What follows belongs to an exercise in optimizing a design on an open flow for small area; a production flow would make more cautious choices. Where RTL was checked, it was by simulation tests only, not by an equivalence proof against the original. Not every run is shown, and edits may drop behaviour that the tests do not exercise. The RTL of run 11 was laid out without a check of its function. No activity file was given, so power comes from the tool's default toggle rates.

==> design.v <==
module switch(
	input clk,
	input rst,
	input start,
	input in_0,
	input in_1,
	output reg [3:0] write,
	output reg [3:0] p_out
);
	reg [3:0] pout;
	reg [2:0] count4;
	reg stop;
	reg [3:0] write_n;			 
	reg [3:0] p_out_n;			 
	always @(posedge clk) begin
		p_out_n = p_out;
		write_n[3:0] = 0;
		if (start == 0) begin
			count4 = 3'd0;
			stop = 0;
			p_out_n[3:0] = 4'd0;
		end
		if (stop == 0) begin
			if (in_0==1) begin
				if (count4 != 3'd4) begin
					if(count4 == 0)begin
						pout[0]=0;
					end
					if(count4 == 1)begin
						pout[1]=0;
					end
					if(count4 == 2)begin
						pout[2]=0;
					end
					if(count4 == 3)begin
						pout[3]=0;
						stop = 1;
						p_out_n[3:0] = pout[3:0];
						write_n[p_out_n[3:2]]=1;
					end
					count4 = count4 + 3'd1;
				end
			end
			if (in_1 == 1) begin
				if (count4 != 3'd4) begin
					if(count4 == 0)begin
						pout[0]=1;
					end
					if(count4 == 1)begin
						pout[1]=1;
					end
					if(count4 == 2)begin
						pout[2]=1;
					end
					if(count4 == 3)begin
						pout[3]=1;
						stop = 1;
						p_out_n[3:0] = pout[3:0];
						write_n[p_out_n[3:2]]=1;
					end
					count4 = count4 + 3'd1;
				end
			end
		end
		else begin
			count4 = 3'd4;
		end
		if (rst) begin
			write_n[3:0] = 4'd0;
			p_out_n[3:0] = 4'd0;
			count4 = 3'd0;
			stop = 1;
		end
		write <= write_n;
		p_out <= p_out_n;
	end
endmodule
module buffer(
	input clk,
	input rst,
	input [3:0] p_in,
	input read, 								 
	input write, 								 
	output reg [23:0] memory,
	output reg [2:0] fullness,				 
	output reg [15:0] time_total,			 
	output reg [9:0] input_count,		   
	output reg [7:0] drop_count         
);
	integer i;
	reg [13:0] time_reg[5:0];  			 
	reg [23:0] memory_n;				 
	reg [2:0] fullness_n;				 
	reg [15:0] time_total_n;
	reg [9:0] input_count_n;
	reg [7:0] drop_count_n;
	always @(posedge clk) begin
		memory_n = memory;
		fullness_n = fullness;
		time_total_n = time_total;
		input_count_n = input_count;
		drop_count_n = drop_count;
		if (read == 1) begin                          
			if (fullness_n != 0) begin
				memory_n[4*0+3:4*0] = memory_n[4*1+3:4*1];
				memory_n[4*1+3:4*1] = memory_n[4*2+3:4*2];
				memory_n[4*2+3:4*2] = memory_n[4*3+3:4*3];
				memory_n[4*3+3:4*3] = memory_n[4*4+3:4*4];
				memory_n[4*4+3:4*4] = memory_n[4*5+3:4*5];
			   memory_n[4*5+3:4*5] = 4'd0;                             
				time_reg[0][13:0] = time_reg[1][13:0];                 
				time_reg[1][13:0] = time_reg[2][13:0];               
				time_reg[2][13:0] = time_reg[3][13:0];               
				time_reg[3][13:0] = time_reg[4][13:0];               
				time_reg[4][13:0] = time_reg[5][13:0];               
				time_reg[5][13:0] = 14'd0; 
				fullness_n = fullness_n - 1;
			end
		end
		if (write == 1) begin                            
			input_count_n = input_count_n+1;
			if (fullness_n == 6) begin
				memory_n[4*0+3:4*0] = memory_n[4*1+3:4*1];     
				memory_n[4*1+3:4*1] = memory_n[4*2+3:4*2];
				memory_n[4*2+3:4*2] = memory_n[4*3+3:4*3];
				memory_n[4*3+3:4*3] = memory_n[4*4+3:4*4];
				memory_n[4*4+3:4*4] = memory_n[4*5+3:4*5];
				memory_n[4*5+3:4*5] = p_in[3:0];
				time_reg[0][13:0] = time_reg[1][13:0];                 
				time_reg[1][13:0] = time_reg[2][13:0];               
				time_reg[2][13:0] = time_reg[3][13:0];               
				time_reg[3][13:0] = time_reg[4][13:0];               
				time_reg[4][13:0] = time_reg[5][13:0];               
				time_reg[5][13:0] = 14'd0;                           
				drop_count_n = drop_count_n+1;
			end
			if (fullness_n < 6) begin
				for (i=0;i<4;i=i+1) begin
					memory_n[fullness_n*4+i] = p_in[i];
				end
				fullness_n = fullness_n + 1;
			end
		end
		for (i=0;i<6;i=i+1) begin
			if (i < fullness_n) begin
				time_reg[i] = time_reg[i]+1;
			end
		end
		time_total_n = 16'd0;
		for(i=0;i<6;i=i+1) begin
			time_total_n = time_total_n + time_reg[i][13:0];
		end
		if (rst) begin
			memory_n = 24'd0;
			fullness_n = 3'd0;
			time_total_n = 16'd0;
			input_count_n = 10'd0;
			drop_count_n = 8'd0;
			for (i=0;i<6;i=i+1) begin
				time_reg[i][13:0] = 14'd0;
			end
		end
		memory <= memory_n;
		fullness <= fullness_n;
		time_total <= time_total_n;
		input_count <= input_count_n;
		drop_count <= drop_count_n;
	end
endmodule
module decision(
	input  clk,
	input  rst,
	input  read_clk,							 
	input [2:0] fullness_1,  				 
	input [2:0] fullness_2,  				 
	input [2:0] fullness_3,  				 
	input [2:0] fullness_4,  				 
	input [15:0] total_time_1,  			 
	input [15:0] total_time_2,  			 
	input [15:0] total_time_3,  			 
	input [15:0] total_time_4,  			 
	output reg read_1,						 
	output reg read_2,						 
	output reg read_3,						 
	output reg read_4 						 
);
	localparam [7:0] WL_1 = 8'd56;
	localparam [7:0] WL_2 = 8'd40;
	localparam [7:0] WL_3 = 8'd19;
	localparam [7:0] WL_4 = 8'd3;
	localparam [11:0] WR_1 = 12'd15;
	localparam [11:0] WR_2 = 12'd425;
	localparam [11:0] WR_3 = 12'd759;
	localparam [11:0] WR_4 = 12'd1000;
	reg [22:0] pick_fcn_1;
	reg [22:0] pick_fcn_2;
	reg [22:0] pick_fcn_3;
	reg [22:0] pick_fcn_4;
	reg [1:0] i;
	reg [22:0] max;
	reg read_1_n, read_2_n, read_3_n, read_4_n;	 
	always @(posedge clk) begin
		read_1_n = 0;
		read_2_n = 0;
		read_3_n = 0;
		read_4_n = 0;	
		if (read_clk == 1 && !rst) begin
				pick_fcn_1 = (WL_1*total_time_1)+(WR_1*fullness_1*fullness_1);
				pick_fcn_2 = (WL_2*total_time_2)+(WR_2*fullness_2*fullness_2);
				pick_fcn_3 = (WL_3*total_time_3)+(WR_3*fullness_3*fullness_3);
				pick_fcn_4 = (WL_4*total_time_4)+(WR_4*fullness_4*fullness_4);
				i	=	0;
				max = pick_fcn_1;
				if(max<pick_fcn_2) begin
					max	=	pick_fcn_2;
					i	=	1;
				end
				if (max<pick_fcn_3) begin
					max	=	pick_fcn_3;
					i	=	2;
				end
				if (max<pick_fcn_4) begin
					max	=	pick_fcn_4;
					i	=	3;
				end
				case(i)
					2'b00 : read_1_n = 1;
					2'b01 : read_2_n = 1;
					2'b10 : read_3_n = 1;
					2'b11 : read_4_n = 1;
				endcase
			end
		read_1 <= read_1_n;
		read_2 <= read_2_n;
		read_3 <= read_3_n;
		read_4 <= read_4_n;
	end
	endmodule
module qos_queue(
	input clk,
	input rst,                  
	input start,                
	input in_0,                 
	input in_1,                 
	input read_tick,            
	output [3:0]  p_in,         
	output [3:0]  read,         
	output [11:0] fullness,     
	output [95:0] memory,       
	output [31:0] drop_count,   
	output [39:0] input_count   
);
	wire [3:0] write;
	wire [15:0] total_times[3:0];
	switch switch1(clk, rst, start, in_0, in_1, write, p_in);
	genvar b;
	generate
		for (b = 0; b < 4; b = b + 1) begin : g_buf
			buffer buffer_i(clk, rst, p_in, read[b], write[b],
				memory[24*b +: 24], fullness[3*b +: 3], total_times[b],
				input_count[10*b +: 10], drop_count[8*b +: 8]);
		end
	endgenerate
	decision decision1(clk, rst, read_tick, fullness[2:0], fullness[5:3], fullness[8:6], fullness[11:9],
		total_times[0], total_times[1], total_times[2], total_times[3], read[0], read[1], read[2], read[3]);
endmodule
==> run.sh <==
#!/bin/bash
# synth_recipe.tcl (not shown) runs the flow's synth.tcl, then flattens the netlist and writes it again
# the make line also repeats each setting of config.mk as NAME=value (left out here)
make -C /OpenROAD-flow-scripts/flow DESIGN_CONFIG=/design/flow/config.mk WORK_HOME=/design/flow/orfs CLKGATE_MAP_FILE= SYNTH_SCRIPT=/design/flow/synth_recipe.tcl finish
==> config.mk <==
export PLATFORM = sky130hd
export DESIGN_NAME = qos_queue
export DESIGN_NICKNAME = qos_queue
export VERILOG_FILES = /design/flow/design.v
export SDC_FILE = /design/flow/constraint.sdc
export NUM_CORES = 4
export LEC_CHECK = 0
export ABC_AREA = 1
export CAP_MARGIN = 20
export CORE_MARGIN = 2
export CORE_UTILIZATION = 40
export SLEW_MARGIN = 20
==> constraint.sdc <==
create_clock -name core_clock -period 12.0 [get_ports {clk}]
set_input_delay 2.4000 -clock core_clock [delete_from_list [all_inputs] [get_ports {clk}]]
set_output_delay 2.4000 -clock core_clock [all_outputs]
set_load 0.01 [all_outputs]
==> impl_summary.log, run 1 <==
[metrics] outcome: complete, no violations
[metrics] number of standard-cell rows in the floorplan: 137
[metrics] simple-gate area share of the yosys netlist: 22.2%
[metrics] biggest area consumer among synthesized cells: dfxtp_1
[metrics] transition time at the pin with the least slew margin: 1.07 ns
[metrics] combined area of all synthesized cells: 55800 um2
[metrics] final critical path time including I/O delays and setup: 10.22 ns
[metrics] worst setup slack for register-to-register paths: 1.78 ns
[metrics] width of the die: 377 um
[metrics] fraction of synthesized cell area taken by the top area cell type: 21.4%
[metrics] group drawing the most power: combinational cells
[metrics] Synth Area in Compound Gates: 14.3%
[metrics] cell depth of the worst flop-to-flop path: 47
[metrics] Worst setup startpoint: g_buf[1].buffer_i.fullness[0]$_SDFF_PP0_
[metrics] upper clock frequency limit: 0.0978 GHz
[metrics] global route overflow: 0
[metrics] register share of the cell area: 19.4%
[metrics] setup repair after global routing missed its margin: false
[metrics] Fin Hold WS: 0.453 ns
[metrics] # clock sinks: 599
[metrics] slowest stage cell on the critical path: dfxtp_1
[metrics] M1 wire length: 74500 um
[metrics] highest metal layer with signal wires: met5
[metrics] met3 layer wire length in the routed design: 9540 um
[metrics] Routed met2 length: 72000 um
[metrics] most common library cell in the layout ignoring fill and taps: inv_1
[metrics] Setup violations, final: 0
[metrics] Psw: 0.00297 W
[metrics] worst relative slew slack: 28.4%
[metrics] Die Outline Area: 142000 um2
[metrics] switching part of the total: 39.4%
[metrics] clock-pin slew on the worst setup and hold paths: 0.06 ns
[metrics] leak pwr: 30.9 nW
[metrics] number of hold violations in the final report: 0
[metrics] startpoint types: flip-flop
[metrics] number of detailed-routing iterations run before antenna repair: 6
[metrics] most used cells in the layout excluding fill and tap cells: inv_1, nand2_1, nor2_1
[metrics] # Max-Cap Violations: 0
[metrics] number of H-tree levels: 3
[metrics] first-pass GRT wire length: 256000 um
[metrics] GR Layer Usage met2: 36.4%
[metrics] Max stage delay on crit path: 0.67 ns
[metrics] post-placement cell area: 59200 um2
[metrics] Setup WS pre-CTS: 1.42 ns
[metrics] Internal Pwr Total: 0.00457 W
[metrics] max FFs per register: 336
[metrics] post-cts resize count: 0
[metrics] post-route cell area: 62000 um2
[metrics] number of clock-tree buffers in the layout: 109
[metrics] capture point of the critical path: decision1.read_3$_SDFF_PN0_
[metrics] fraction of power consumed by combinational cells: 37.5%
[metrics] final routed DRC violation total: 0
[metrics] signal arrival time at the worst endpoint: 10.76 ns
[metrics] clock tree from TritonCTS: built
**Run 1: local utilization**

(1 px per um) The die is cut into 38 by 38 equal tiles; black is low, pale yellow is high, 0 to 100% covered.
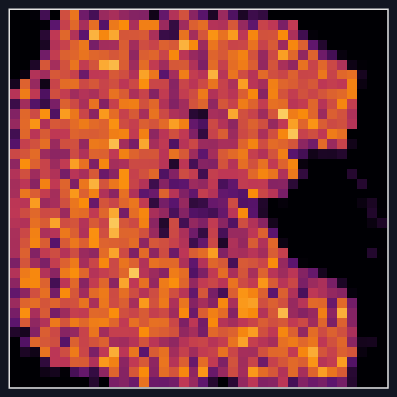
mean over tiles	42%
tiles over 75% full	4.5%
fullest tile	89%
nearly empty tiles	17%
emptiest ninth of the die	right middle
share of the core filled with cells in the final layout: 44.6%
total core area: 139000 um2
initial core utilization: 40.1%

**Run 1: met3 routing**

(1 px per um)
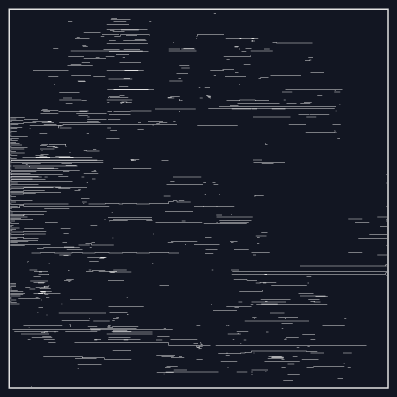
wire length on this layer	9540 um
nets with wire on the layer	429
longest straight run	160 um
final routed wirelength across all metal layers: 160000 um
met3 GRT Util: 3.66%
via count: 50116

**Run 1: met1 routing**

(1 px per um)
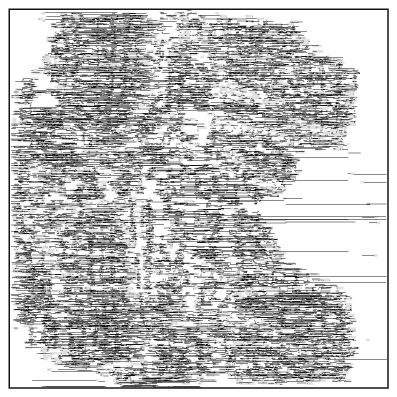
longest straight run	133 um
share of all routed wire	47%
main direction	horizontal
wire length on this layer	74.5 mm
nets with wire on the layer	8303
Global Route met1 Usage: 30.2%

**Run 1: critical path on the layout**

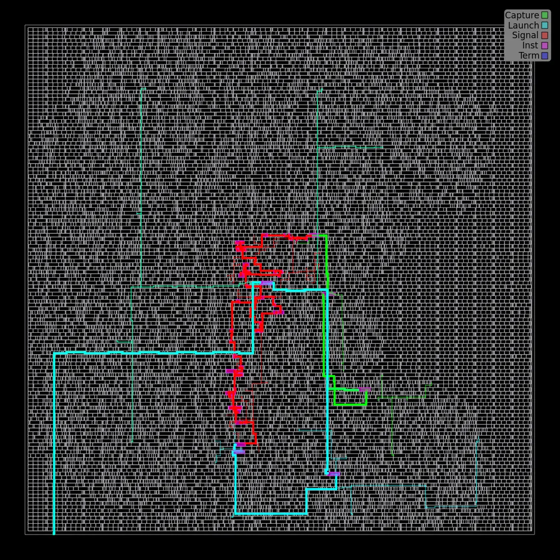
worst path setup slack after routing: 1.78 ns
setup TNS: 0 ns
number of non-filler instances in the completed layout: 9911

--- run 2 (changed files replaced; the others as in run 1) ---
==> design.v <==
module switch(
	input clk,
	input rst,
	input start,
	input in_0,
	input in_1,
	output reg wr,              
	output reg [3:0] p,         
	output [3:0] p_out          
);
	reg run;                    
	reg [1:0] cnt;              
	reg r, done;
	reg [1:0] c;
	reg [3:0] q;
	always @(posedge clk) begin
		r = run | ~start;
		c = start ? cnt : 2'd0;
		q = start ? p : 4'd0;
		done = 1'b0;
		if (r) begin
			if (in_0) begin
				if (c == 2'd3) done = 1'b1;
				c = c + 2'd1;
			end
			if (in_1 && !done) begin
				q[c] = 1'b1;
				if (c == 2'd3) done = 1'b1;
				c = c + 2'd1;
			end
		end
		cnt <= c;
		if (rst) begin
			run <= 1'b0;
			wr <= 1'b0;
			p <= 4'd0;
		end else begin
			run <= r & ~done;
			wr <= done;
			p <= q;
		end
	end
	assign p_out = run ? 4'd0 : p;
endmodule
module buffer(
	input clk,
	input rst,
	input [3:0] p_in,
	input read,
	input write,
	output reg [23:0] memory,
	output reg [2:0] fullness,
	output reg [15:0] time_total,
	output reg [9:0] input_count,
	output reg [7:0] drop_count
);
	reg [13:0] age [0:5];
	wire rd = read & (fullness != 3'd0);
	wire drop = write & ~rd & (fullness == 3'd6);
	wire sh = rd | drop;
	wire [2:0] f1 = fullness - {2'd0, rd};
	wire [2:0] f2 = f1 + {2'd0, write & ~drop};
	integer j, k;
	reg [13:0] x;
	reg [14:0] cc;
	reg [5:0] wrap;
	reg vld;
	reg [13:0] n [0:5];
	always @(*) begin
		for (j = 0; j < 6; j = j + 1) begin
			if (rst) x = 14'd0;
			else if (sh) x = (j < 5) ? age[(j + 1) % 6] : 14'd0;
			else x = age[j];
			vld = ~rst & (j < f2);
			cc[0] = vld;
			for (k = 0; k < 14; k = k + 1) begin
				n[j][k] = x[k] ^ cc[k];
				cc[k + 1] = x[k] & cc[k];
			end
			wrap[j] = cc[14];
		end
	end
	wire s1 = wrap[0] ^ wrap[1] ^ wrap[2];
	wire k1 = (wrap[0] & wrap[1]) | (wrap[2] & (wrap[0] ^ wrap[1]));
	wire s2 = wrap[3] ^ wrap[4] ^ wrap[5];
	wire k2 = (wrap[3] & wrap[4]) | (wrap[5] & (wrap[3] ^ wrap[4]));
	wire [1:0] wc = {k1 ^ k2 ^ (s1 & s2), s1 ^ s2};
	wire [15:0] v = ~{wc, sh ? age[0] : 14'd0};
	wire [15:0] f2x = {13'd0, f2};
	reg [15:0] ps, pc;
	reg [16:0] tc;
	reg [15:0] tn;
	always @(*) begin
		for (k = 0; k < 16; k = k + 1) begin
			ps[k] = time_total[k] ^ v[k] ^ f2x[k];
			pc[k] = (time_total[k] & v[k]) | (f2x[k] & (time_total[k] ^ v[k]));
		end
		tc[0] = 1'b1;
		for (k = 0; k < 16; k = k + 1) begin
			if (k == 0) begin
				tn[k] = ps[k] ^ tc[k];
				tc[k + 1] = ps[k] & tc[k];
			end else begin
				tn[k] = ps[k] ^ pc[k - 1] ^ tc[k];
				tc[k + 1] = (ps[k] & pc[k - 1]) | (tc[k] & (ps[k] ^ pc[k - 1]));
			end
		end
	end
	reg [10:0] ic;
	reg [8:0] dc;
	reg [9:0] icn;
	reg [7:0] dcn;
	always @(*) begin
		ic[0] = write;
		for (k = 0; k < 10; k = k + 1) begin
			icn[k] = input_count[k] ^ ic[k];
			ic[k + 1] = input_count[k] & ic[k];
		end
		dc[0] = drop;
		for (k = 0; k < 8; k = k + 1) begin
			dcn[k] = drop_count[k] ^ dc[k];
			dc[k + 1] = drop_count[k] & dc[k];
		end
	end
	reg [3:0] m;
	reg [23:0] mn;
	always @(*) begin
		for (j = 0; j < 6; j = j + 1) begin
			if (sh) m = (j < 5) ? memory[4 * ((j + 1) % 6) +: 4] : 4'd0;
			else m = memory[4 * j +: 4];
			if (write && (j == 5 ? (f1 >= 3'd5) : (f1 == j))) m = p_in;
			mn[4 * j +: 4] = m;
		end
	end
	always @(posedge clk) begin
		for (j = 0; j < 6; j = j + 1) age[j] <= n[j];
		if (rst) begin
			memory <= 24'd0;
			fullness <= 3'd0;
			time_total <= 16'd0;
			input_count <= 10'd0;
			drop_count <= 8'd0;
		end else begin
			memory <= mn;
			fullness <= f2;
			time_total <= tn;
			input_count <= icn;
			drop_count <= dcn;
		end
	end
endmodule
module rca #(parameter W = 8) (
	input [W-1:0] a,
	input [W-1:0] b,
	input ci,
	output [W-1:0] s
);
	wire [W:0] cy;
	assign cy[0] = ci;
	genvar i;
	generate
		for (i = 0; i < W; i = i + 1) begin : g
			assign s[i] = a[i] ^ b[i] ^ cy[i];
			assign cy[i + 1] = (a[i] & b[i]) | (cy[i] & (a[i] ^ b[i]));
		end
	endgenerate
endmodule
module gt #(parameter W = 8) (
	input [W-1:0] a,
	input [W-1:0] b,
	output o
);
	wire [W:0] c;
	assign c[0] = 1'b0;
	genvar i;
	generate
		for (i = 0; i < W; i = i + 1) begin : g
			assign c[i + 1] = (a[i] & ~b[i]) | (c[i] & (a[i] | ~b[i]));
		end
	endgenerate
	assign o = c[W];
endmodule
module decision(
	input  clk,
	input  rst,
	input  read_clk,
	input [2:0] fullness_1,
	input [2:0] fullness_2,
	input [2:0] fullness_3,
	input [2:0] fullness_4,
	input [15:0] total_time_1,
	input [15:0] total_time_2,
	input [15:0] total_time_3,
	input [15:0] total_time_4,
	output reg read_1,
	output reg read_2,
	output reg read_3,
	output reg read_4
);
	function [15:0] sq;
		input [2:0] f;
		input [11:0] w;
		case (f)
			3'd0: sq = 16'd0;
			3'd1: sq = w;
			3'd2: sq = w * 4;
			3'd3: sq = w * 9;
			3'd4: sq = w * 16;
			3'd5: sq = w * 25;
			3'd6: sq = w * 36;
			default: sq = w * 49;
		endcase
	endfunction
	wire [15:0] k0 = sq(fullness_1, 12'd15);
	wire [15:0] k1 = sq(fullness_2, 12'd425);
	wire [15:0] k2 = sq(fullness_3, 12'd759);
	wire [15:0] k3 = sq(fullness_4, 12'd1000);
	wire [18:0] h0, g0;
	rca #(19) a0a({total_time_1, 3'd0}, ~{3'd0, total_time_1}, 1'b1, g0);
	rca #(19) a0b(g0, {12'd0, k0[9:3]}, 1'b0, h0);
	wire [21:0] p0 = {h0, k0[2:0]};
	wire [18:0] h1, g1;
	rca #(19) a1a({1'b0, total_time_2, 2'd0}, {3'd0, total_time_2}, 1'b0, g1);
	rca #(19) a1b(g1, {8'd0, k1[13:3]}, 1'b0, h1);
	wire [21:0] p1 = {h1, k1[2:0]};
	wire [20:0] g2a, g2, p2;
	rca #(21) a2a({4'd0, total_time_3, 1'b0}, {5'd0, total_time_3}, 1'b0, g2a);
	rca #(21) a2b({1'b0, total_time_3, 4'd0}, g2a, 1'b0, g2);
	rca #(21) a2c(g2, {6'd0, k2[14:0]}, 1'b0, p2);
	wire [17:0] g3, p3;
	rca #(18) a3a({1'b0, total_time_4, 1'b0}, {2'd0, total_time_4}, 1'b0, g3);
	rca #(18) a3b(g3, {2'd0, k3}, 1'b0, p3);
	wire c01, c23, cf;
	gt #(22) g01(p1, p0, c01);
	gt #(21) g23({3'd0, p3}, p2, c23);
	wire [21:0] m01 = c01 ? p1 : p0;
	wire [20:0] m23 = c23 ? {3'd0, p3} : p2;
	gt #(22) gf({1'b0, m23}, m01, cf);
	wire go = read_clk & ~rst;
	always @(posedge clk) begin
		read_1 <= go & ~cf & ~c01;
		read_2 <= go & ~cf & c01;
		read_3 <= go & cf & ~c23;
		read_4 <= go & cf & c23;
	end
endmodule
module qos_queue(
	input clk,
	input rst,                  
	input start,                
	input in_0,                 
	input in_1,                 
	input read_tick,            
	output [3:0]  p_in,         
	output [3:0]  read,         
	output [11:0] fullness,     
	output [95:0] memory,       
	output [31:0] drop_count,   
	output [39:0] input_count   
);
	wire wr;
	wire [3:0] pk;
	wire [15:0] total_times[3:0];
	switch switch1(clk, rst, start, in_0, in_1, wr, pk, p_in);
	genvar b;
	generate
		for (b = 0; b < 4; b = b + 1) begin : g_buf
			buffer buffer_i(clk, rst, pk, read[b], wr & (pk[3:2] == b),
				memory[24*b +: 24], fullness[3*b +: 3], total_times[b],
				input_count[10*b +: 10], drop_count[8*b +: 8]);
		end
	endgenerate
	decision decision1(clk, rst, read_tick, fullness[2:0], fullness[5:3], fullness[8:6], fullness[11:9],
		total_times[0], total_times[1], total_times[2], total_times[3], read[0], read[1], read[2], read[3]);
endmodule
==> config.mk <==
export PLATFORM = sky130hd
export DESIGN_NAME = qos_queue
export DESIGN_NICKNAME = qos_queue
export VERILOG_FILES = /design/flow/design.v
export SDC_FILE = /design/flow/constraint.sdc
export NUM_CORES = 4
export LEC_CHECK = 0
export ABC_AREA = 1
export CAP_MARGIN = 20
export CORE_MARGIN = 2
export CORE_UTILIZATION = 40
export CTS_BUF_LIST = sky130_fd_sc_hd__clkbuf_4
export CTS_CLUSTER_SIZE = 30
export SLEW_MARGIN = 20
**Run 2: critical path on the layout**

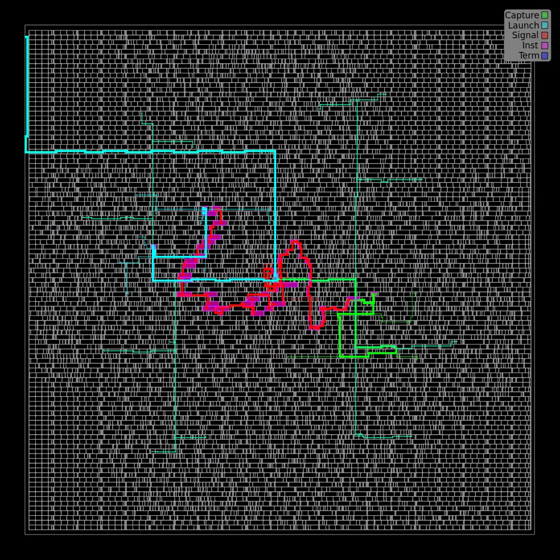
share of the core filled with cells in the final layout: 46.5%
final critical path time including I/O delays and setup: 11.30 ns
number of non-filler instances in the completed layout: 5313
worst path setup slack after routing: 0.696 ns

**Run 2: met1 routing**

(1 px per um)
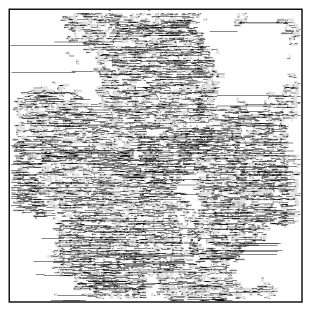
main direction	horizontal
wire length on this layer	33.9 mm
Global Route met1 Usage: 22.5%
final routed wirelength across all metal layers: 72100 um
via count: 24857

==> run 2 against run 1 <==
Effect of this change: total power down 6.7%; final cell count down 46%; routed wire length down 55%; non-clock buffer count down 14; die area down 40%; utilization up 2.0 points; clock power down 25%; sequential power about the same; fmax down 9.6%; critical path depth up 8; synthesized area down 41%; combinational power up 5%; critical path type unchanged.
==> impl_summary.log, run 2 <==
[metrics] number of clock buffers inserted by TritonCTS: 169
[metrics] clock tree from TritonCTS: built
[metrics] met3 layer wire length in the routed design: 3010 um
[metrics] max FFs per register: 336
[metrics] number of standard-cell rows in the floorplan: 105
[metrics] cell depth of the worst flop-to-flop path: 55
[metrics] leak pwr: 18.9 nW
[metrics] Setup violations, final: 0
[metrics] num sequential: 592
[metrics] Routed met2 length: 33300 um
[metrics] Worst setup startpoint: g_buf[2].buffer_i.time_total[0]$_SDFF_PP0_
[metrics] clock-pin slew on the worst setup and hold paths: 0.06 ns
[metrics] initial core utilization: 40.3%
[metrics] number of clock-tree buffers in the layout: 261
[metrics] # clock sinks: 592
[metrics] total core area: 82000 um2
[metrics] worst relative slew slack: 27.0%
[metrics] # Max-Cap Violations: 0
[metrics] M1 wire length: 33900 um
[metrics] Die Outline Area: 84900 um2
[metrics] synthesized flop and latch total: 592
[metrics] transition time at the pin with the least slew margin: 1.09 ns
[metrics] startpoint types: flip-flop
[metrics] Hold Path Depth: 2
[metrics] met3 GRT Util: 3.66%
[metrics] GR Layer Usage met2: 28.4%
[metrics] number of non-clock inverters: 580
[metrics] group drawing the most power: combinational cells
[metrics] first-pass GRT wire length: 121000 um
[metrics] combined area of all synthesized cells: 33000 um2
[metrics] share of final-layout standard cells stronger than drive strength 1: 8.65%
[metrics] Synth Area in Compound Gates: 8.75%
[metrics] register share of the cell area: 31.1%
[metrics] fraction of power consumed by combinational cells: 42.0%
[metrics] most common library cell in the layout ignoring fill and taps: nor2_1
[metrics] post-cts resize count: 0
[metrics] Psw: 0.00274 W
[metrics] number of H-tree levels: 4
[metrics] Fin Hold WS: 0.467 ns
[metrics] final routed DRC violation total: 0
[metrics] setup repair after global routing missed its margin: false
[metrics] outcome: complete, no violations
[metrics] total half-perimeter wirelength after legalization and detailed placement: 51500 um
[metrics] most used cells in the layout excluding fill and tap cells: nor2_1, dfxtp_1, inv_1
[metrics] Max stage delay on crit path: 0.54 ns
[metrics] slowest stage cell on the critical path: fa_1
[metrics] number of detailed-routing iterations run before antenna repair: 5
[metrics] signal arrival time at the worst endpoint: 12.22 ns
[metrics] global route overflow: 0
[metrics] upper clock frequency limit: 0.0885 GHz
[metrics] width of the die: 291 um
[metrics] number of hold violations in the final report: 0
[metrics] Setup WS pre-CTS: 0.189 ns
[metrics] post-placement cell area: 35900 um2
[metrics] worst setup slack for register-to-register paths: 0.70 ns
[metrics] fraction of synthesized cell area taken by the top area cell type: 35.9%
[metrics] setup TNS: 0 ns
[metrics] combinational family with the most area after synthesis: adder cells
**Run 2: drive-strength map**

(2 px per um)
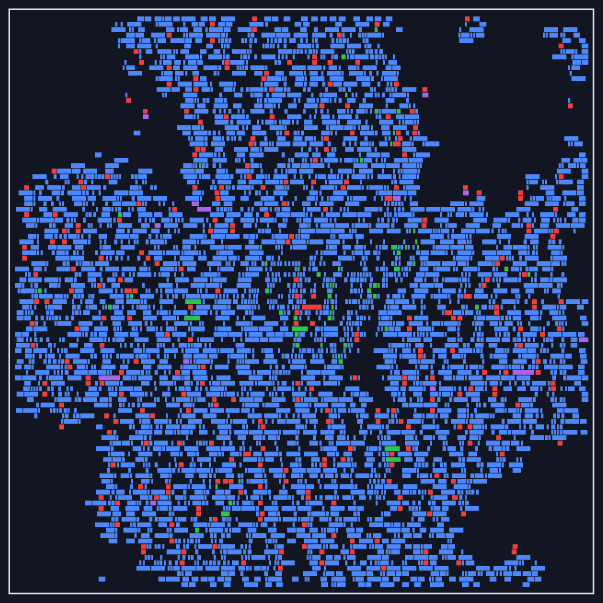
size	colour	cells	share
_2 cells	green	59	1.4%
_0 and _1 cells	blue	3875	91%
_6 and larger	purple	13	0.31%
_3 and _4 cells	red	295	7.0%
layout overhead on the synthesized area: 15.5%
post-route cell area: 38200 um2
Buffers excl. clock: 219

## Run 3: what changed since run 2
--- a/config.mk
+++ b/config.mk
@@ -11,4 +11,3 @@
 export CORE_UTILIZATION = 40
-export CTS_BUF_LIST = sky130_fd_sc_hd__clkbuf_4
-export CTS_CLUSTER_SIZE = 30
+export CTS_BUF_LIST = sky130_fd_sc_hd__clkbuf_8
 export SLEW_MARGIN = 20
**Run 3: the whole layout, all layers**

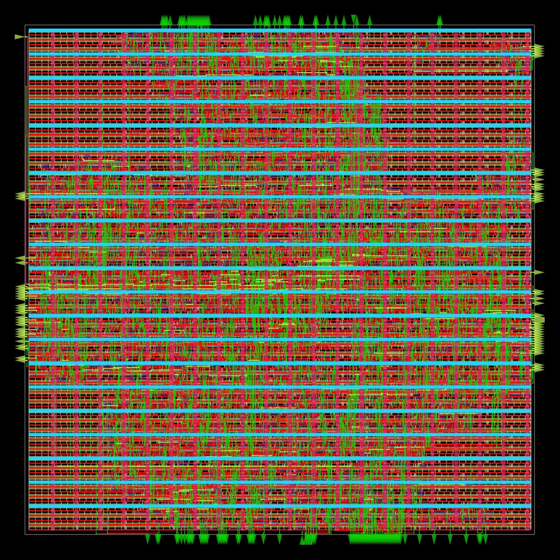
Die Outline Area: 84900 um2
number of standard-cell rows in the floorplan: 105
top-level port count: 194

**Run 3: drive-strength map**

(2 px per um)
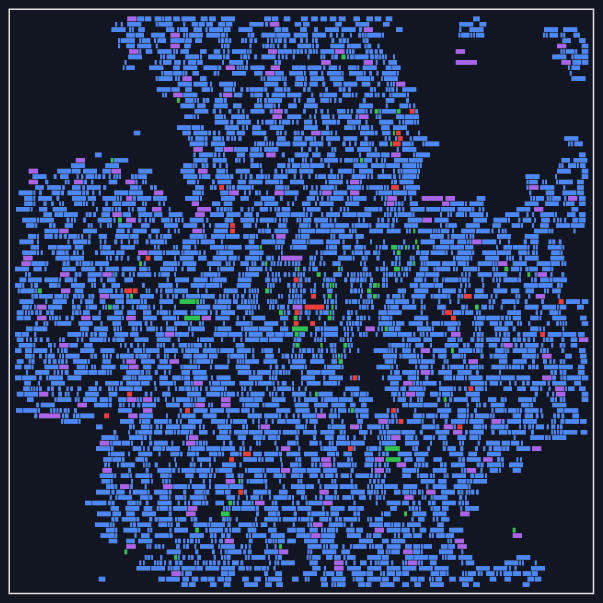
size	colour	cells	share
_3 and _4 cells	red	34	0.82%
_0 and _1 cells	blue	3886	94%
_6 and larger	purple	156	3.8%
_2 cells	green	68	1.6%
worst path setup slack after routing: 0.734 ns
layout overhead on the synthesized area: 16.0%

==> run 3 against run 2 <==
Effect of this change: still clean on timing, DRC and antenna; combinational power about the same; non-clock buffer count stayed put; total power grew 1.7%; synthesized cell count is the same; fmax up 0.33%; critical path depth fell by 6; cell area is 0.41% higher; utilization increased by 0.19 points; critical path type unchanged.
==> impl_summary.log, run 3 <==
[metrics] outcome: complete, no violations
[metrics] number of detailed-routing iterations run before antenna repair: 5
[metrics] synthesized flop and latch total: 592
[metrics] number of non-clock inverters: 580
[metrics] setup TNS: 0 ns
[metrics] post-cts resize count: 0
[metrics] cell depth of the worst flop-to-flop path: 49
[metrics] Synth Area in Compound Gates: 8.75%
[metrics] post-route cell area: 38300 um2
[metrics] clock-pin slew on the worst setup and hold paths: 0.06 ns
[metrics] via count: 24507
[metrics] capture point of the critical path: decision1.read_2$_DFF_P_
[metrics] fraction of power consumed by combinational cells: 41.3%
[metrics] simple-gate area share of the yosys netlist: 15.3%
[metrics] final critical path time including I/O delays and setup: 11.27 ns
[metrics] number of clock buffers inserted by TritonCTS: 106
[metrics] worst setup slack for register-to-register paths: 0.73 ns
[metrics] Worst setup startpoint: g_buf[2].buffer_i.time_total[0]$_SDFF_PP0_
[metrics] most used cells in the layout excluding fill and tap cells: nor2_1, dfxtp_1, inv_1
[metrics] Psw: 0.00272 W
[metrics] highest metal layer with signal wires: met4
[metrics] number of non-filler instances in the completed layout: 5215
[metrics] setup repair after global routing missed its margin: false
[metrics] GR Layer Usage met2: 28.2%
[metrics] worst relative slew slack: 34.4%
[metrics] Fin Hold WS: 0.467 ns
[metrics] number of H-tree levels: 3
[metrics] startpoint types: flip-flop
[metrics] share of the core filled with cells in the final layout: 46.7%
[metrics] signal arrival time at the worst endpoint: 11.83 ns
[metrics] share of final-layout standard cells stronger than drive strength 1: 6.23%
[metrics] biggest area consumer among synthesized cells: dfxtp_1
[metrics] combinational family with the most area after synthesis: adder cells
[metrics] transition time at the pin with the least slew margin: 0.975 ns
[metrics] Routed met2 length: 32700 um
[metrics] initial core utilization: 40.3%
[metrics] number of hold violations in the final report: 0
[metrics] combined area of all synthesized cells: 33000 um2
[metrics] num sequential: 592
[metrics] post-placement cell area: 35900 um2
[metrics] Buffers excl. clock: 219
[metrics] Internal Pwr Total: 0.00443 W
[metrics] leak pwr: 18.9 nW
[metrics] # Max-Cap Violations: 0
[metrics] total half-perimeter wirelength after legalization and detailed placement: 51500 um
[metrics] fraction of synthesized cell area taken by the top area cell type: 35.9%
[metrics] width of the die: 291 um
[metrics] register share of the cell area: 30.9%
[metrics] # clock sinks: 592
**Run 3: met3 routing**

(1.5 px per um)
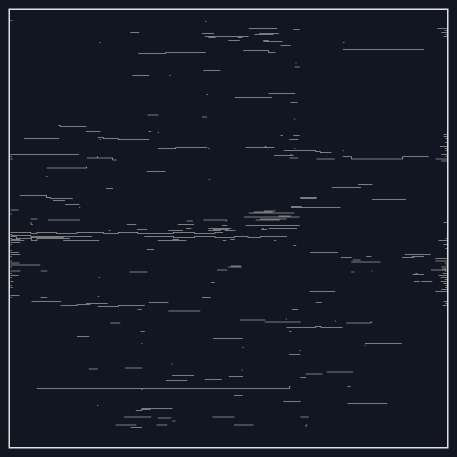
nets with wire on the layer	154
wire length on this layer	2750 um
main direction	horizontal
share of all routed wire	3.8%
final routed wirelength across all metal layers: 71500 um
met3 GRT Util: 2.78%

## Run 4: what changed since run 3
--- a/config.mk
+++ b/config.mk
@@ -11,3 +11,2 @@
 export CORE_UTILIZATION = 40
-export CTS_BUF_LIST = sky130_fd_sc_hd__clkbuf_8
 export SLEW_MARGIN = 20
**Run 4: the whole layout, all layers**

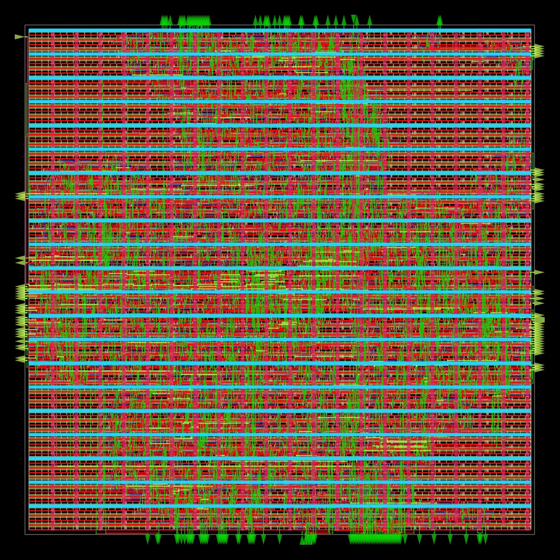
final routed wirelength across all metal layers: 70900 um
width of the die: 291 um

**Run 4: critical path on the layout**

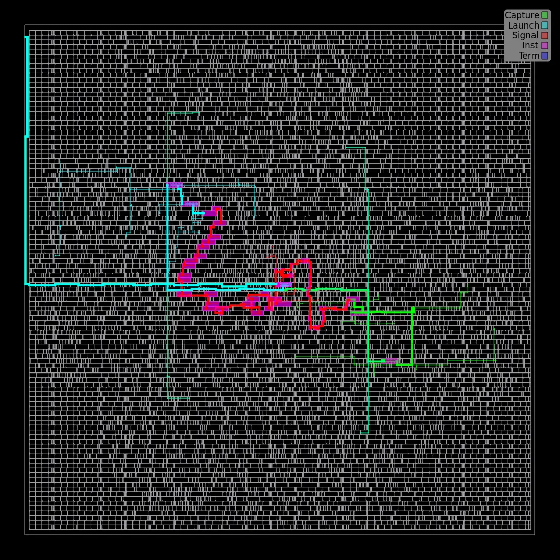
worst path setup slack after routing: 0.690 ns
number of non-filler instances in the completed layout: 5142
final critical path time including I/O delays and setup: 11.31 ns
share of the core filled with cells in the final layout: 46.7%

==> run 4 against run 3 <==
Effect of this change: total power is 1.6% higher; synthesized cell count unchanged; sequential share of layout area barely moved; critical path depth unchanged; via count down 1.2%; setup slack worse by 0.044 ns; cell area about the same; worst hold slack hardly changed; combinational power about the same; clock skew decreased by 0.0075 ns; clock power is 5% higher; fmax decreased by 0.39%; critical path type unchanged; largest cell class unchanged.
==> impl_summary.log, run 4 <==
[metrics] outcome: complete, no violations
[metrics] biggest area consumer among synthesized cells: dfxtp_1
[metrics] Global Route met1 Usage: 22.9%
[metrics] group drawing the most power: combinational cells
[metrics] post-cts resize count: 0
[metrics] first-pass GRT wire length: 119000 um
[metrics] number of non-clock inverters: 580
[metrics] cell depth of the worst flop-to-flop path: 49
[metrics] Max stage delay on crit path: 0.54 ns
[metrics] setup TNS: 0 ns
[metrics] GR Layer Usage met2: 28.0%
[metrics] number of standard-cell rows in the floorplan: 105
[metrics] fraction of power consumed by combinational cells: 40.8%
[metrics] Die Outline Area: 84900 um2
[metrics] most common library cell in the layout ignoring fill and taps: nor2_1
[metrics] Setup violations, final: 0
[metrics] slowest stage cell on the critical path: fa_1
[metrics] transition time at the pin with the least slew margin: 1.09 ns
[metrics] Routed met2 length: 32500 um
[metrics] final routed DRC violation total: 0
[metrics] share of final-layout standard cells stronger than drive strength 1: 4.89%
[metrics] switching part of the total: 37.3%
[metrics] Setup WS pre-CTS: 0.189 ns
[metrics] setup repair after global routing missed its margin: false
[metrics] combinational family with the most area after synthesis: adder cells
[metrics] met3 GRT Util: 2.58%
[metrics] worst setup slack for register-to-register paths: 0.69 ns
[metrics] Fin Hold WS: 0.467 ns
[metrics] met3 layer wire length in the routed design: 2920 um
[metrics] Internal Pwr Total: 0.00456 W
[metrics] num sequential: 592
[metrics] most used cells in the layout excluding fill and tap cells: nor2_1, dfxtp_1, inv_1
[metrics] clock-pin slew on the worst setup and hold paths: 0.06 ns
[metrics] register share of the cell area: 31.0%
[metrics] number of clock-tree buffers in the layout: 100
[metrics] worst relative slew slack: 26.9%
[metrics] fraction of synthesized cell area taken by the top area cell type: 35.9%
[metrics] Worst setup startpoint: g_buf[2].buffer_i.time_total[0]$_SDFF_PP0_
[metrics] capture point of the critical path: decision1.read_2$_DFF_P_
[metrics] number of H-tree levels: 3
[metrics] combined area of all synthesized cells: 33000 um2
[metrics] global route overflow: 0
[metrics] number of clock buffers inserted by TritonCTS: 70
[metrics] signal arrival time at the worst endpoint: 11.79 ns
[metrics] simple-gate area share of the yosys netlist: 15.3%
[metrics] max FFs per register: 336
[metrics] startpoint types: flip-flop
[metrics] leak pwr: 18.7 nW
[metrics] number of detailed-routing iterations run before antenna repair: 5
**Run 4: local utilization**

(1 px per um) The die is cut into 29 by 29 equal tiles; black is low, pale yellow is high, 0 to 100% covered.
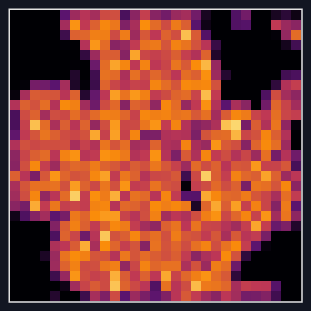
tiles over 75% full	6.1%
nearly empty tiles	20%
fullest tile	91%
mean over tiles	44%
emptiest ninth of the die	top right
initial core utilization: 40.3%
total core area: 82000 um2

## Run 5: what changed since run 4
--- a/config.mk
+++ b/config.mk
@@ -11,2 +11,4 @@
 export CORE_UTILIZATION = 40
+export CTS_CLUSTER_DIAMETER = 70
+export CTS_CLUSTER_SIZE = 25
 export SLEW_MARGIN = 20
**Run 5: met3 routing**

(1.5 px per um)
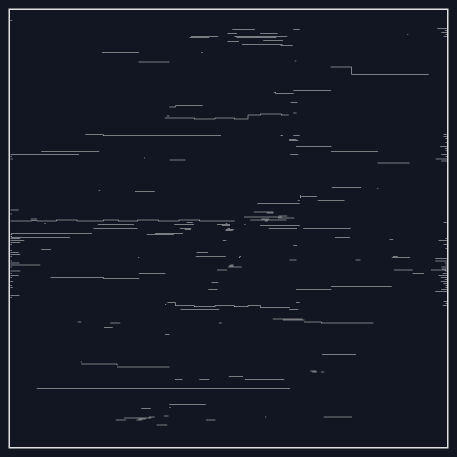
nets with wire on the layer	137
share of all routed wire	3.6%
met3 GRT Util: 2.31%
final routed wirelength across all metal layers: 70300 um

**Run 5: the whole layout, all layers**

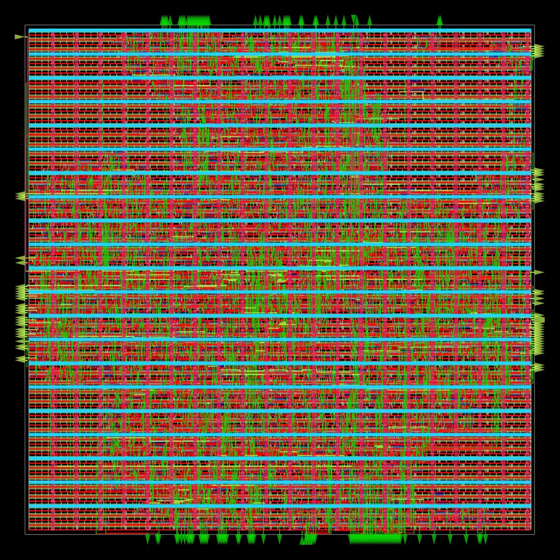
number of non-filler instances in the completed layout: 5099
post-route cell area: 37600 um2
y dimension of the die: 291 um

==> run 5 against run 4 <==
Effect of this change: routed wire length down 0.71%; sequential cell count stayed put; sequential power hardly changed; utilization decreased by 0.85 points; first-iteration DRC count shrank 6.9%; total power decreased by 6.6%; critical path depth rose by 7; clock skew up 0.015 ns; register-to-register slack gained 0.04 ns; cell area down 1.8%; global-route usage decreased by 0.25 points; clock power decreased by 22%; critical path type unchanged; largest cell class unchanged.
==> impl_summary.log, run 5 <==
[metrics] fraction of synthesized cell area taken by the top area cell type: 35.9%
[metrics] most common library cell in the layout ignoring fill and taps: nor2_1
[metrics] Hold Path Depth: 2
[metrics] GR Layer Usage met2: 27.9%
[metrics] setup TNS: 0 ns
[metrics] leak pwr: 18.4 nW
[metrics] Worst setup startpoint: g_buf[2].buffer_i.time_total[0]$_SDFF_PP0_
[metrics] met3 layer wire length in the routed design: 2490 um
[metrics] number of standard-cell rows in the floorplan: 105
[metrics] synthesized flop and latch total: 592
[metrics] switching part of the total: 40.0%
[metrics] M1 wire length: 33800 um
[metrics] layout overhead on the synthesized area: 13.8%
[metrics] width of the die: 291 um
[metrics] fraction of power consumed by combinational cells: 43.6%
[metrics] Psw: 0.00272 W
[metrics] total half-perimeter wirelength after legalization and detailed placement: 51500 um
[metrics] Synth Area in Compound Gates: 8.75%
[metrics] number of H-tree levels: 2
[metrics] slowest stage cell on the critical path: fa_1
[metrics] first-pass GRT wire length: 118000 um
[metrics] number of hold violations in the final report: 0
[metrics] global route overflow: 0
[metrics] Die Outline Area: 84900 um2
[metrics] most used cells in the layout excluding fill and tap cells: nor2_1, dfxtp_1, inv_1
[metrics] final critical path time including I/O delays and setup: 11.27 ns
[metrics] worst setup slack for register-to-register paths: 0.73 ns
[metrics] Setup violations, final: 0
[metrics] outcome: complete, no violations
[metrics] transition time at the pin with the least slew margin: 1.06 ns
[metrics] clock-pin slew on the worst setup and hold paths: 0.09 ns
[metrics] group drawing the most power: combinational cells
[metrics] # Max-Cap Violations: 0
[metrics] total core area: 82000 um2
[metrics] Max stage delay on crit path: 0.54 ns
[metrics] upper clock frequency limit: 0.0888 GHz
[metrics] worst path setup slack after routing: 0.735 ns
**Run 5: met1 routing**

(1 px per um)
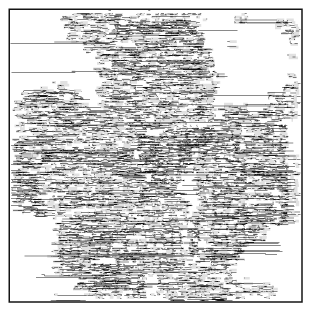
main direction	horizontal
wire length on this layer	33.8 mm
nets with wire on the layer	4456
Global Route met1 Usage: 22.9%
via count: 24039

## Run 6: what changed since run 5
--- a/config.mk
+++ b/config.mk
@@ -11,4 +11,4 @@
 export CORE_UTILIZATION = 40
-export CTS_CLUSTER_DIAMETER = 70
-export CTS_CLUSTER_SIZE = 25
+export CTS_CLUSTER_DIAMETER = 50
+export CTS_CLUSTER_SIZE = 30
 export SLEW_MARGIN = 20
**Run 6: local utilization**

(1 px per um) The die is cut into 29 by 29 equal tiles; black is low, pale yellow is high, 0 to 100% covered.
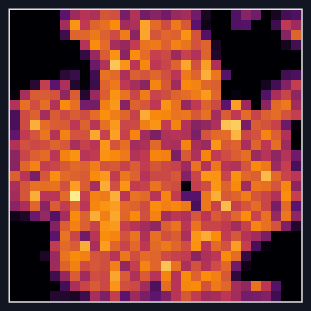
tiles over 75% full	7.6%
fullest tile	96%
mean over tiles	44%
nearly empty tiles	19%
share of the core filled with cells in the final layout: 47.2%

**Run 6: met1 routing**

(1 px per um)
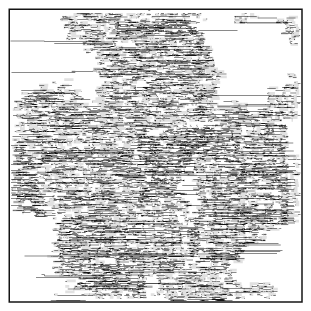
wire length on this layer	33.8 mm
share of all routed wire	47%
longest straight run	79.1 um
via count: 24239
Global Route met1 Usage: 22.9%

==> run 6 against run 5 <==
Effect of this change: setup slack better by 0.010 ns; combinational power about the same; synthesized area unchanged; total power up 11%; worst hold slack worse by 0.0051 ns; sequential cell count unchanged; still clean; via count is 0.83% higher; final cell count is 1.3% higher; highest routed layer unchanged; non-clock buffer count is the same; sequential share of layout area shrank 0.93 points.
==> impl_summary.log, run 6 <==
[metrics] outcome: complete, no violations
[metrics] biggest area consumer among synthesized cells: dfxtp_1
[metrics] fraction of synthesized cell area taken by the top area cell type: 35.9%
[metrics] Psw: 0.00289 W
[metrics] number of non-filler instances in the completed layout: 5164
[metrics] Buffers excl. clock: 219
[metrics] transition time at the pin with the least slew margin: 1.05 ns
[metrics] number of standard-cell rows in the floorplan: 105
[metrics] fraction of power consumed by combinational cells: 39.2%
[metrics] combined area of all synthesized cells: 33000 um2
[metrics] Setup violations, final: 0
[metrics] slowest stage cell on the critical path: fa_1
[metrics] clock-pin slew on the worst setup and hold paths: 0.06 ns
[metrics] y dimension of the die: 291 um
[metrics] setup repair after global routing missed its margin: false
[metrics] number of hold violations in the final report: 0
[metrics] final routed DRC violation total: 0
[metrics] num sequential: 592
[metrics] setup TNS: 0 ns
[metrics] # clock sinks: 592
[metrics] # Max-Cap Violations: 0
[metrics] switching part of the total: 38.2%
[metrics] number of detailed-routing iterations run before antenna repair: 5
[metrics] Max stage delay on crit path: 0.54 ns
[metrics] initial core utilization: 40.3%
[metrics] post-cts resize count: 0
[metrics] GR Layer Usage met2: 28.2%
[metrics] most common library cell in the layout ignoring fill and taps: nor2_1
[metrics] combinational family with the most area after synthesis: adder cells
[metrics] Hold Path Depth: 2
[metrics] total half-perimeter wirelength after legalization and detailed placement: 51500 um
[metrics] layout overhead on the synthesized area: 17.2%
[metrics] cell depth of the worst flop-to-flop path: 56
[metrics] most used cells in the layout excluding fill and tap cells: nor2_1, dfxtp_1, inv_1
[metrics] Synth Area in Compound Gates: 8.75%
[metrics] met3 layer wire length in the routed design: 2900 um
[metrics] first-pass GRT wire length: 119000 um
[metrics] highest metal layer with signal wires: met4
[metrics] global route overflow: 0
[metrics] register share of the cell area: 30.6%
[metrics] worst setup slack for register-to-register paths: 0.74 ns
[metrics] worst path setup slack after routing: 0.745 ns
[metrics] simple-gate area share of the yosys netlist: 15.3%
[metrics] number of clock buffers inserted by TritonCTS: 79
[metrics] M1 wire length: 33800 um
**Run 6: met3 routing**

(1.5 px per um)
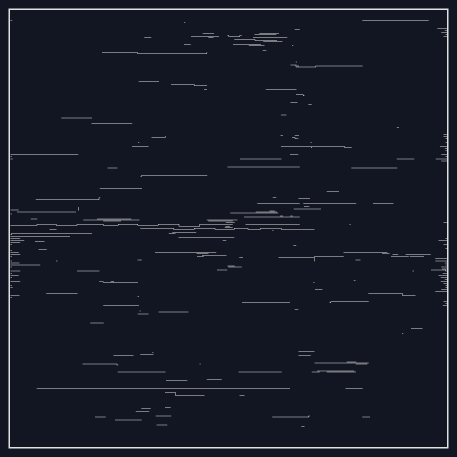
share of all routed wire	4.1%
nets with wire on the layer	156
main direction	horizontal
longest straight run	169 um
wire length on this layer	2900 um
met3 GRT Util: 2.66%
final routed wirelength across all metal layers: 71400 um

## Run 7: what changed since run 6
--- a/design.v
+++ b/design.v
@@ -83,5 +83,5 @@
 	wire s1 = wrap[0] ^ wrap[1] ^ wrap[2];
-	wire k1 = (wrap[0] & wrap[1]) | (wrap[2] & (wrap[0] ^ wrap[1]));
+	wire k1 = (wrap[0] & wrap[1]) | (wrap[0] & wrap[2]) | (wrap[1] & wrap[2]);
 	wire s2 = wrap[3] ^ wrap[4] ^ wrap[5];
-	wire k2 = (wrap[3] & wrap[4]) | (wrap[5] & (wrap[3] ^ wrap[4]));
+	wire k2 = (wrap[3] & wrap[4]) | (wrap[3] & wrap[5]) | (wrap[4] & wrap[5]);
 	wire [1:0] wc = {k1 ^ k2 ^ (s1 & s2), s1 ^ s2};
@@ -95,3 +95,3 @@
 			ps[k] = time_total[k] ^ v[k] ^ f2x[k];
-			pc[k] = (time_total[k] & v[k]) | (f2x[k] & (time_total[k] ^ v[k]));
+			pc[k] = (time_total[k] & v[k]) | (time_total[k] & f2x[k]) | (v[k] & f2x[k]);
 		end
@@ -104,3 +104,3 @@
 				tn[k] = ps[k] ^ pc[k - 1] ^ tc[k];
-				tc[k + 1] = (ps[k] & pc[k - 1]) | (tc[k] & (ps[k] ^ pc[k - 1]));
+				tc[k + 1] = (ps[k] & pc[k - 1]) | (ps[k] & tc[k]) | (pc[k - 1] & tc[k]);
 			end
@@ -163,3 +163,3 @@
 			assign s[i] = a[i] ^ b[i] ^ cy[i];
-			assign cy[i + 1] = (a[i] & b[i]) | (cy[i] & (a[i] ^ b[i]));
+			assign cy[i + 1] = (a[i] & b[i]) | (a[i] & cy[i]) | (b[i] & cy[i]);
 		end
==> flow/run.sh (new file) <==
#!/bin/bash
# Layout flow: the standard ORFS flow (standard.sh) with
#  - synthesis by flow/synth.tcl (area-oriented logic mapping, same registers),
#  - port buffers of the smallest buffer cell instead of clkdlybuf4s50_1.
# The make output goes to flow.log; ORFS keeps each step's log under orfs/logs.
set -euo pipefail
W=$PWD
bash standard.sh \
  "SYNTH_SCRIPT=$W/flow/synth.tcl" \
  "BUFFER_PORTS_ARGS=-buffer_cell sky130_fd_sc_hd__buf_1" \
  finish > "$W/flow.log" 2>&1
==> flow/area.abc (new file) <==
strash
dch
map -a
topo
==> flow/synth.tcl (new file) <==
# The standard synthesis (synth_recipe.tcl), with two changes to the
# logic mapping only: Yosys's synth runs without its internal abc pass, so
# extract_fa sees the ripple adders as the RTL writes them, and the final
# ABC mapping uses flow/area.abc, an area-only mapping without buffering or
# upsizing (placement repairs slew, capacitance and timing). Registers and
# their names are the same as in the standard synthesis.
set flow_dir [file dirname [file normalize [info script]]]
proc synth {args} { yosys synth -nofsm -noshare -noabc {*}$args }
proc abc {args} {
  set i [lsearch -exact $args -script]
  if { $i >= 0 } { lset args [expr { $i + 1 }] $::flow_dir/area.abc }
  yosys abc {*}$args
}
source $::env(SCRIPTS_DIR)/synth.tcl
# left out here: clear keep_hierarchy, flatten, clean up, hide names made inside functions, write 1_2_yosys.v
==> standard.sh (new file) <==
#!/bin/bash
# synth_recipe.tcl (not shown) runs the flow's synth.tcl, then flattens the netlist and writes it again
# the make line also repeats each setting of config.mk as NAME=value (left out here)
make -C /OpenROAD-flow-scripts/flow DESIGN_CONFIG=/design/flow/config.mk WORK_HOME=/design/flow/orfs CLKGATE_MAP_FILE= SYNTH_SCRIPT=/design/flow/synth_recipe.tcl "${@:-finish}"
--- a/config.mk
+++ b/config.mk
@@ -11,4 +11,2 @@
 export CORE_UTILIZATION = 40
-export CTS_CLUSTER_DIAMETER = 50
-export CTS_CLUSTER_SIZE = 30
 export SLEW_MARGIN = 20
removed: run.sh
**Run 7: met3 routing**

(1.5 px per um)
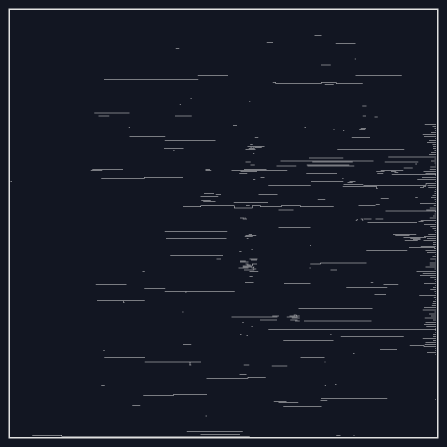
main direction	horizontal
wire length on this layer	3200 um
final routed wirelength across all metal layers: 68300 um
via count: 23587
met3 GRT Util: 2.74%

**Run 7: drive-strength map**

(2 px per um)
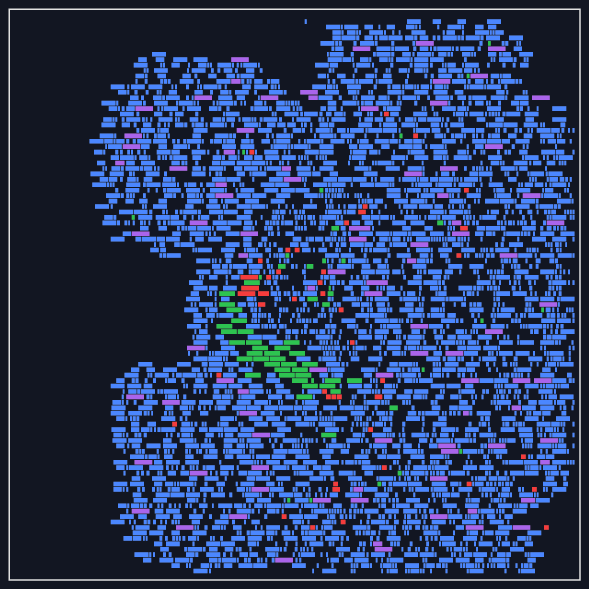
size	colour	cells	share
_2 cells	green	63	1.7%
_6 and larger	purple	90	2.4%
_3 and _4 cells	red	44	1.2%
_0 and _1 cells	blue	3589	95%
layout overhead on the synthesized area: 14.6%
worst path setup slack after routing: 0.557 ns
post-route cell area: 36100 um2
Buffers excl. clock: 227

==> run 7 against run 6 <==
Effect of this change: die area shrank 4.6%; via count shrank 2.7%; combinational power shrank 2%; critical path type unchanged.
==> impl_summary.log, run 7 <==
[metrics] outcome: complete, no violations
[metrics] Max stage delay on crit path: 0.57 ns
[metrics] most used cells in the layout excluding fill and tap cells: nor2_1, dfxtp_1, ha_1
[metrics] Hold Path Depth: 2
[metrics] M1 wire length: 32000 um
[metrics] transition time at the pin with the least slew margin: 1.10 ns
[metrics] Setup violations, final: 0
[metrics] clock-pin slew on the worst setup and hold paths: 0.06 ns
[metrics] register share of the cell area: 32.8%
[metrics] global route overflow: 0
[metrics] most common library cell in the layout ignoring fill and taps: nor2_1
[metrics] highest metal layer with signal wires: met4
[metrics] initial core utilization: 40.5%
[metrics] Setup WS pre-CTS: 0.00450 ns
[metrics] number of non-clock inverters: 423
[metrics] capture point of the critical path: decision1.read_2$_DFF_P_
[metrics] switching part of the total: 36.3%
[metrics] final routed DRC violation total: 0
[metrics] number of detailed-routing iterations run before antenna repair: 5
[metrics] total half-perimeter wirelength after legalization and detailed placement: 50500 um
[metrics] Die Outline Area: 81000 um2
[metrics] upper clock frequency limit: 0.0874 GHz
[metrics] fraction of power consumed by combinational cells: 40.8%
[metrics] number of hold violations in the final report: 0
[metrics] # clock sinks: 592
[metrics] y dimension of the die: 285 um
[metrics] leak pwr: 16.3 nW
[metrics] top-level port count: 194
[metrics] num sequential: 592
[metrics] setup TNS: 0 ns
**Run 7: critical path on the layout**

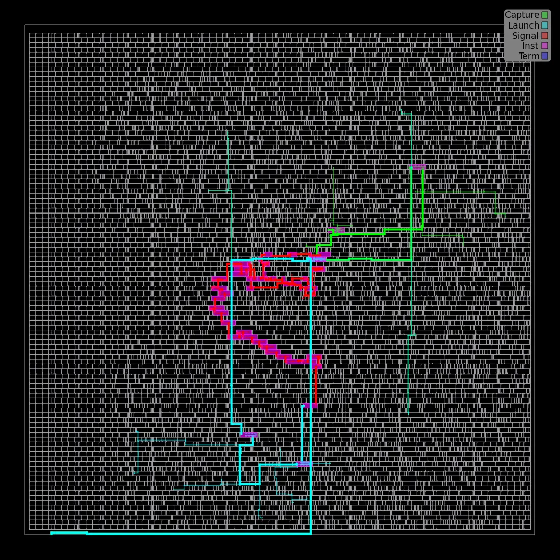
number of non-filler instances in the completed layout: 4826
final critical path time including I/O delays and setup: 11.44 ns

## Run 8: what changed since run 7
--- a/config.mk
+++ b/config.mk
@@ -11,2 +11,4 @@
 export CORE_UTILIZATION = 40
+export CTS_CLUSTER_DIAMETER = 70
+export CTS_CLUSTER_SIZE = 25
 export SLEW_MARGIN = 20
**Run 8: the whole layout, all layers**

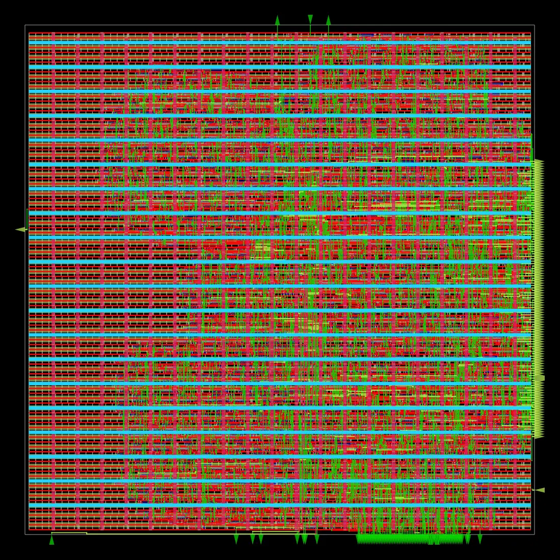
number of non-filler instances in the completed layout: 4773
post-route cell area: 35200 um2
y dimension of the die: 285 um

**Run 8: met3 routing**

(1.5 px per um)
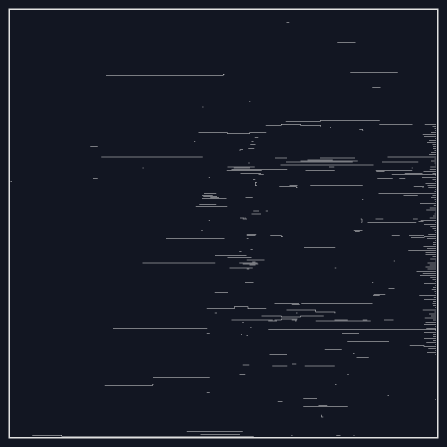
main direction	horizontal
nets with wire on the layer	212
share of all routed wire	4.1%
final routed wirelength across all metal layers: 67500 um
met3 GRT Util: 2.51%

==> run 8 against run 7 <==
Effect of this change: combinational power decreased by 2%; setup slack got worse by 0.032 ns; sequential share of layout area up 0.84 points; still clean on timing, DRC and antenna; synthesized area stayed put; via count down 1.1%.
==> impl_summary.log, run 8 <==
[metrics] Max stage delay on crit path: 0.56 ns
[metrics] total half-perimeter wirelength after legalization and detailed placement: 50500 um
[metrics] GR Layer Usage met2: 27.9%
[metrics] num sequential: 592
[metrics] top-level port count: 194
[metrics] switching part of the total: 39.0%
[metrics] number of detailed-routing iterations run before antenna repair: 5
[metrics] Die Outline Area: 81000 um2
[metrics] startpoint types: flip-flop
[metrics] met3 layer wire length in the routed design: 2740 um
[metrics] combined area of all synthesized cells: 31500 um2
[metrics] cell depth of the worst flop-to-flop path: 48
[metrics] highest metal layer with signal wires: met4
[metrics] simple-gate area share of the yosys netlist: 12.9%
[metrics] final routed DRC violation total: 0
[metrics] most common library cell in the layout ignoring fill and taps: nor2_1
[metrics] Buffers excl. clock: 226
[metrics] leak pwr: 15.9 nW
[metrics] Internal Pwr Total: 0.00397 W
[metrics] # clock sinks: 592
[metrics] Setup WS pre-CTS: 0.00450 ns
[metrics] fraction of power consumed by combinational cells: 43.8%
[metrics] outcome: complete, no violations
[metrics] # Max-Cap Violations: 0
[metrics] setup TNS: 0 ns
[metrics] most used cells in the layout excluding fill and tap cells: nor2_1, dfxtp_1, ha_1
[metrics] biggest area consumer among synthesized cells: dfxtp_1
[metrics] slowest stage cell on the critical path: fa_2
[metrics] share of final-layout standard cells stronger than drive strength 1: 4.07%
[metrics] number of standard-cell rows in the floorplan: 102
[metrics] total core area: 77700 um2
[metrics] Routed met2 length: 30800 um
[metrics] number of clock buffers inserted by TritonCTS: 38
[metrics] capture point of the critical path: decision1.read_1$_DFF_P_
**Run 8: met1 routing**

(1.5 px per um)
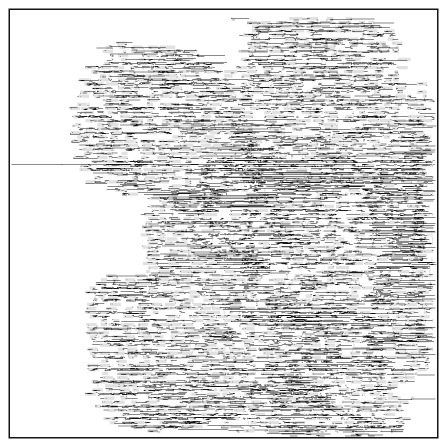
longest straight run	74.5 um
nets with wire on the layer	4143
wire length on this layer	32.2 mm
Global Route met1 Usage: 23.1%
via count: 23337

## Run 9: what changed since run 8
==> flow/area.abc (replaced) <==
strash
dch
amap
strash
dch
amap
topo
--- a/config.mk
+++ b/config.mk
@@ -10,3 +10,3 @@
 export CORE_MARGIN = 2
-export CORE_UTILIZATION = 40
+export CORE_UTILIZATION = 60
 export CTS_CLUSTER_DIAMETER = 70
**Run 9: local utilization**

(1.5 px per um) The die is cut into 23 by 23 equal tiles; black is low, pale yellow is high, 0 to 100% covered.
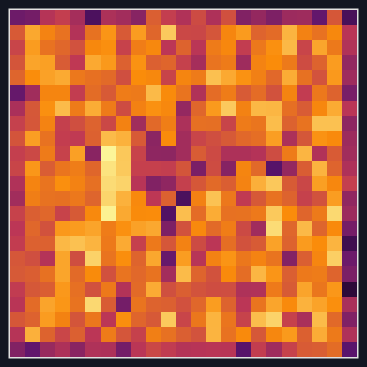
mean over tiles	63%
fullest tile	98%
tiles over 75% full	23%
share of the core filled with cells in the final layout: 67.5%
total core area: 51200 um2
initial core utilization: 60.5%

**Run 9: drive-strength map**

(3 px per um)
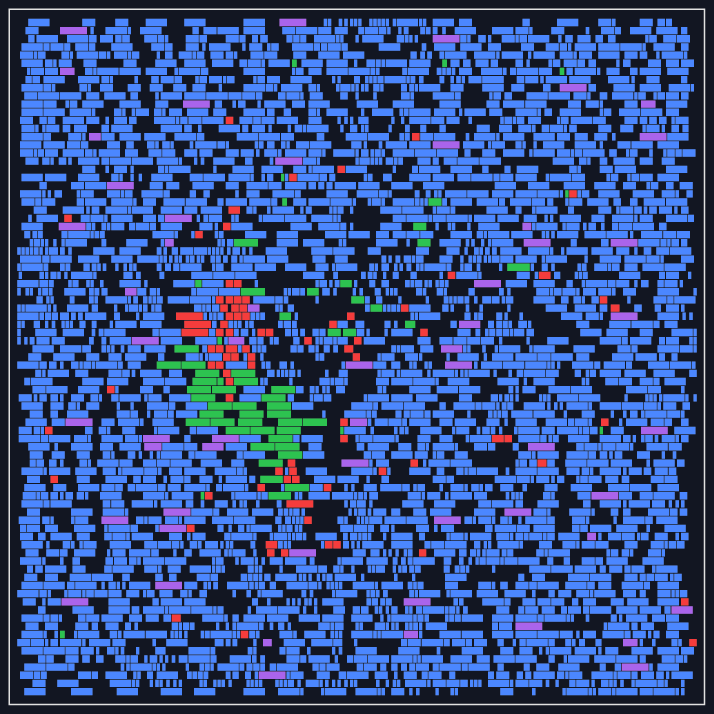
size	colour	cells	share
_6 and larger	purple	55	1.6%
_2 cells	green	61	1.8%
_0 and _1 cells	blue	3134	94%
_3 and _4 cells	red	86	2.6%
worst path setup slack after routing: -0.342 ns
layout overhead on the synthesized area: 11.4%
Buffers excl. clock: 264
post-route cell area: 34500 um2

==> run 9 against run 8 <==
Effect of this change: synthesized cell count shrank 13%; critical path depth grew 10; final cell count decreased by 16%; synthesized area down 1.6%; first-iteration DRC count up 3.2%; total power rose by 1.8%; now fails the layout checks on negative setup slack; clock skew is 0.012 ns lower; worst hold slack worse by 0.0092 ns.
==> impl_summary.log, run 9 <==
[metrics] clock tree from TritonCTS: built
[metrics] worst relative slew slack: 30.6%
[metrics] simple-gate area share of the yosys netlist: 13.4%
[metrics] Psw: 0.00253 W
[metrics] Worst setup startpoint: g_buf[2].buffer_i.time_total[1]$_SDFF_PP0_
[metrics] highest metal layer with signal wires: met4
[metrics] clock-pin slew on the worst setup and hold paths: 0.09 ns
[metrics] number of H-tree levels: 2
[metrics] capture point of the critical path: decision1.read_1$_DFF_P_
[metrics] num sequential: 592
[metrics] failing layout criteria: negative setup slack
[metrics] final routed DRC violation total: 0
[metrics] number of hold violations in the final report: 0
[metrics] synthesized flop and latch total: 592
[metrics] Setup WS pre-CTS: -0.372 ns
[metrics] number of non-clock inverters: 211
[metrics] Global Route met1 Usage: 34.0%
[metrics] final critical path time including I/O delays and setup: 12.34 ns
[metrics] y dimension of the die: 231 um
[metrics] via count: 22975
[metrics] cell depth of the worst flop-to-flop path: 58
[metrics] Routed met2 length: 33900 um
[metrics] upper clock frequency limit: 0.0810 GHz
[metrics] slowest stage cell on the critical path: fa_1
[metrics] transition time at the pin with the least slew margin: 1.04 ns
[metrics] top-level port count: 194
[metrics] Die Outline Area: 53500 um2
[metrics] worst path setup slack after routing: -0.342 ns
[metrics] setup TNS: -1.31 ns
[metrics] Max stage delay on crit path: 0.51 ns
[metrics] Internal Pwr Total: 0.00410 W
[metrics] group drawing the most power: combinational cells
[metrics] leak pwr: 15.8 nW
[metrics] biggest area consumer among synthesized cells: dfxtp_1
[metrics] worst setup slack for register-to-register paths: -0.34 ns
[metrics] combinational family with the most area after synthesis: adder cells
[metrics] total half-perimeter wirelength after legalization and detailed placement: 49700 um
[metrics] share of final-layout standard cells stronger than drive strength 1: 6.06%
[metrics] Fin Hold WS: 0.458 ns
[metrics] most common library cell in the layout ignoring fill and taps: dfxtp_1
[metrics] number of non-filler instances in the completed layout: 4016
[metrics] startpoint types: flip-flop
[metrics] number of standard-cell rows in the floorplan: 83
[metrics] post-cts resize count: 22
[metrics] setup repair after global routing missed its margin: true
[metrics] # clock sinks: 592
[metrics] M1 wire length: 30200 um
[metrics] switching part of the total: 38.1%
[metrics] met3 layer wire length in the routed design: 2720 um
[metrics] Synth Area in Compound Gates: 12.8%
[metrics] # Max-Cap Violations: 0
[metrics] first-pass GRT wire length: 114000 um
[metrics] Setup violations, final: 4
[metrics] combined area of all synthesized cells: 31000 um2
[metrics] number of detailed-routing iterations run before antenna repair: 5
[metrics] outcome: complete, but fails checks
[metrics] number of clock-tree buffers in the layout: 43
**Run 9: met3 routing**

(2 px per um)
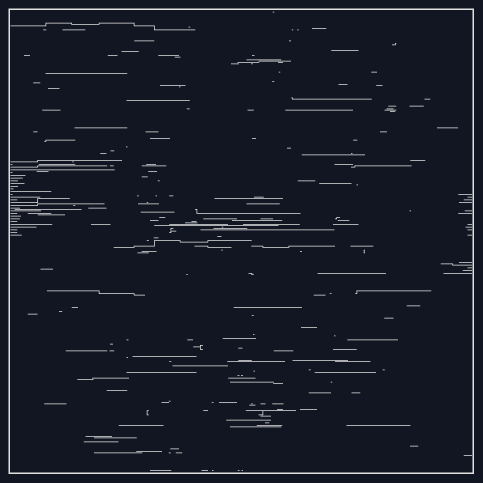
share of all routed wire	4.0%
longest straight run	66.7 um
main direction	horizontal
met3 GRT Util: 3.35%
final routed wirelength across all metal layers: 68700 um

## Run 10: what changed since run 9
==> flow/area.abc (replaced) <==
strash
dch
map -a
topo
**Run 10: local utilization**

(1.5 px per um) The die is cut into 23 by 23 equal tiles; black is low, pale yellow is high, 0 to 100% covered.
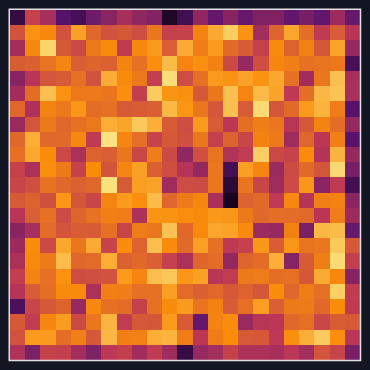
mean over tiles	62%
tiles over 75% full	21%
fullest tile	94%
total core area: 51600 um2
share of the core filled with cells in the final layout: 67.1%
initial core utilization: 61.0%

**Run 10: met1 routing**

(1.5 px per um)
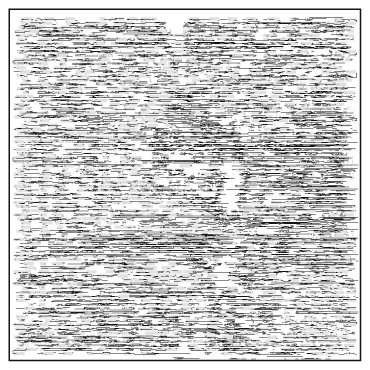
share of all routed wire	46%
wire length on this layer	31.0 mm
main direction	horizontal
nets with wire on the layer	4115
longest straight run	65.8 um
final routed wirelength across all metal layers: 66900 um
Global Route met1 Usage: 34.4%
via count: 23603

==> run 10 against run 9 <==
Effect of this change: the run now finishes clean; final cell count up 9.8%; clock power about the same; non-clock buffer count decreased by 37; first-iteration DRC count fell by 4.8%; critical endpoint is now decision1.read_2$_DFF_P_; largest cell class unchanged.
==> impl_summary.log, run 10 <==
[metrics] cell depth of the worst flop-to-flop path: 49
[metrics] number of non-filler instances in the completed layout: 4410
[metrics] y dimension of the die: 233 um
[metrics] capture point of the critical path: decision1.read_2$_DFF_P_
[metrics] outcome: complete, no violations
[metrics] Psw: 0.00247 W
[metrics] Setup violations, final: 0
[metrics] number of detailed-routing iterations run before antenna repair: 7
[metrics] setup TNS: 0 ns
[metrics] worst relative slew slack: 23.0%
[metrics] number of hold violations in the final report: 0
[metrics] final critical path time including I/O delays and setup: 11.36 ns
[metrics] combinational family with the most area after synthesis: adder cells
[metrics] first-pass GRT wire length: 113000 um
[metrics] transition time at the pin with the least slew margin: 1.15 ns
[metrics] Synth Area in Compound Gates: 11.2%
[metrics] clock-pin slew on the worst setup and hold paths: 0.09 ns
[metrics] slowest stage cell on the critical path: fa_1
[metrics] Setup WS pre-CTS: -0.115 ns
[metrics] leak pwr: 15.8 nW
[metrics] post-cts resize count: 6
[metrics] GR Layer Usage met2: 42.5%
[metrics] number of H-tree levels: 2
[metrics] post-placement cell area: 33300 um2
[metrics] top-level port count: 194
[metrics] clock tree from TritonCTS: built
[metrics] group drawing the most power: combinational cells
[metrics] signal arrival time at the worst endpoint: 11.87 ns
[metrics] register share of the cell area: 34.2%
[metrics] Routed met2 length: 31600 um
[metrics] number of clock-tree buffers in the layout: 43
[metrics] # Max-Cap Violations: 0
[metrics] Worst setup startpoint: g_buf[2].buffer_i.time_total[0]$_SDFF_PP0_
[metrics] global route overflow: 0
[metrics] biggest area consumer among synthesized cells: dfxtp_1
[metrics] combined area of all synthesized cells: 31500 um2
[metrics] num sequential: 592
[metrics] max FFs per register: 336
[metrics] Fin Hold WS: 0.467 ns
[metrics] most used cells in the layout excluding fill and tap cells: nor2_1, dfxtp_1, ha_1
[metrics] fraction of power consumed by combinational cells: 44.7%
[metrics] width of the die: 233 um
[metrics] synthesized flop and latch total: 592
[metrics] number of clock buffers inserted by TritonCTS: 36
[metrics] fraction of synthesized cell area taken by the top area cell type: 37.6%
[metrics] setup repair after global routing missed its margin: false
[metrics] worst setup slack for register-to-register paths: 0.64 ns
[metrics] M1 wire length: 31000 um
[metrics] switching part of the total: 38.3%
**Run 10: drive-strength map**

(3 px per um)
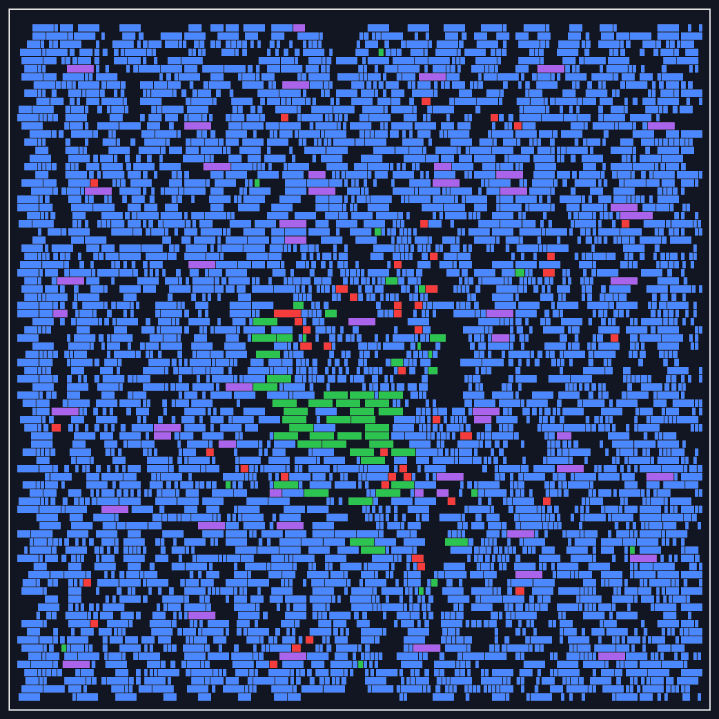
size	colour	cells	share
_0 and _1 cells	blue	3572	96%
_3 and _4 cells	red	46	1.2%
_2 cells	green	60	1.6%
_6 and larger	purple	51	1.4%
Buffers excl. clock: 227
layout overhead on the synthesized area: 10.0%
post-route cell area: 34700 um2
worst path setup slack after routing: 0.640 ns

## Run 11: what changed since run 10
--- a/design.v
+++ b/design.v
@@ -62,2 +62,5 @@
 	wire [2:0] f2 = f1 + {2'd0, write & ~drop};
+	wire nr = ~rst;
+	wire s_sh = sh & nr;           
+	wire s_hold = ~sh & nr;        
 	integer j, k;
@@ -66,3 +69,2 @@
 	reg [5:0] wrap;
-	reg vld;
 	reg [13:0] n [0:5];
@@ -70,7 +72,5 @@
 		for (j = 0; j < 6; j = j + 1) begin
-			if (rst) x = 14'd0;
-			else if (sh) x = (j < 5) ? age[(j + 1) % 6] : 14'd0;
-			else x = age[j];
-			vld = ~rst & (j < f2);
-			cc[0] = vld;
+			if (j < 5) x = (age[(j + 1) % 6] & {14{s_sh}}) | (age[j] & {14{s_hold}});
+			else x = age[j] & {14{s_hold}};
+			cc[0] = nr & (j < f2);
 			for (k = 0; k < 14; k = k + 1) begin
@@ -87,4 +87,5 @@
 	wire [1:0] wc = {k1 ^ k2 ^ (s1 & s2), s1 ^ s2};
-	wire [15:0] v = ~{wc, sh ? age[0] : 14'd0};
-	wire [15:0] f2x = {13'd0, f2};
+	wire [15:0] tt = time_total & {16{nr}};
+	wire [15:0] v = ~({wc, age[0] & {14{sh}}} & {16{nr}});
+	wire [2:0] fz = f2 & {3{nr}};
 	reg [15:0] ps, pc;
@@ -94,4 +95,9 @@
 		for (k = 0; k < 16; k = k + 1) begin
-			ps[k] = time_total[k] ^ v[k] ^ f2x[k];
-			pc[k] = (time_total[k] & v[k]) | (time_total[k] & f2x[k]) | (v[k] & f2x[k]);
+			if (k < 3) begin
+				ps[k] = tt[k] ^ v[k] ^ fz[k];
+				pc[k] = (tt[k] & v[k]) | (tt[k] & fz[k]) | (v[k] & fz[k]);
+			end else begin
+				ps[k] = tt[k] ^ v[k];
+				pc[k] = tt[k] & v[k];
+			end
 		end
@@ -108,2 +114,4 @@
 	end
+	wire [9:0] icq = input_count & {10{nr}};
+	wire [7:0] dcq = drop_count & {8{nr}};
 	reg [10:0] ic;
@@ -113,14 +121,14 @@
 	always @(*) begin
-		ic[0] = write;
+		ic[0] = write & nr;
 		for (k = 0; k < 10; k = k + 1) begin
-			icn[k] = input_count[k] ^ ic[k];
-			ic[k + 1] = input_count[k] & ic[k];
-		end
-		dc[0] = drop;
+			icn[k] = icq[k] ^ ic[k];
+			ic[k + 1] = icq[k] & ic[k];
+		end
+		dc[0] = drop & nr;
 		for (k = 0; k < 8; k = k + 1) begin
-			dcn[k] = drop_count[k] ^ dc[k];
-			dc[k + 1] = drop_count[k] & dc[k];
-		end
-	end
-	reg [3:0] m;
+			dcn[k] = dcq[k] ^ dc[k];
+			dc[k + 1] = dcq[k] & dc[k];
+		end
+	end
+	reg [5:0] wsel;
 	reg [23:0] mn;
@@ -128,6 +136,8 @@
 		for (j = 0; j < 6; j = j + 1) begin
-			if (sh) m = (j < 5) ? memory[4 * ((j + 1) % 6) +: 4] : 4'd0;
-			else m = memory[4 * j +: 4];
-			if (write && (j == 5 ? (f1 >= 3'd5) : (f1 == j))) m = p_in;
-			mn[4 * j +: 4] = m;
+			wsel[j] = write & nr & (j == 5 ? (f1 >= 3'd5) : (f1 == j));
+			if (j < 5)
+				mn[4 * j +: 4] = (memory[4 * ((j + 1) % 6) +: 4] & {4{s_sh & ~wsel[j]}}) |
+					(memory[4 * j +: 4] & {4{s_hold & ~wsel[j]}}) | (p_in & {4{wsel[j]}});
+			else
+				mn[4 * j +: 4] = (memory[4 * j +: 4] & {4{s_hold & ~wsel[j]}}) | (p_in & {4{wsel[j]}});
 		end
@@ -136,15 +146,7 @@
 		for (j = 0; j < 6; j = j + 1) age[j] <= n[j];
-		if (rst) begin
-			memory <= 24'd0;
-			fullness <= 3'd0;
-			time_total <= 16'd0;
-			input_count <= 10'd0;
-			drop_count <= 8'd0;
-		end else begin
-			memory <= mn;
-			fullness <= f2;
-			time_total <= tn;
-			input_count <= icn;
-			drop_count <= dcn;
-		end
+		memory <= mn;
+		fullness <= f2 & {3{nr}};
+		time_total <= tn;
+		input_count <= icn;
+		drop_count <= dcn;
 	end
@@ -232,8 +234,10 @@
 	rca #(18) a3b(g3, {2'd0, k3}, 1'b0, p3);
-	wire c01, c23, cf;
+	wire c01, c23, c02, c03, c12, c13;
 	gt #(22) g01(p1, p0, c01);
 	gt #(21) g23({3'd0, p3}, p2, c23);
-	wire [21:0] m01 = c01 ? p1 : p0;
-	wire [20:0] m23 = c23 ? {3'd0, p3} : p2;
-	gt #(22) gf({1'b0, m23}, m01, cf);
+	gt #(22) g02({1'b0, p2}, p0, c02);
+	gt #(22) g03({4'd0, p3}, p0, c03);
+	gt #(22) g12({1'b0, p2}, p1, c12);
+	gt #(22) g13({4'd0, p3}, p1, c13);
+	wire cf = c23 ? (c01 ? c13 : c03) : (c01 ? c12 : c02);
 	wire go = read_clk & ~rst;
==> flow/area.abc (replaced) <==
strash
dch
amap
strash
dch
amap
topo
**Run 11: met3 routing**

(2 px per um)
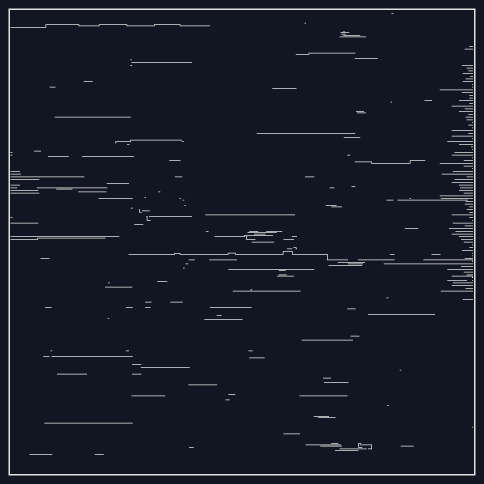
share of all routed wire	3.6%
main direction	horizontal
wire length on this layer	2310 um
longest straight run	54.0 um
nets with wire on the layer	191
met3 GRT Util: 2.85%
final routed wirelength across all metal layers: 64900 um
via count: 22052

**Run 11: critical path on the layout**

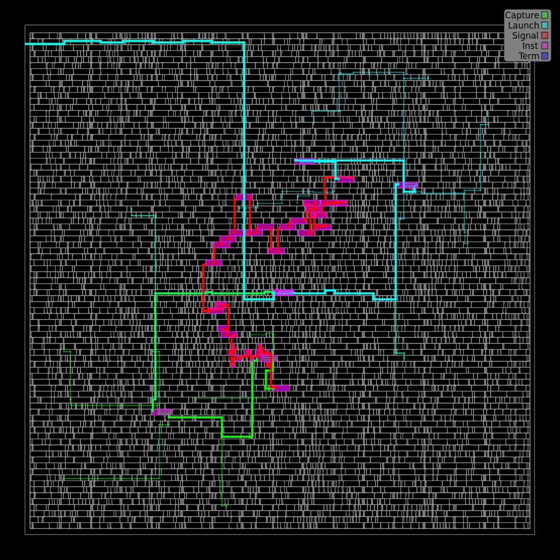
share of the core filled with cells in the final layout: 66.4%
worst path setup slack after routing: 1.52 ns
final critical path time including I/O delays and setup: 10.48 ns

==> run 11 against run 10 <==
Effect of this change: sequential power hardly changed; synthesized cell count fell by 9.0%; total power up 14%; final cell count down 7.3%; first-iteration DRC count is 17% lower; die area is 0.91% lower; setup slack better by 0.88 ns; largest power group unchanged; critical endpoint unchanged; highest routed layer unchanged; largest cell class unchanged; utilization fell by 0.78 points; global-route usage shrank 0.61 points.
==> impl_summary.log, run 11 <==
[metrics] outcome: complete, no violations
[metrics] Routed met2 length: 31100 um
[metrics] combinational family with the most area after synthesis: adder cells
[metrics] global route overflow: 0
[metrics] capture point of the critical path: decision1.read_2$_DFF_P_
[metrics] post-route cell area: 34100 um2
[metrics] biggest area consumer among synthesized cells: dfxtp_1
[metrics] width of the die: 232 um
[metrics] Global Route met1 Usage: 33.1%
[metrics] cell depth of the worst flop-to-flop path: 34
[metrics] synthesized flop and latch total: 592
[metrics] y dimension of the die: 232 um
[metrics] worst setup slack for register-to-register paths: 1.52 ns
[metrics] first-pass GRT wire length: 108000 um
[metrics] Max stage delay on crit path: 0.59 ns
[metrics] leak pwr: 15.1 nW
[metrics] number of clock-tree buffers in the layout: 41
[metrics] layout overhead on the synthesized area: 9.34%
[metrics] total half-perimeter wirelength after legalization and detailed placement: 50100 um
[metrics] number of non-filler instances in the completed layout: 4086
[metrics] clock-pin slew on the worst setup and hold paths: 0.09 ns
[metrics] Die Outline Area: 53800 um2
[metrics] top-level port count: 194
[metrics] post-cts resize count: 0
[metrics] final routed DRC violation total: 0
[metrics] group drawing the most power: combinational cells
[metrics] signal arrival time at the worst endpoint: 10.91 ns
[metrics] most common library cell in the layout ignoring fill and taps: clkinv_1
[metrics] post-placement cell area: 32900 um2
[metrics] setup TNS: 0 ns
[metrics] switching part of the total: 40.2%
[metrics] Setup WS pre-CTS: 0.893 ns
[metrics] Worst setup startpoint: g_buf[2].buffer_i.time_total[1]$_DFF_P_
[metrics] startpoint types: flip-flop
[metrics] num sequential: 592
[metrics] fraction of power consumed by combinational cells: 51.3%
[metrics] M1 wire length: 30200 um
[metrics] Buffers excl. clock: 211
[metrics] upper clock frequency limit: 0.0954 GHz
[metrics] transition time at the pin with the least slew margin: 1.07 ns
[metrics] number of detailed-routing iterations run before antenna repair: 5
[metrics] Internal Pwr Total: 0.00439 W
[metrics] combined area of all synthesized cells: 31200 um2
[metrics] clock tree from TritonCTS: built
[metrics] Setup violations, final: 0
[metrics] Synth Area in Compound Gates: 12.8%
**Run 11: local utilization**

(1.5 px per um) The die is cut into 23 by 23 equal tiles; black is low, pale yellow is high, 0 to 100% covered.
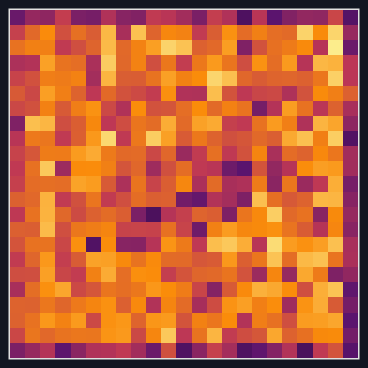
mean over tiles	62%
fullest tile	96%
tiles over 75% full	22%
total core area: 51400 um2
initial core utilization: 60.7%

## Run 12: what changed since run 11
--- a/design.v
+++ b/design.v
@@ -56,3 +56,8 @@
 );
-	reg [13:0] age [0:5];
+	reg [13:0] nage [0:5];         
+	wire [13:0] age [0:5];
+	genvar g;
+	generate for (g = 0; g < 6; g = g + 1) begin : g_age
+		assign age[g] = ~nage[g];
+	end endgenerate
 	wire rd = read & (fullness != 3'd0);
@@ -145,3 +150,3 @@
 	always @(posedge clk) begin
-		for (j = 0; j < 6; j = j + 1) age[j] <= n[j];
+		for (j = 0; j < 6; j = j + 1) nage[j] <= ~n[j];
 		memory <= mn;
==> flow/area.abc (replaced) <==
strash
dch -f
amap
topo
==> flow/synth.tcl (replaced) <==
# The standard synthesis (synth_recipe.tcl), with three changes to the
# logic mapping only: Yosys's synth runs without its internal abc pass, so
# extract_fa sees the ripple adders as the RTL writes them; extract_fa only
# extracts full adders (half adders are left to ABC, which can then merge
# the inversions of the inverted age registers into the increment logic);
# and the final ABC mapping uses flow/area.abc, an area-only mapping without
# buffering or upsizing (placement repairs slew, capacitance and timing).
# Registers and their names are the same as in the standard synthesis.
set flow_dir [file dirname [file normalize [info script]]]
proc synth {args} { yosys synth -nofsm -noshare -noabc {*}$args }
proc abc {args} {
  set i [lsearch -exact $args -script]
  if { $i >= 0 } { lset args [expr { $i + 1 }] $::flow_dir/area.abc }
  yosys abc {*}$args
}
proc extract_fa {args} { yosys extract_fa -fa }
source $::env(SCRIPTS_DIR)/synth.tcl
# left out here: clear keep_hierarchy, flatten, clean up, hide names made inside functions, write 1_2_yosys.v
**Run 12: met3 routing**

(2 px per um)
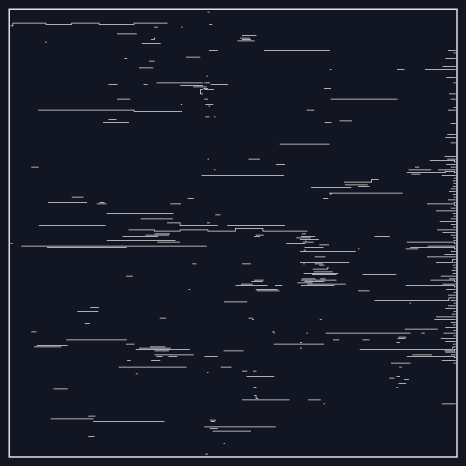
wire length on this layer	2570 um
main direction	horizontal
share of all routed wire	4.0%
final routed wirelength across all metal layers: 64200 um
via count: 24463
met3 GRT Util: 2.66%

**Run 12: met1 routing**

(1.5 px per um)
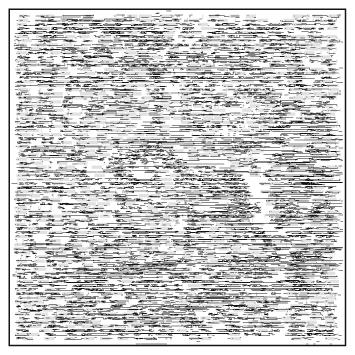
longest straight run	58.9 um
share of all routed wire	47%
Global Route met1 Usage: 36.9%

==> run 12 against run 11 <==
Effect of this change: still clean; clock skew up 0.0043 ns; routed wire length is 0.99% lower; sequential cell count unchanged; cell area fell by 7.3%; setup slack got worse by 0.074 ns; count of clock-buffer cells in the layout is 2 lower; sequential power about the same; register-to-register slack worse by 0.07 ns; sequential share of layout area rose by 2.7 points; global-route usage is 1.5 points higher; synthesized cell count up 13%; highest routed layer unchanged.
==> impl_summary.log, run 12 <==
[metrics] startpoint types: flip-flop
[metrics] register share of the cell area: 37.5%
[metrics] Worst setup startpoint: g_buf[2].buffer_i.time_total[1]$_DFF_P_
[metrics] layout overhead on the synthesized area: 9.82%
[metrics] Hold Path Depth: 2
[metrics] capture point of the critical path: decision1.read_3$_DFF_P_
[metrics] highest metal layer with signal wires: met4
[metrics] group drawing the most power: combinational cells
[metrics] Routed met2 length: 30100 um
[metrics] number of H-tree levels: 2
[metrics] number of non-filler instances in the completed layout: 4438
[metrics] # clock sinks: 592
[metrics] number of clock-tree buffers in the layout: 39
[metrics] max FFs per register: 336
[metrics] outcome: complete, no violations
[metrics] post-placement cell area: 30400 um2
[metrics] Internal Pwr Total: 0.00404 W
[metrics] fraction of power consumed by combinational cells: 47.4%
[metrics] combinational family with the most area after synthesis: compound AO/OA/AOI/OAI gates
[metrics] worst setup slack for register-to-register paths: 1.45 ns
[metrics] slowest stage cell on the critical path: fa_1
[metrics] Buffers excl. clock: 207
[metrics] clock tree from TritonCTS: built
[metrics] number of non-clock inverters: 604
[metrics] number of hold violations in the final report: 0
[metrics] number of clock buffers inserted by TritonCTS: 36
[metrics] worst relative slew slack: 27.2%
**Run 12: local utilization**

(1.5 px per um) The die is cut into 22 by 22 equal tiles; black is low, pale yellow is high, 0 to 100% covered.
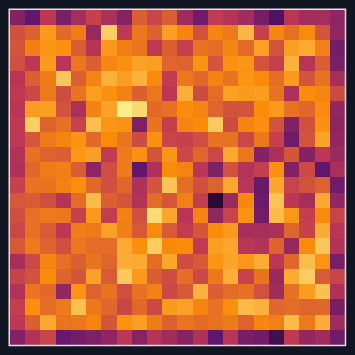
tiles over 75% full	22%
mean over tiles	62%
fullest tile	96%
total core area: 47500 um2
share of the core filled with cells in the final layout: 66.5%

## Run 13: what changed since run 12
==> flow/run.sh (replaced) <==
#!/bin/bash
# Layout flow: the standard ORFS flow (standard.sh) with
#  - synthesis by flow/synth.tcl (area-oriented logic mapping, same registers),
#  - port buffers of the smallest buffer cell instead of clkdlybuf4s50_1,
#  - clock tree synthesis with sink clusters of at most 25 sinks and 70 um
#    and without dummy loads.
# The make output goes to flow.log; ORFS keeps each step's log under orfs/logs.
set -euo pipefail
W=$PWD
bash standard.sh \
  "SYNTH_SCRIPT=$W/flow/synth.tcl" \
  "BUFFER_PORTS_ARGS=-buffer_cell sky130_fd_sc_hd__buf_1" \
  "CTS_ARGS=-sink_clustering_enable -repair_clock_nets -sink_clustering_size 25 -sink_clustering_max_diameter 70 -dont_use_dummy_load" \
  finish > "$W/flow.log" 2>&1
--- a/config.mk
+++ b/config.mk
@@ -11,4 +11,2 @@
 export CORE_UTILIZATION = 60
-export CTS_CLUSTER_DIAMETER = 70
-export CTS_CLUSTER_SIZE = 25
 export SLEW_MARGIN = 20
**Run 13: met3 routing**

(2 px per um)
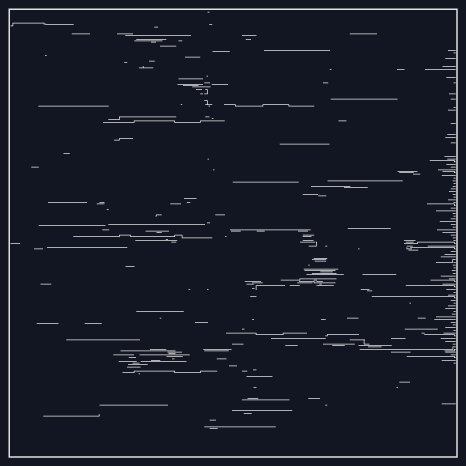
wire length on this layer	2590 um
main direction	horizontal
share of all routed wire	4.1%
nets with wire on the layer	223
met3 GRT Util: 3.16%
final routed wirelength across all metal layers: 63800 um
via count: 24368

**Run 13: met1 routing**

(1.5 px per um)
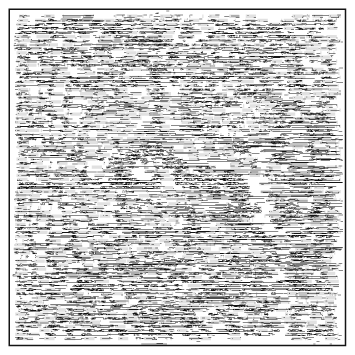
wire length on this layer	30.2 mm
main direction	horizontal
share of all routed wire	47%
longest straight run	55.2 um
Global Route met1 Usage: 36.8%

==> run 13 against run 12 <==
Effect of this change: still clean; sequential share of layout area increased by 0.40 points; via count decreased by 0.39%; total power decreased by 3.1%; largest cell class unchanged.
==> impl_summary.log, run 13 <==
[metrics] post-cts resize count: 0
[metrics] slowest stage cell on the critical path: fa_1
[metrics] cell depth of the worst flop-to-flop path: 36
[metrics] post-placement cell area: 30400 um2
[metrics] outcome: complete, no violations
[metrics] layout overhead on the synthesized area: 8.66%
[metrics] Setup WS pre-CTS: 1.09 ns
[metrics] startpoint types: flip-flop
[metrics] capture point of the critical path: decision1.read_3$_DFF_P_
[metrics] top-level port count: 194
[metrics] clock tree from TritonCTS: built
[metrics] worst setup slack for register-to-register paths: 1.47 ns
[metrics] synthesized flop and latch total: 592
[metrics] number of H-tree levels: 2
[metrics] GR Layer Usage met2: 42.9%
[metrics] Psw: 0.00263 W
[metrics] post-route cell area: 31300 um2
[metrics] Routed met2 length: 30000 um
[metrics] y dimension of the die: 223 um
[metrics] number of detailed-routing iterations run before antenna repair: 5
[metrics] Fin Hold WS: 0.436 ns
[metrics] M1 wire length: 30200 um
[metrics] leak pwr: 10.6 nW
[metrics] Max stage delay on crit path: 0.47 ns
[metrics] width of the die: 223 um
[metrics] worst relative slew slack: 26.9%
[metrics] Die Outline Area: 49800 um2
[metrics] Hold Path Depth: 2
[metrics] share of final-layout standard cells stronger than drive strength 1: 1.58%
[metrics] most common library cell in the layout ignoring fill and taps: clkinv_1
[metrics] number of standard-cell rows in the floorplan: 80
[metrics] setup TNS: 0 ns
[metrics] final critical path time including I/O delays and setup: 10.53 ns
[metrics] number of hold violations in the final report: 0
[metrics] met3 layer wire length in the routed design: 2590 um
[metrics] global route overflow: 0
[metrics] signal arrival time at the worst endpoint: 11.00 ns
[metrics] setup repair after global routing missed its margin: false
[metrics] combined area of all synthesized cells: 28800 um2
[metrics] highest metal layer with signal wires: met4
[metrics] register share of the cell area: 37.9%
[metrics] Internal Pwr Total: 0.00394 W
[metrics] Buffers excl. clock: 207
[metrics] number of clock-tree buffers in the layout: 36
[metrics] total core area: 47500 um2
[metrics] biggest area consumer among synthesized cells: dfxtp_1
[metrics] group drawing the most power: combinational cells
[metrics] number of non-clock inverters: 604
[metrics] transition time at the pin with the least slew margin: 1.09 ns
**Run 13: local utilization**

(1.5 px per um) The die is cut into 22 by 22 equal tiles; black is low, pale yellow is high, 0 to 100% covered.
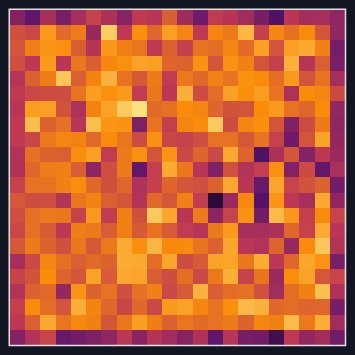
mean over tiles	61%
tiles over 75% full	20%
fullest tile	94%
share of the core filled with cells in the final layout: 65.8%
initial core utilization: 60.6%

## Run 14: what changed since run 13
--- a/config.mk
+++ b/config.mk
@@ -10,3 +10,3 @@
 export CORE_MARGIN = 2
-export CORE_UTILIZATION = 60
+export CORE_UTILIZATION = 80
 export SLEW_MARGIN = 20
**Run 14: critical path on the layout**

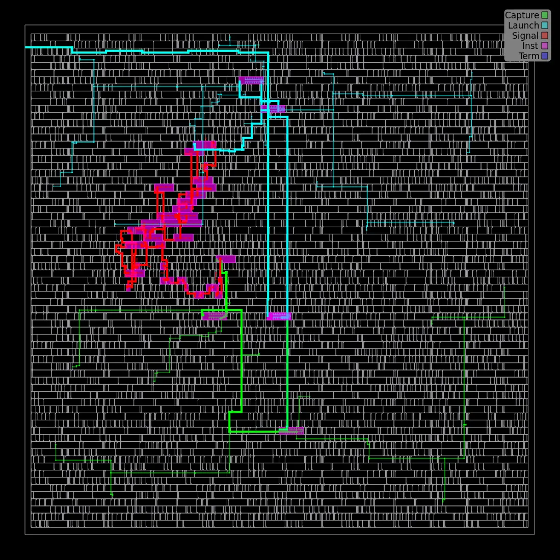
worst path setup slack after routing: 1.26 ns
share of the core filled with cells in the final layout: 87.3%
number of non-filler instances in the completed layout: 4254
final critical path time including I/O delays and setup: 10.74 ns

**Run 14: drive-strength map**

(3 px per um)
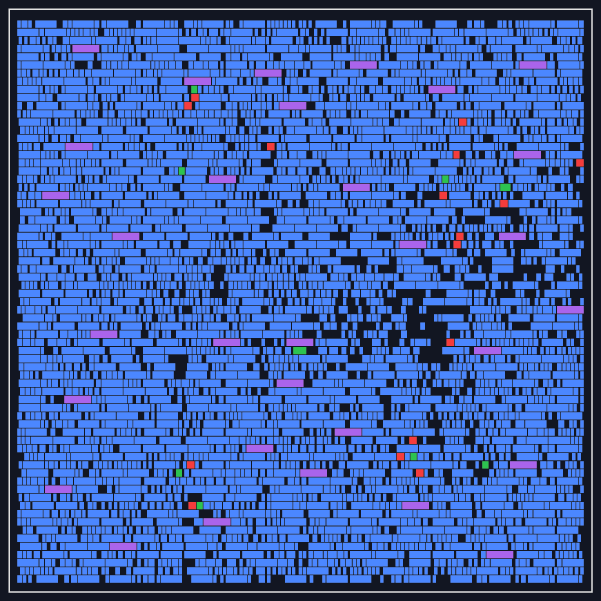
size	colour	cells	share
_0 and _1 cells	blue	3737	99%
_3 and _4 cells	red	16	0.42%
_2 cells	green	9	0.24%
_6 and larger	purple	31	0.82%
post-route cell area: 31000 um2
layout overhead on the synthesized area: 7.58%

==> run 14 against run 13 <==
Effect of this change: non-clock buffer count unchanged; via count is 8.6% higher; sequential share of layout area grew 0.38 points; final cell count decreased by 3.6%; fmax fell by 1.9%; die area down 25%; clock power shrank 8%; critical endpoint unchanged.
==> impl_summary.log, run 14 <==
[metrics] synthesized flop and latch total: 592
[metrics] clock tree from TritonCTS: built
[metrics] global route overflow: 0
[metrics] transition time at the pin with the least slew margin: 0.996 ns
[metrics] register share of the cell area: 38.2%
[metrics] total half-perimeter wirelength after legalization and detailed placement: 50900 um
[metrics] Internal Pwr Total: 0.00389 W
[metrics] simple-gate area share of the yosys netlist: 13.7%
[metrics] slowest stage cell on the critical path: fa_1
[metrics] most used cells in the layout excluding fill and tap cells: clkinv_1, dfxtp_1, o21ai_0
[metrics] y dimension of the die: 194 um
[metrics] Setup violations, final: 0
[metrics] Max stage delay on crit path: 0.49 ns
[metrics] width of the die: 194 um
[metrics] combined area of all synthesized cells: 28800 um2
[metrics] num sequential: 592
[metrics] signal arrival time at the worst endpoint: 11.26 ns
[metrics] share of final-layout standard cells stronger than drive strength 1: 1.48%
[metrics] setup TNS: 0 ns
[metrics] # clock sinks: 592
[metrics] max FFs per register: 336
[metrics] top-level port count: 194
[metrics] worst setup slack for register-to-register paths: 1.26 ns
[metrics] outcome: complete, no violations
[metrics] worst relative slew slack: 33.2%
[metrics] highest metal layer with signal wires: met4
[metrics] number of H-tree levels: 1
**Run 14: met3 routing**

(2 px per um)
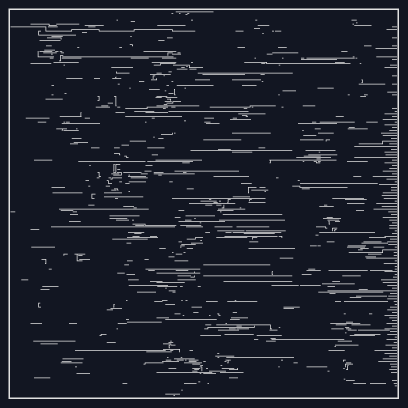
wire length on this layer	4810 um
longest straight run	61.6 um
share of all routed wire	6.7%
via count: 26473
final routed wirelength across all metal layers: 71500 um
met3 GRT Util: 3.98%

## Run 15: what changed since run 14
--- a/config.mk
+++ b/config.mk
@@ -10,3 +10,4 @@
 export CORE_MARGIN = 2
-export CORE_UTILIZATION = 80
+export CORE_UTILIZATION = 70
+export GPL_TIMING_DRIVEN = 0
 export SLEW_MARGIN = 20
**Run 15: the whole layout, all layers**

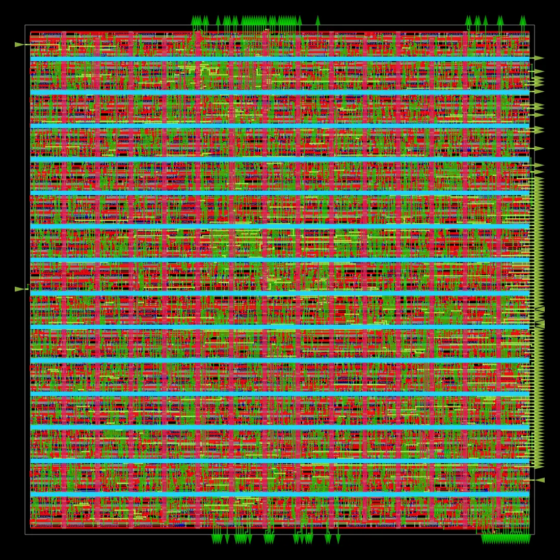
width of the die: 207 um
post-route cell area: 31400 um2
number of standard-cell rows in the floorplan: 74
Die Outline Area: 42800 um2
final routed wirelength across all metal layers: 64500 um

**Run 15: critical path on the layout**

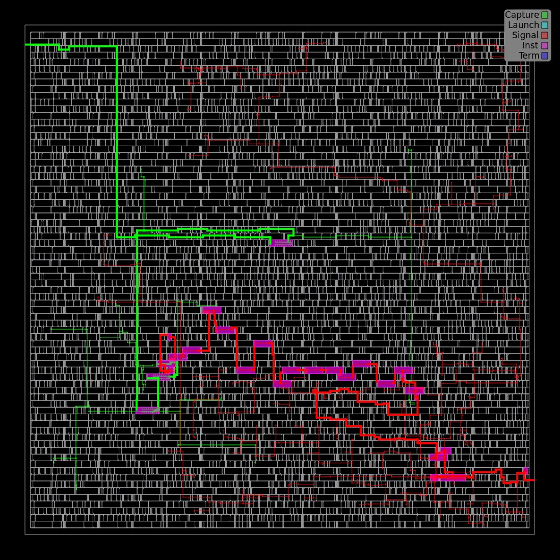
share of the core filled with cells in the final layout: 77.0%
number of non-filler instances in the completed layout: 4330
worst path setup slack after routing: 0.717 ns
final critical path time including I/O delays and setup: 11.28 ns

==> run 15 against run 14 <==
Effect of this change: routed wire length decreased by 9.9%; final cell count increased by 1.8%; fmax decreased by 4.8%; global-route usage decreased by 7.4 points; synthesized cell count unchanged; sequential share of layout area decreased by 0.46 points; register-to-register slack got worse by 0.32 ns; still clean; setup slack got worse by 0.54 ns.
==> impl_summary.log, run 15 <==
[metrics] outcome: complete, no violations
[metrics] most used cells in the layout excluding fill and tap cells: clkinv_1, dfxtp_1, o21ai_0
[metrics] leak pwr: 10.7 nW
[metrics] signal arrival time at the worst endpoint: 11.71 ns
[metrics] num sequential: 592
[metrics] number of clock buffers inserted by TritonCTS: 34
[metrics] synthesized flop and latch total: 592
[metrics] first-pass GRT wire length: 108000 um
[metrics] M1 wire length: 28500 um
[metrics] Hold Path Depth: 2
[metrics] worst setup slack for register-to-register paths: 0.94 ns
[metrics] capture point of the critical path: g_buf[0].buffer_i.time_total[15]$_DFF_P_
[metrics] Buffers excl. clock: 209
[metrics] final routed DRC violation total: 0
[metrics] via count: 25103
[metrics] Fin Hold WS: 0.453 ns
[metrics] simple-gate area share of the yosys netlist: 13.7%
[metrics] Setup WS pre-CTS: 0.166 ns
[metrics] met3 GRT Util: 3.59%
[metrics] number of detailed-routing iterations run before antenna repair: 6
[metrics] post-placement cell area: 30500 um2
[metrics] combined area of all synthesized cells: 28800 um2
[metrics] GR Layer Usage met2: 51.7%
[metrics] share of final-layout standard cells stronger than drive strength 1: 1.58%
[metrics] post-cts resize count: 0
[metrics] number of clock-tree buffers in the layout: 34
[metrics] number of H-tree levels: 2
[metrics] group drawing the most power: combinational cells
[metrics] global route overflow: 0
[metrics] register share of the cell area: 37.8%
[metrics] setup TNS: 0 ns
[metrics] Synth Area in Compound Gates: 24.2%
[metrics] Worst setup startpoint: rst
[metrics] worst relative slew slack: 33.1%
[metrics] max FFs per register: 336
[metrics] number of hold violations in the final report: 0
[metrics] startpoint types: input pin
**Run 15: local utilization**

(2 px per um) The die is cut into 21 by 21 equal tiles; black is low, pale yellow is high, 0 to 100% covered.
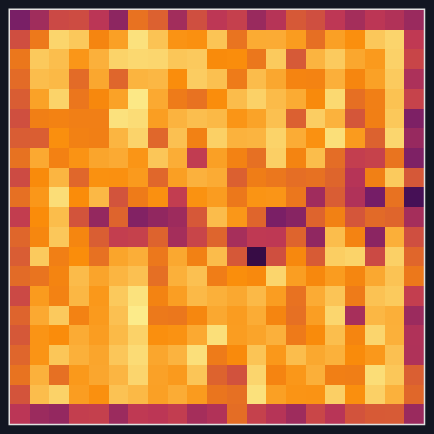
mean over tiles	72%
fullest tile	96%
tiles over 75% full	51%
initial core utilization: 70.7%
total core area: 40700 um2

## Run 16: what changed since run 15
--- a/config.mk
+++ b/config.mk
@@ -11,3 +11,2 @@
 export CORE_UTILIZATION = 70
-export GPL_TIMING_DRIVEN = 0
 export SLEW_MARGIN = 20
**Run 16: critical path on the layout**

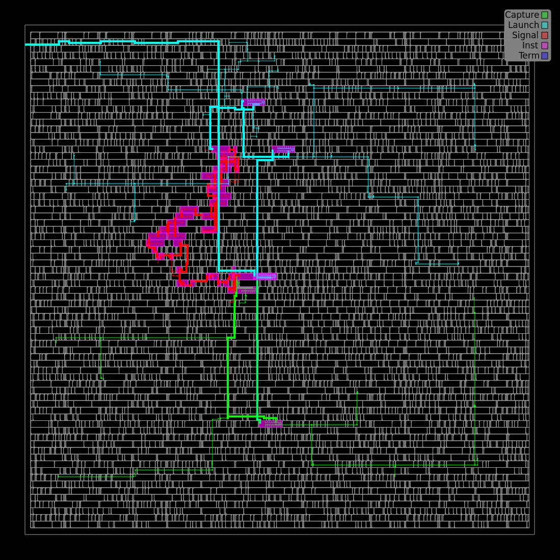
worst path setup slack after routing: 1.51 ns
final critical path time including I/O delays and setup: 10.49 ns

**Run 16: the whole layout, all layers**

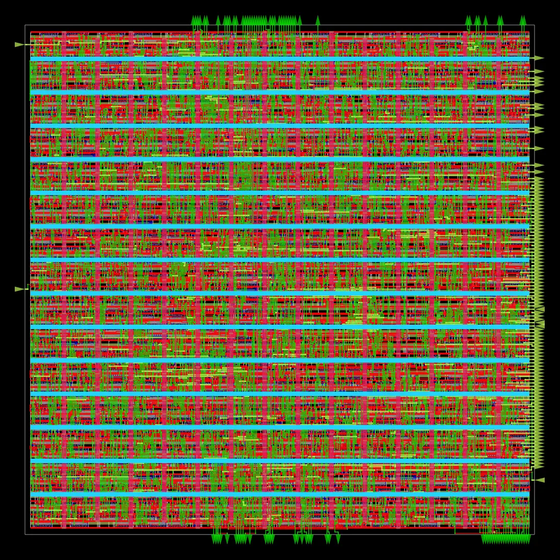
share of the core filled with cells in the final layout: 76.3%
final routed wirelength across all metal layers: 65200 um

==> run 16 against run 15 <==
Effect of this change: clock skew up 0.010 ns; sequential power about the same; utilization down 0.71 points; still clean.
==> impl_summary.log, run 16 <==
[metrics] biggest area consumer among synthesized cells: dfxtp_1
[metrics] Synth Area in Compound Gates: 24.2%
[metrics] capture point of the critical path: decision1.read_4$_DFF_P_
[metrics] top-level port count: 194
[metrics] # Max-Cap Violations: 0
[metrics] register share of the cell area: 38.1%
[metrics] # clock sinks: 592
[metrics] upper clock frequency limit: 0.0953 GHz
[metrics] combinational family with the most area after synthesis: compound AO/OA/AOI/OAI gates
[metrics] Routed met2 length: 32000 um
[metrics] post-cts resize count: 0
[metrics] GR Layer Usage met2: 53.4%
[metrics] layout overhead on the synthesized area: 7.88%
[metrics] y dimension of the die: 207 um
[metrics] Buffers excl. clock: 206
[metrics] outcome: complete, no violations
[metrics] combined area of all synthesized cells: 28800 um2
[metrics] total core area: 40700 um2
[metrics] signal arrival time at the worst endpoint: 10.98 ns
[metrics] Setup violations, final: 0
[metrics] number of non-filler instances in the completed layout: 4324
[metrics] width of the die: 207 um
[metrics] most common library cell in the layout ignoring fill and taps: clkinv_1
[metrics] setup repair after global routing missed its margin: false
[metrics] number of standard-cell rows in the floorplan: 74
[metrics] clock-pin slew on the worst setup and hold paths: 0.10 ns
[metrics] simple-gate area share of the yosys netlist: 13.7%
[metrics] total half-perimeter wirelength after legalization and detailed placement: 48500 um
**Run 16: met3 routing**

(2 px per um)
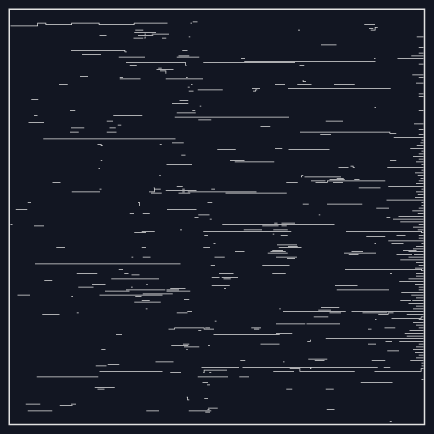
longest straight run	72.5 um
wire length on this layer	3100 um
share of all routed wire	4.8%
met3 GRT Util: 3.25%
via count: 24982

## Run 17: what changed since run 16
--- a/config.mk
+++ b/config.mk
@@ -8,5 +8,5 @@
 export ABC_AREA = 1
-export CAP_MARGIN = 20
+export CAP_MARGIN = 5
 export CORE_MARGIN = 2
 export CORE_UTILIZATION = 70
-export SLEW_MARGIN = 20
+export SLEW_MARGIN = 5
**Run 17: local utilization**

(2 px per um) The die is cut into 21 by 21 equal tiles; black is low, pale yellow is high, 0 to 100% covered.
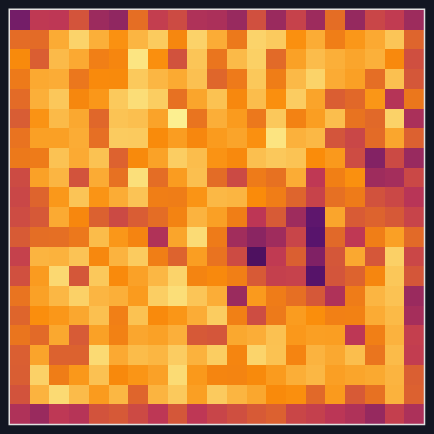
tiles over 75% full	47%
fullest tile	97%
emptiest ninth of the die	right middle
mean over tiles	71%

**Run 17: met1 routing**

(2 px per um)
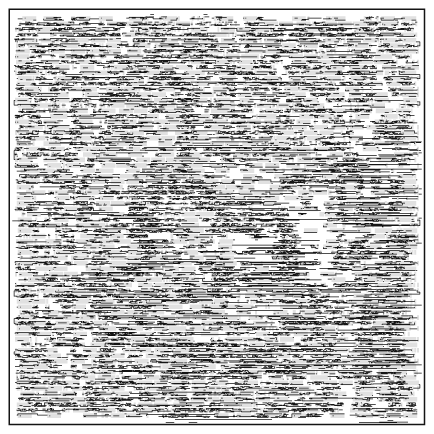
share of all routed wire	44%
nets with wire on the layer	3794
main direction	horizontal
Global Route met1 Usage: 40.3%

==> run 17 against run 16 <==
Effect of this change: sequential share of layout area is the same; count of clock-buffer cells in the layout is the same; first-iteration DRC count unchanged; combinational power about the same; total power unchanged; via count stayed put; cell area did not move; register-to-register slack about the same; worst hold slack unchanged; synthesized cell count unchanged; die area did not move; critical path depth stayed put; critical path type unchanged; largest cell class unchanged.
==> impl_summary.log, run 17 <==
[metrics] number of H-tree levels: 1
[metrics] number of clock buffers inserted by TritonCTS: 31
[metrics] worst relative slew slack: 32.5%
[metrics] biggest area consumer among synthesized cells: dfxtp_1
[metrics] Die Outline Area: 42800 um2
[metrics] width of the die: 207 um
[metrics] worst setup slack for register-to-register paths: 1.51 ns
[metrics] Worst setup startpoint: g_buf[2].buffer_i.time_total[1]$_DFF_P_
[metrics] fraction of power consumed by combinational cells: 50.4%
[metrics] post-placement cell area: 30300 um2
[metrics] synthesized flop and latch total: 592
[metrics] max FFs per register: 336
[metrics] final routed wirelength across all metal layers: 65200 um
[metrics] combinational family with the most area after synthesis: compound AO/OA/AOI/OAI gates
[metrics] number of standard-cell rows in the floorplan: 74
[metrics] first-pass GRT wire length: 109000 um
[metrics] clock tree from TritonCTS: built
[metrics] fraction of synthesized cell area taken by the top area cell type: 41.1%
[metrics] clock-pin slew on the worst setup and hold paths: 0.10 ns
[metrics] Synth Area in Compound Gates: 24.2%
[metrics] outcome: complete, no violations
[metrics] group drawing the most power: combinational cells
[metrics] number of detailed-routing iterations run before antenna repair: 6
[metrics] setup repair after global routing missed its margin: false
[metrics] highest metal layer with signal wires: met4
[metrics] number of clock-tree buffers in the layout: 31
[metrics] final critical path time including I/O delays and setup: 10.49 ns
[metrics] # clock sinks: 592
[metrics] Max stage delay on crit path: 0.48 ns
[metrics] initial core utilization: 70.7%
[metrics] post-cts resize count: 0
[metrics] startpoint types: flip-flop
[metrics] cell depth of the worst flop-to-flop path: 36
[metrics] Psw: 0.00267 W
[metrics] leak pwr: 10.6 nW
[metrics] met3 GRT Util: 3.25%
[metrics] number of non-clock inverters: 604
[metrics] register share of the cell area: 38.1%
[metrics] number of non-filler instances in the completed layout: 4324
[metrics] Setup WS pre-CTS: 1.13 ns
[metrics] M1 wire length: 28900 um
[metrics] number of hold violations in the final report: 0
[metrics] GR Layer Usage met2: 53.4%
[metrics] capture point of the critical path: decision1.read_4$_DFF_P_
[metrics] met3 layer wire length in the routed design: 3100 um
[metrics] upper clock frequency limit: 0.0953 GHz
[metrics] setup TNS: 0 ns
[metrics] most used cells in the layout excluding fill and tap cells: clkinv_1, dfxtp_1, o21ai_0
[metrics] worst path setup slack after routing: 1.51 ns
[metrics] # Max-Cap Violations: 0
[metrics] top-level port count: 194
**Run 17: drive-strength map**

(3 px per um)
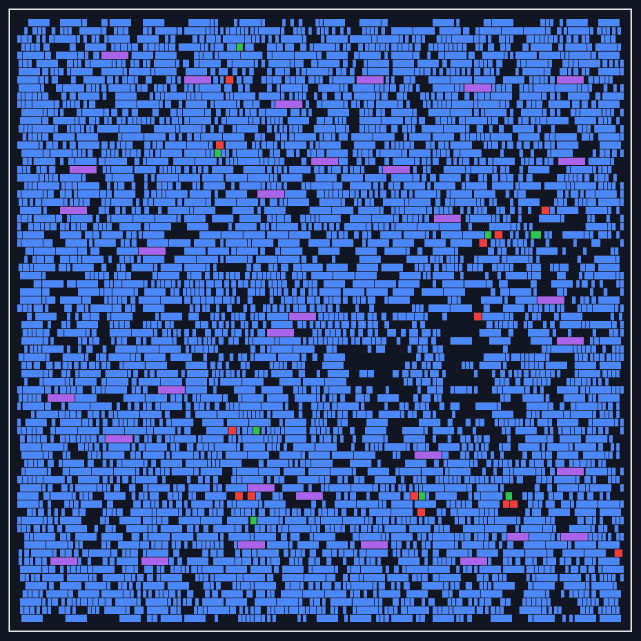
size	colour	cells	share
_6 and larger	purple	32	0.84%
_0 and _1 cells	blue	3738	99%
_3 and _4 cells	red	14	0.37%
_2 cells	green	8	0.21%
layout overhead on the synthesized area: 7.88%
Buffers excl. clock: 206

## Run 18: what changed since run 17
--- a/flow/run.sh
+++ b/flow/run.sh
@@ -12,3 +12,3 @@
   "BUFFER_PORTS_ARGS=-buffer_cell sky130_fd_sc_hd__buf_1" \
-  "CTS_ARGS=-sink_clustering_enable -repair_clock_nets -sink_clustering_size 25 -sink_clustering_max_diameter 70 -dont_use_dummy_load" \
+  "CTS_ARGS=-sink_clustering_enable -repair_clock_nets -sink_clustering_size 20 -sink_clustering_max_diameter 50 -dont_use_dummy_load -buf_list sky130_fd_sc_hd__clkbuf_8" \
   finish > "$W/flow.log" 2>&1
--- a/config.mk
+++ b/config.mk
@@ -8,5 +8,5 @@
 export ABC_AREA = 1
-export CAP_MARGIN = 5
+export CAP_MARGIN = 20
 export CORE_MARGIN = 2
-export CORE_UTILIZATION = 70
-export SLEW_MARGIN = 5
+export CORE_UTILIZATION = 60
+export SLEW_MARGIN = 20
**Run 18: drive-strength map**

(3 px per um)
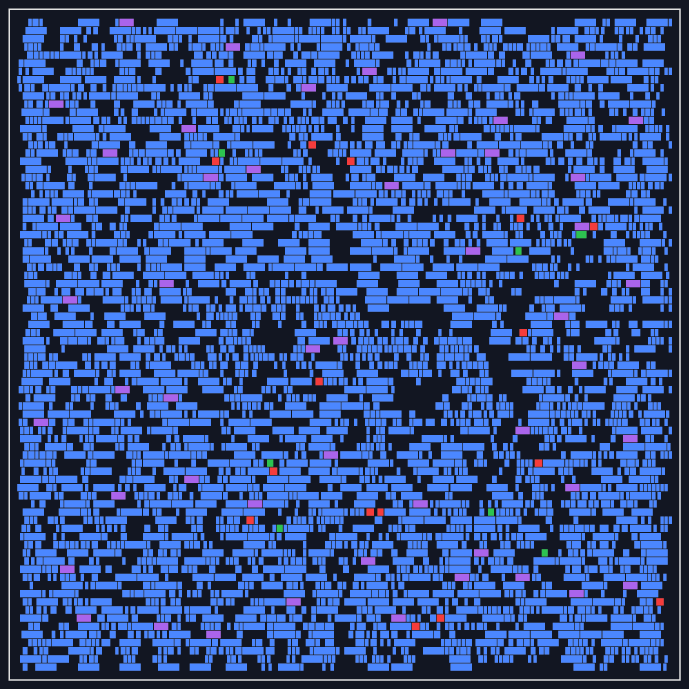
size	colour	cells	share
_2 cells	green	8	0.21%
_0 and _1 cells	blue	3738	98%
_6 and larger	purple	50	1.3%
_3 and _4 cells	red	16	0.42%
layout overhead on the synthesized area: 7.92%
worst path setup slack after routing: 1.45 ns
post-route cell area: 31100 um2
Buffers excl. clock: 207

**Run 18: local utilization**

(1.5 px per um) The die is cut into 22 by 22 equal tiles; black is low, pale yellow is high, 0 to 100% covered.
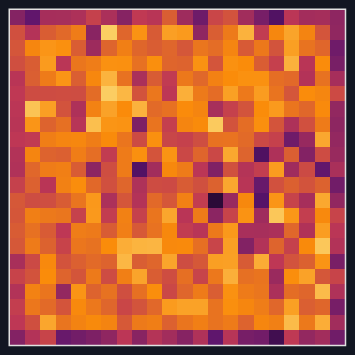
fullest tile	89%
tiles over 75% full	17%
mean over tiles	61%
initial core utilization: 60.6%
share of the core filled with cells in the final layout: 65.4%

==> run 18 against run 17 <==
Effect of this change: worst hold slack got worse by 0.014 ns; critical endpoint is now decision1.read_3$_DFF_P_; via count decreased by 2.0%; routed wire length decreased by 2.2%; global-route usage decreased by 4.5 points.
==> impl_summary.log, run 18 <==
[metrics] worst setup slack for register-to-register paths: 1.45 ns
[metrics] switching part of the total: 40.8%
[metrics] Psw: 0.00261 W
[metrics] Max stage delay on crit path: 0.47 ns
[metrics] upper clock frequency limit: 0.0948 GHz
[metrics] number of H-tree levels: 2
[metrics] clock-pin slew on the worst setup and hold paths: 0.10 ns
[metrics] transition time at the pin with the least slew margin: 1.05 ns
[metrics] Synth Area in Compound Gates: 24.2%
[metrics] M1 wire length: 30000 um
[metrics] simple-gate area share of the yosys netlist: 13.7%
[metrics] Worst setup startpoint: g_buf[2].buffer_i.time_total[1]$_DFF_P_
[metrics] outcome: complete, no violations
[metrics] number of clock buffers inserted by TritonCTS: 50
[metrics] Setup violations, final: 0
[metrics] number of hold violations in the final report: 0
[metrics] register share of the cell area: 38.1%
[metrics] global route overflow: 0
[metrics] number of clock-tree buffers in the layout: 50
[metrics] setup repair after global routing missed its margin: false
[metrics] met3 GRT Util: 3.36%
[metrics] Global Route met1 Usage: 36.6%
[metrics] slowest stage cell on the critical path: fa_1
[metrics] Setup WS pre-CTS: 1.09 ns
[metrics] clock tree from TritonCTS: built
[metrics] group drawing the most power: combinational cells
**Run 18: the whole layout, all layers**

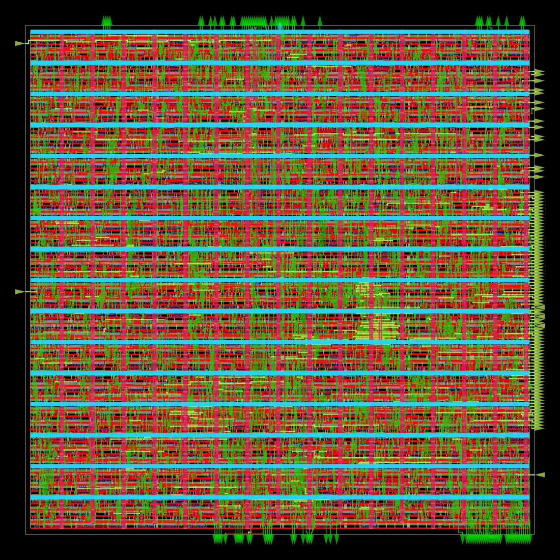
y dimension of the die: 223 um
number of standard-cell rows in the floorplan: 80
width of the die: 223 um


==> gallery <==
The whole layout, all layers.
(a)
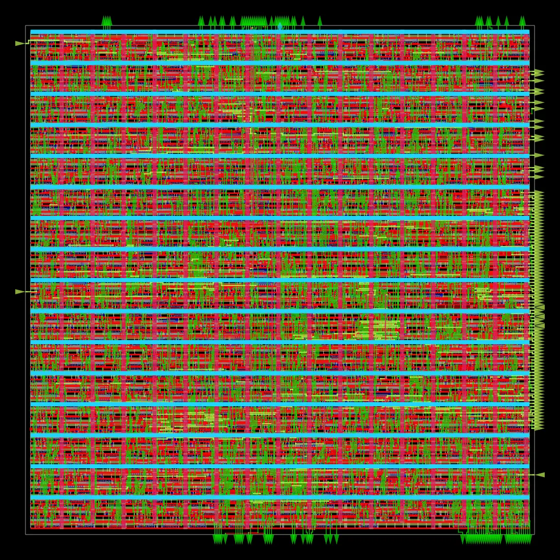
(b)
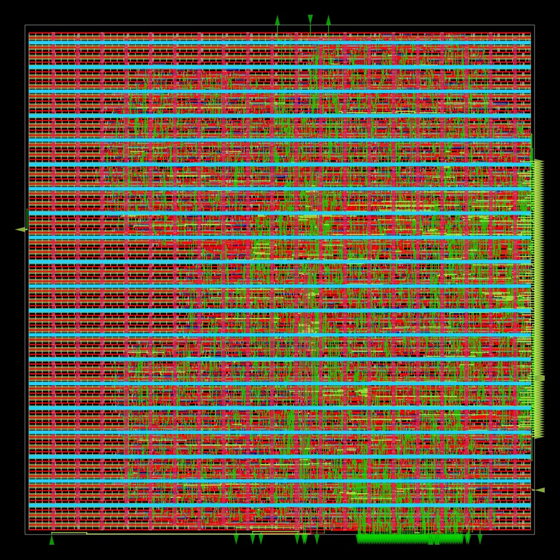
(c)
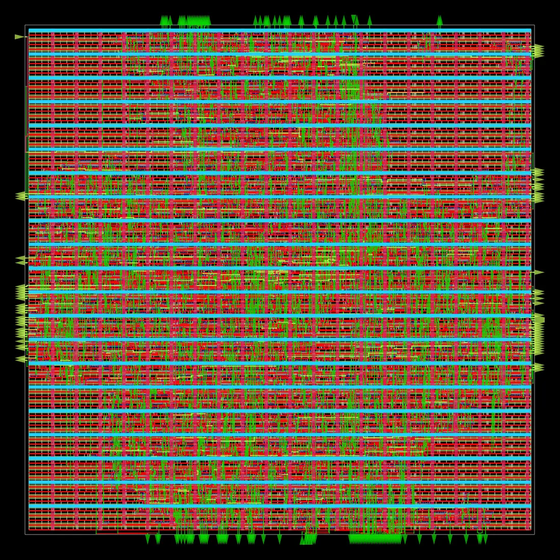
(d)
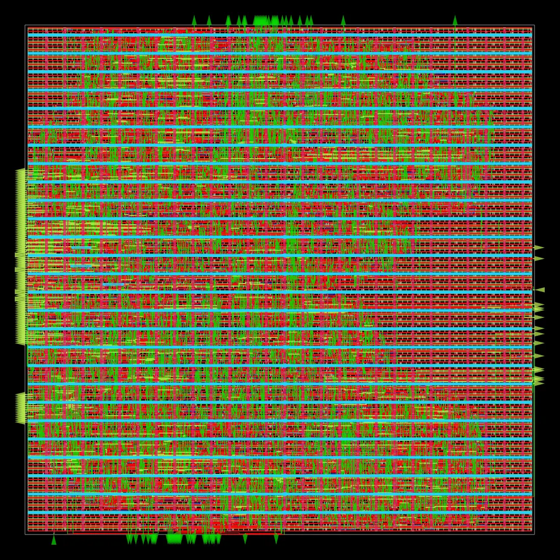
(e)
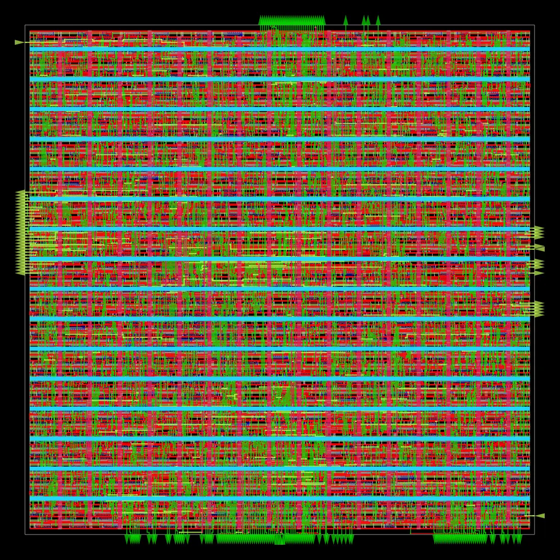
(f)
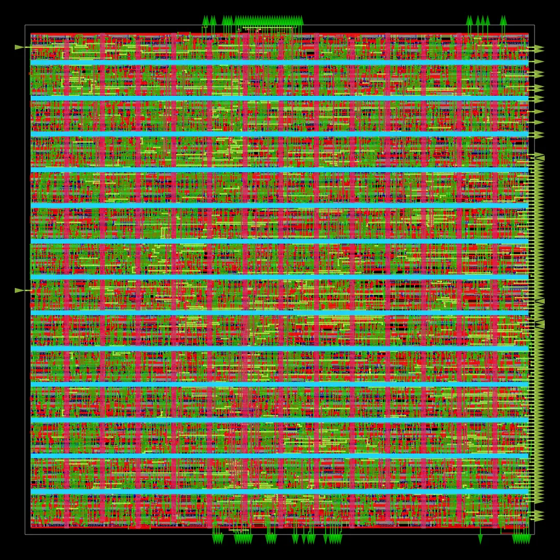
run 2: (c)
run 13: (a)
run 1: (d)
run 14: (f)
run 7: (b)
run 9: (e)
The one with the most cells is (d).
The one with the largest die is (d).

port drivers added, routing unchanged:
The results above use ideal ports. As a check the final layouts listed here were re-extracted and re-timed, cells and wires unchanged.
Step 1 sets driving cells, clkbuf_16 on the clock port and buf_2 on the other inputs (assumed; they add their load-dependent delay and slew).
Step 2, shift: input delay + t, output delay - t, t = (earliest + latest rising clock arrival at the registers) / 2. This alone moves slack from input paths to output paths.
Slacks: no drivers / after step 1 / after step 2; pairs: no drivers / after step 1.
run	t, ns	setup slack, ns	slew at the worst register clock pin (ns)	worst slew at a driven data input, ns
run 1	0.766	1.777 / 1.777 / 1.777	0.06 / 0.06	0.08
run 2	1.050	0.696 / 0.696 / 0.696	0.07 / 0.07	0.06
run 3	0.761	0.734 / 0.734 / 0.734	0.07 / 0.07	0.06
run 4	0.665	0.690 / 0.690 / 0.690	0.06 / 0.06	0.06
run 5	0.661	0.735 / 0.735 / 0.735	0.10 / 0.10	0.07
run 6	0.687	0.745 / 0.745 / 0.745	0.07 / 0.07	0.06
run 7	0.657	0.557 / 0.557 / 0.557	0.06 / 0.06	0.06
run 8	0.653	0.525 / 0.525 / 0.525	0.10 / 0.10	0.06
run 9	0.635	-0.342 / -0.342 / -0.342	0.10 / 0.10	0.06
run 10	0.625	0.640 / 0.640 / 0.640	0.10 / 0.10	0.10
run 11	0.629	1.523 / 1.523 / 0.986	0.10 / 0.10	0.10
run 12	0.641	1.449 / 1.449 / 1.140	0.10 / 0.10	0.05
run 13	0.619	1.465 / 1.465 / 1.158	0.10 / 0.10	0.05
run 14	0.657	1.261 / 1.261 / 0.775	0.10 / 0.10	0.03
run 15	0.603	0.717 / 0.751 / 0.148	0.10 / 0.10	0.05
run 16	0.635	1.508 / 1.508 / 1.091	0.10 / 0.10	0.04
run 17	0.635	1.508 / 1.508 / 1.091	0.10 / 0.10	0.04
run 18	0.700	1.451 / 1.451 / 1.155	0.12 / 0.12	0.04
For run 15, which loses most, drivers alone change the setup slack by +0.034 ns; drivers and shift together by -0.569 ns.
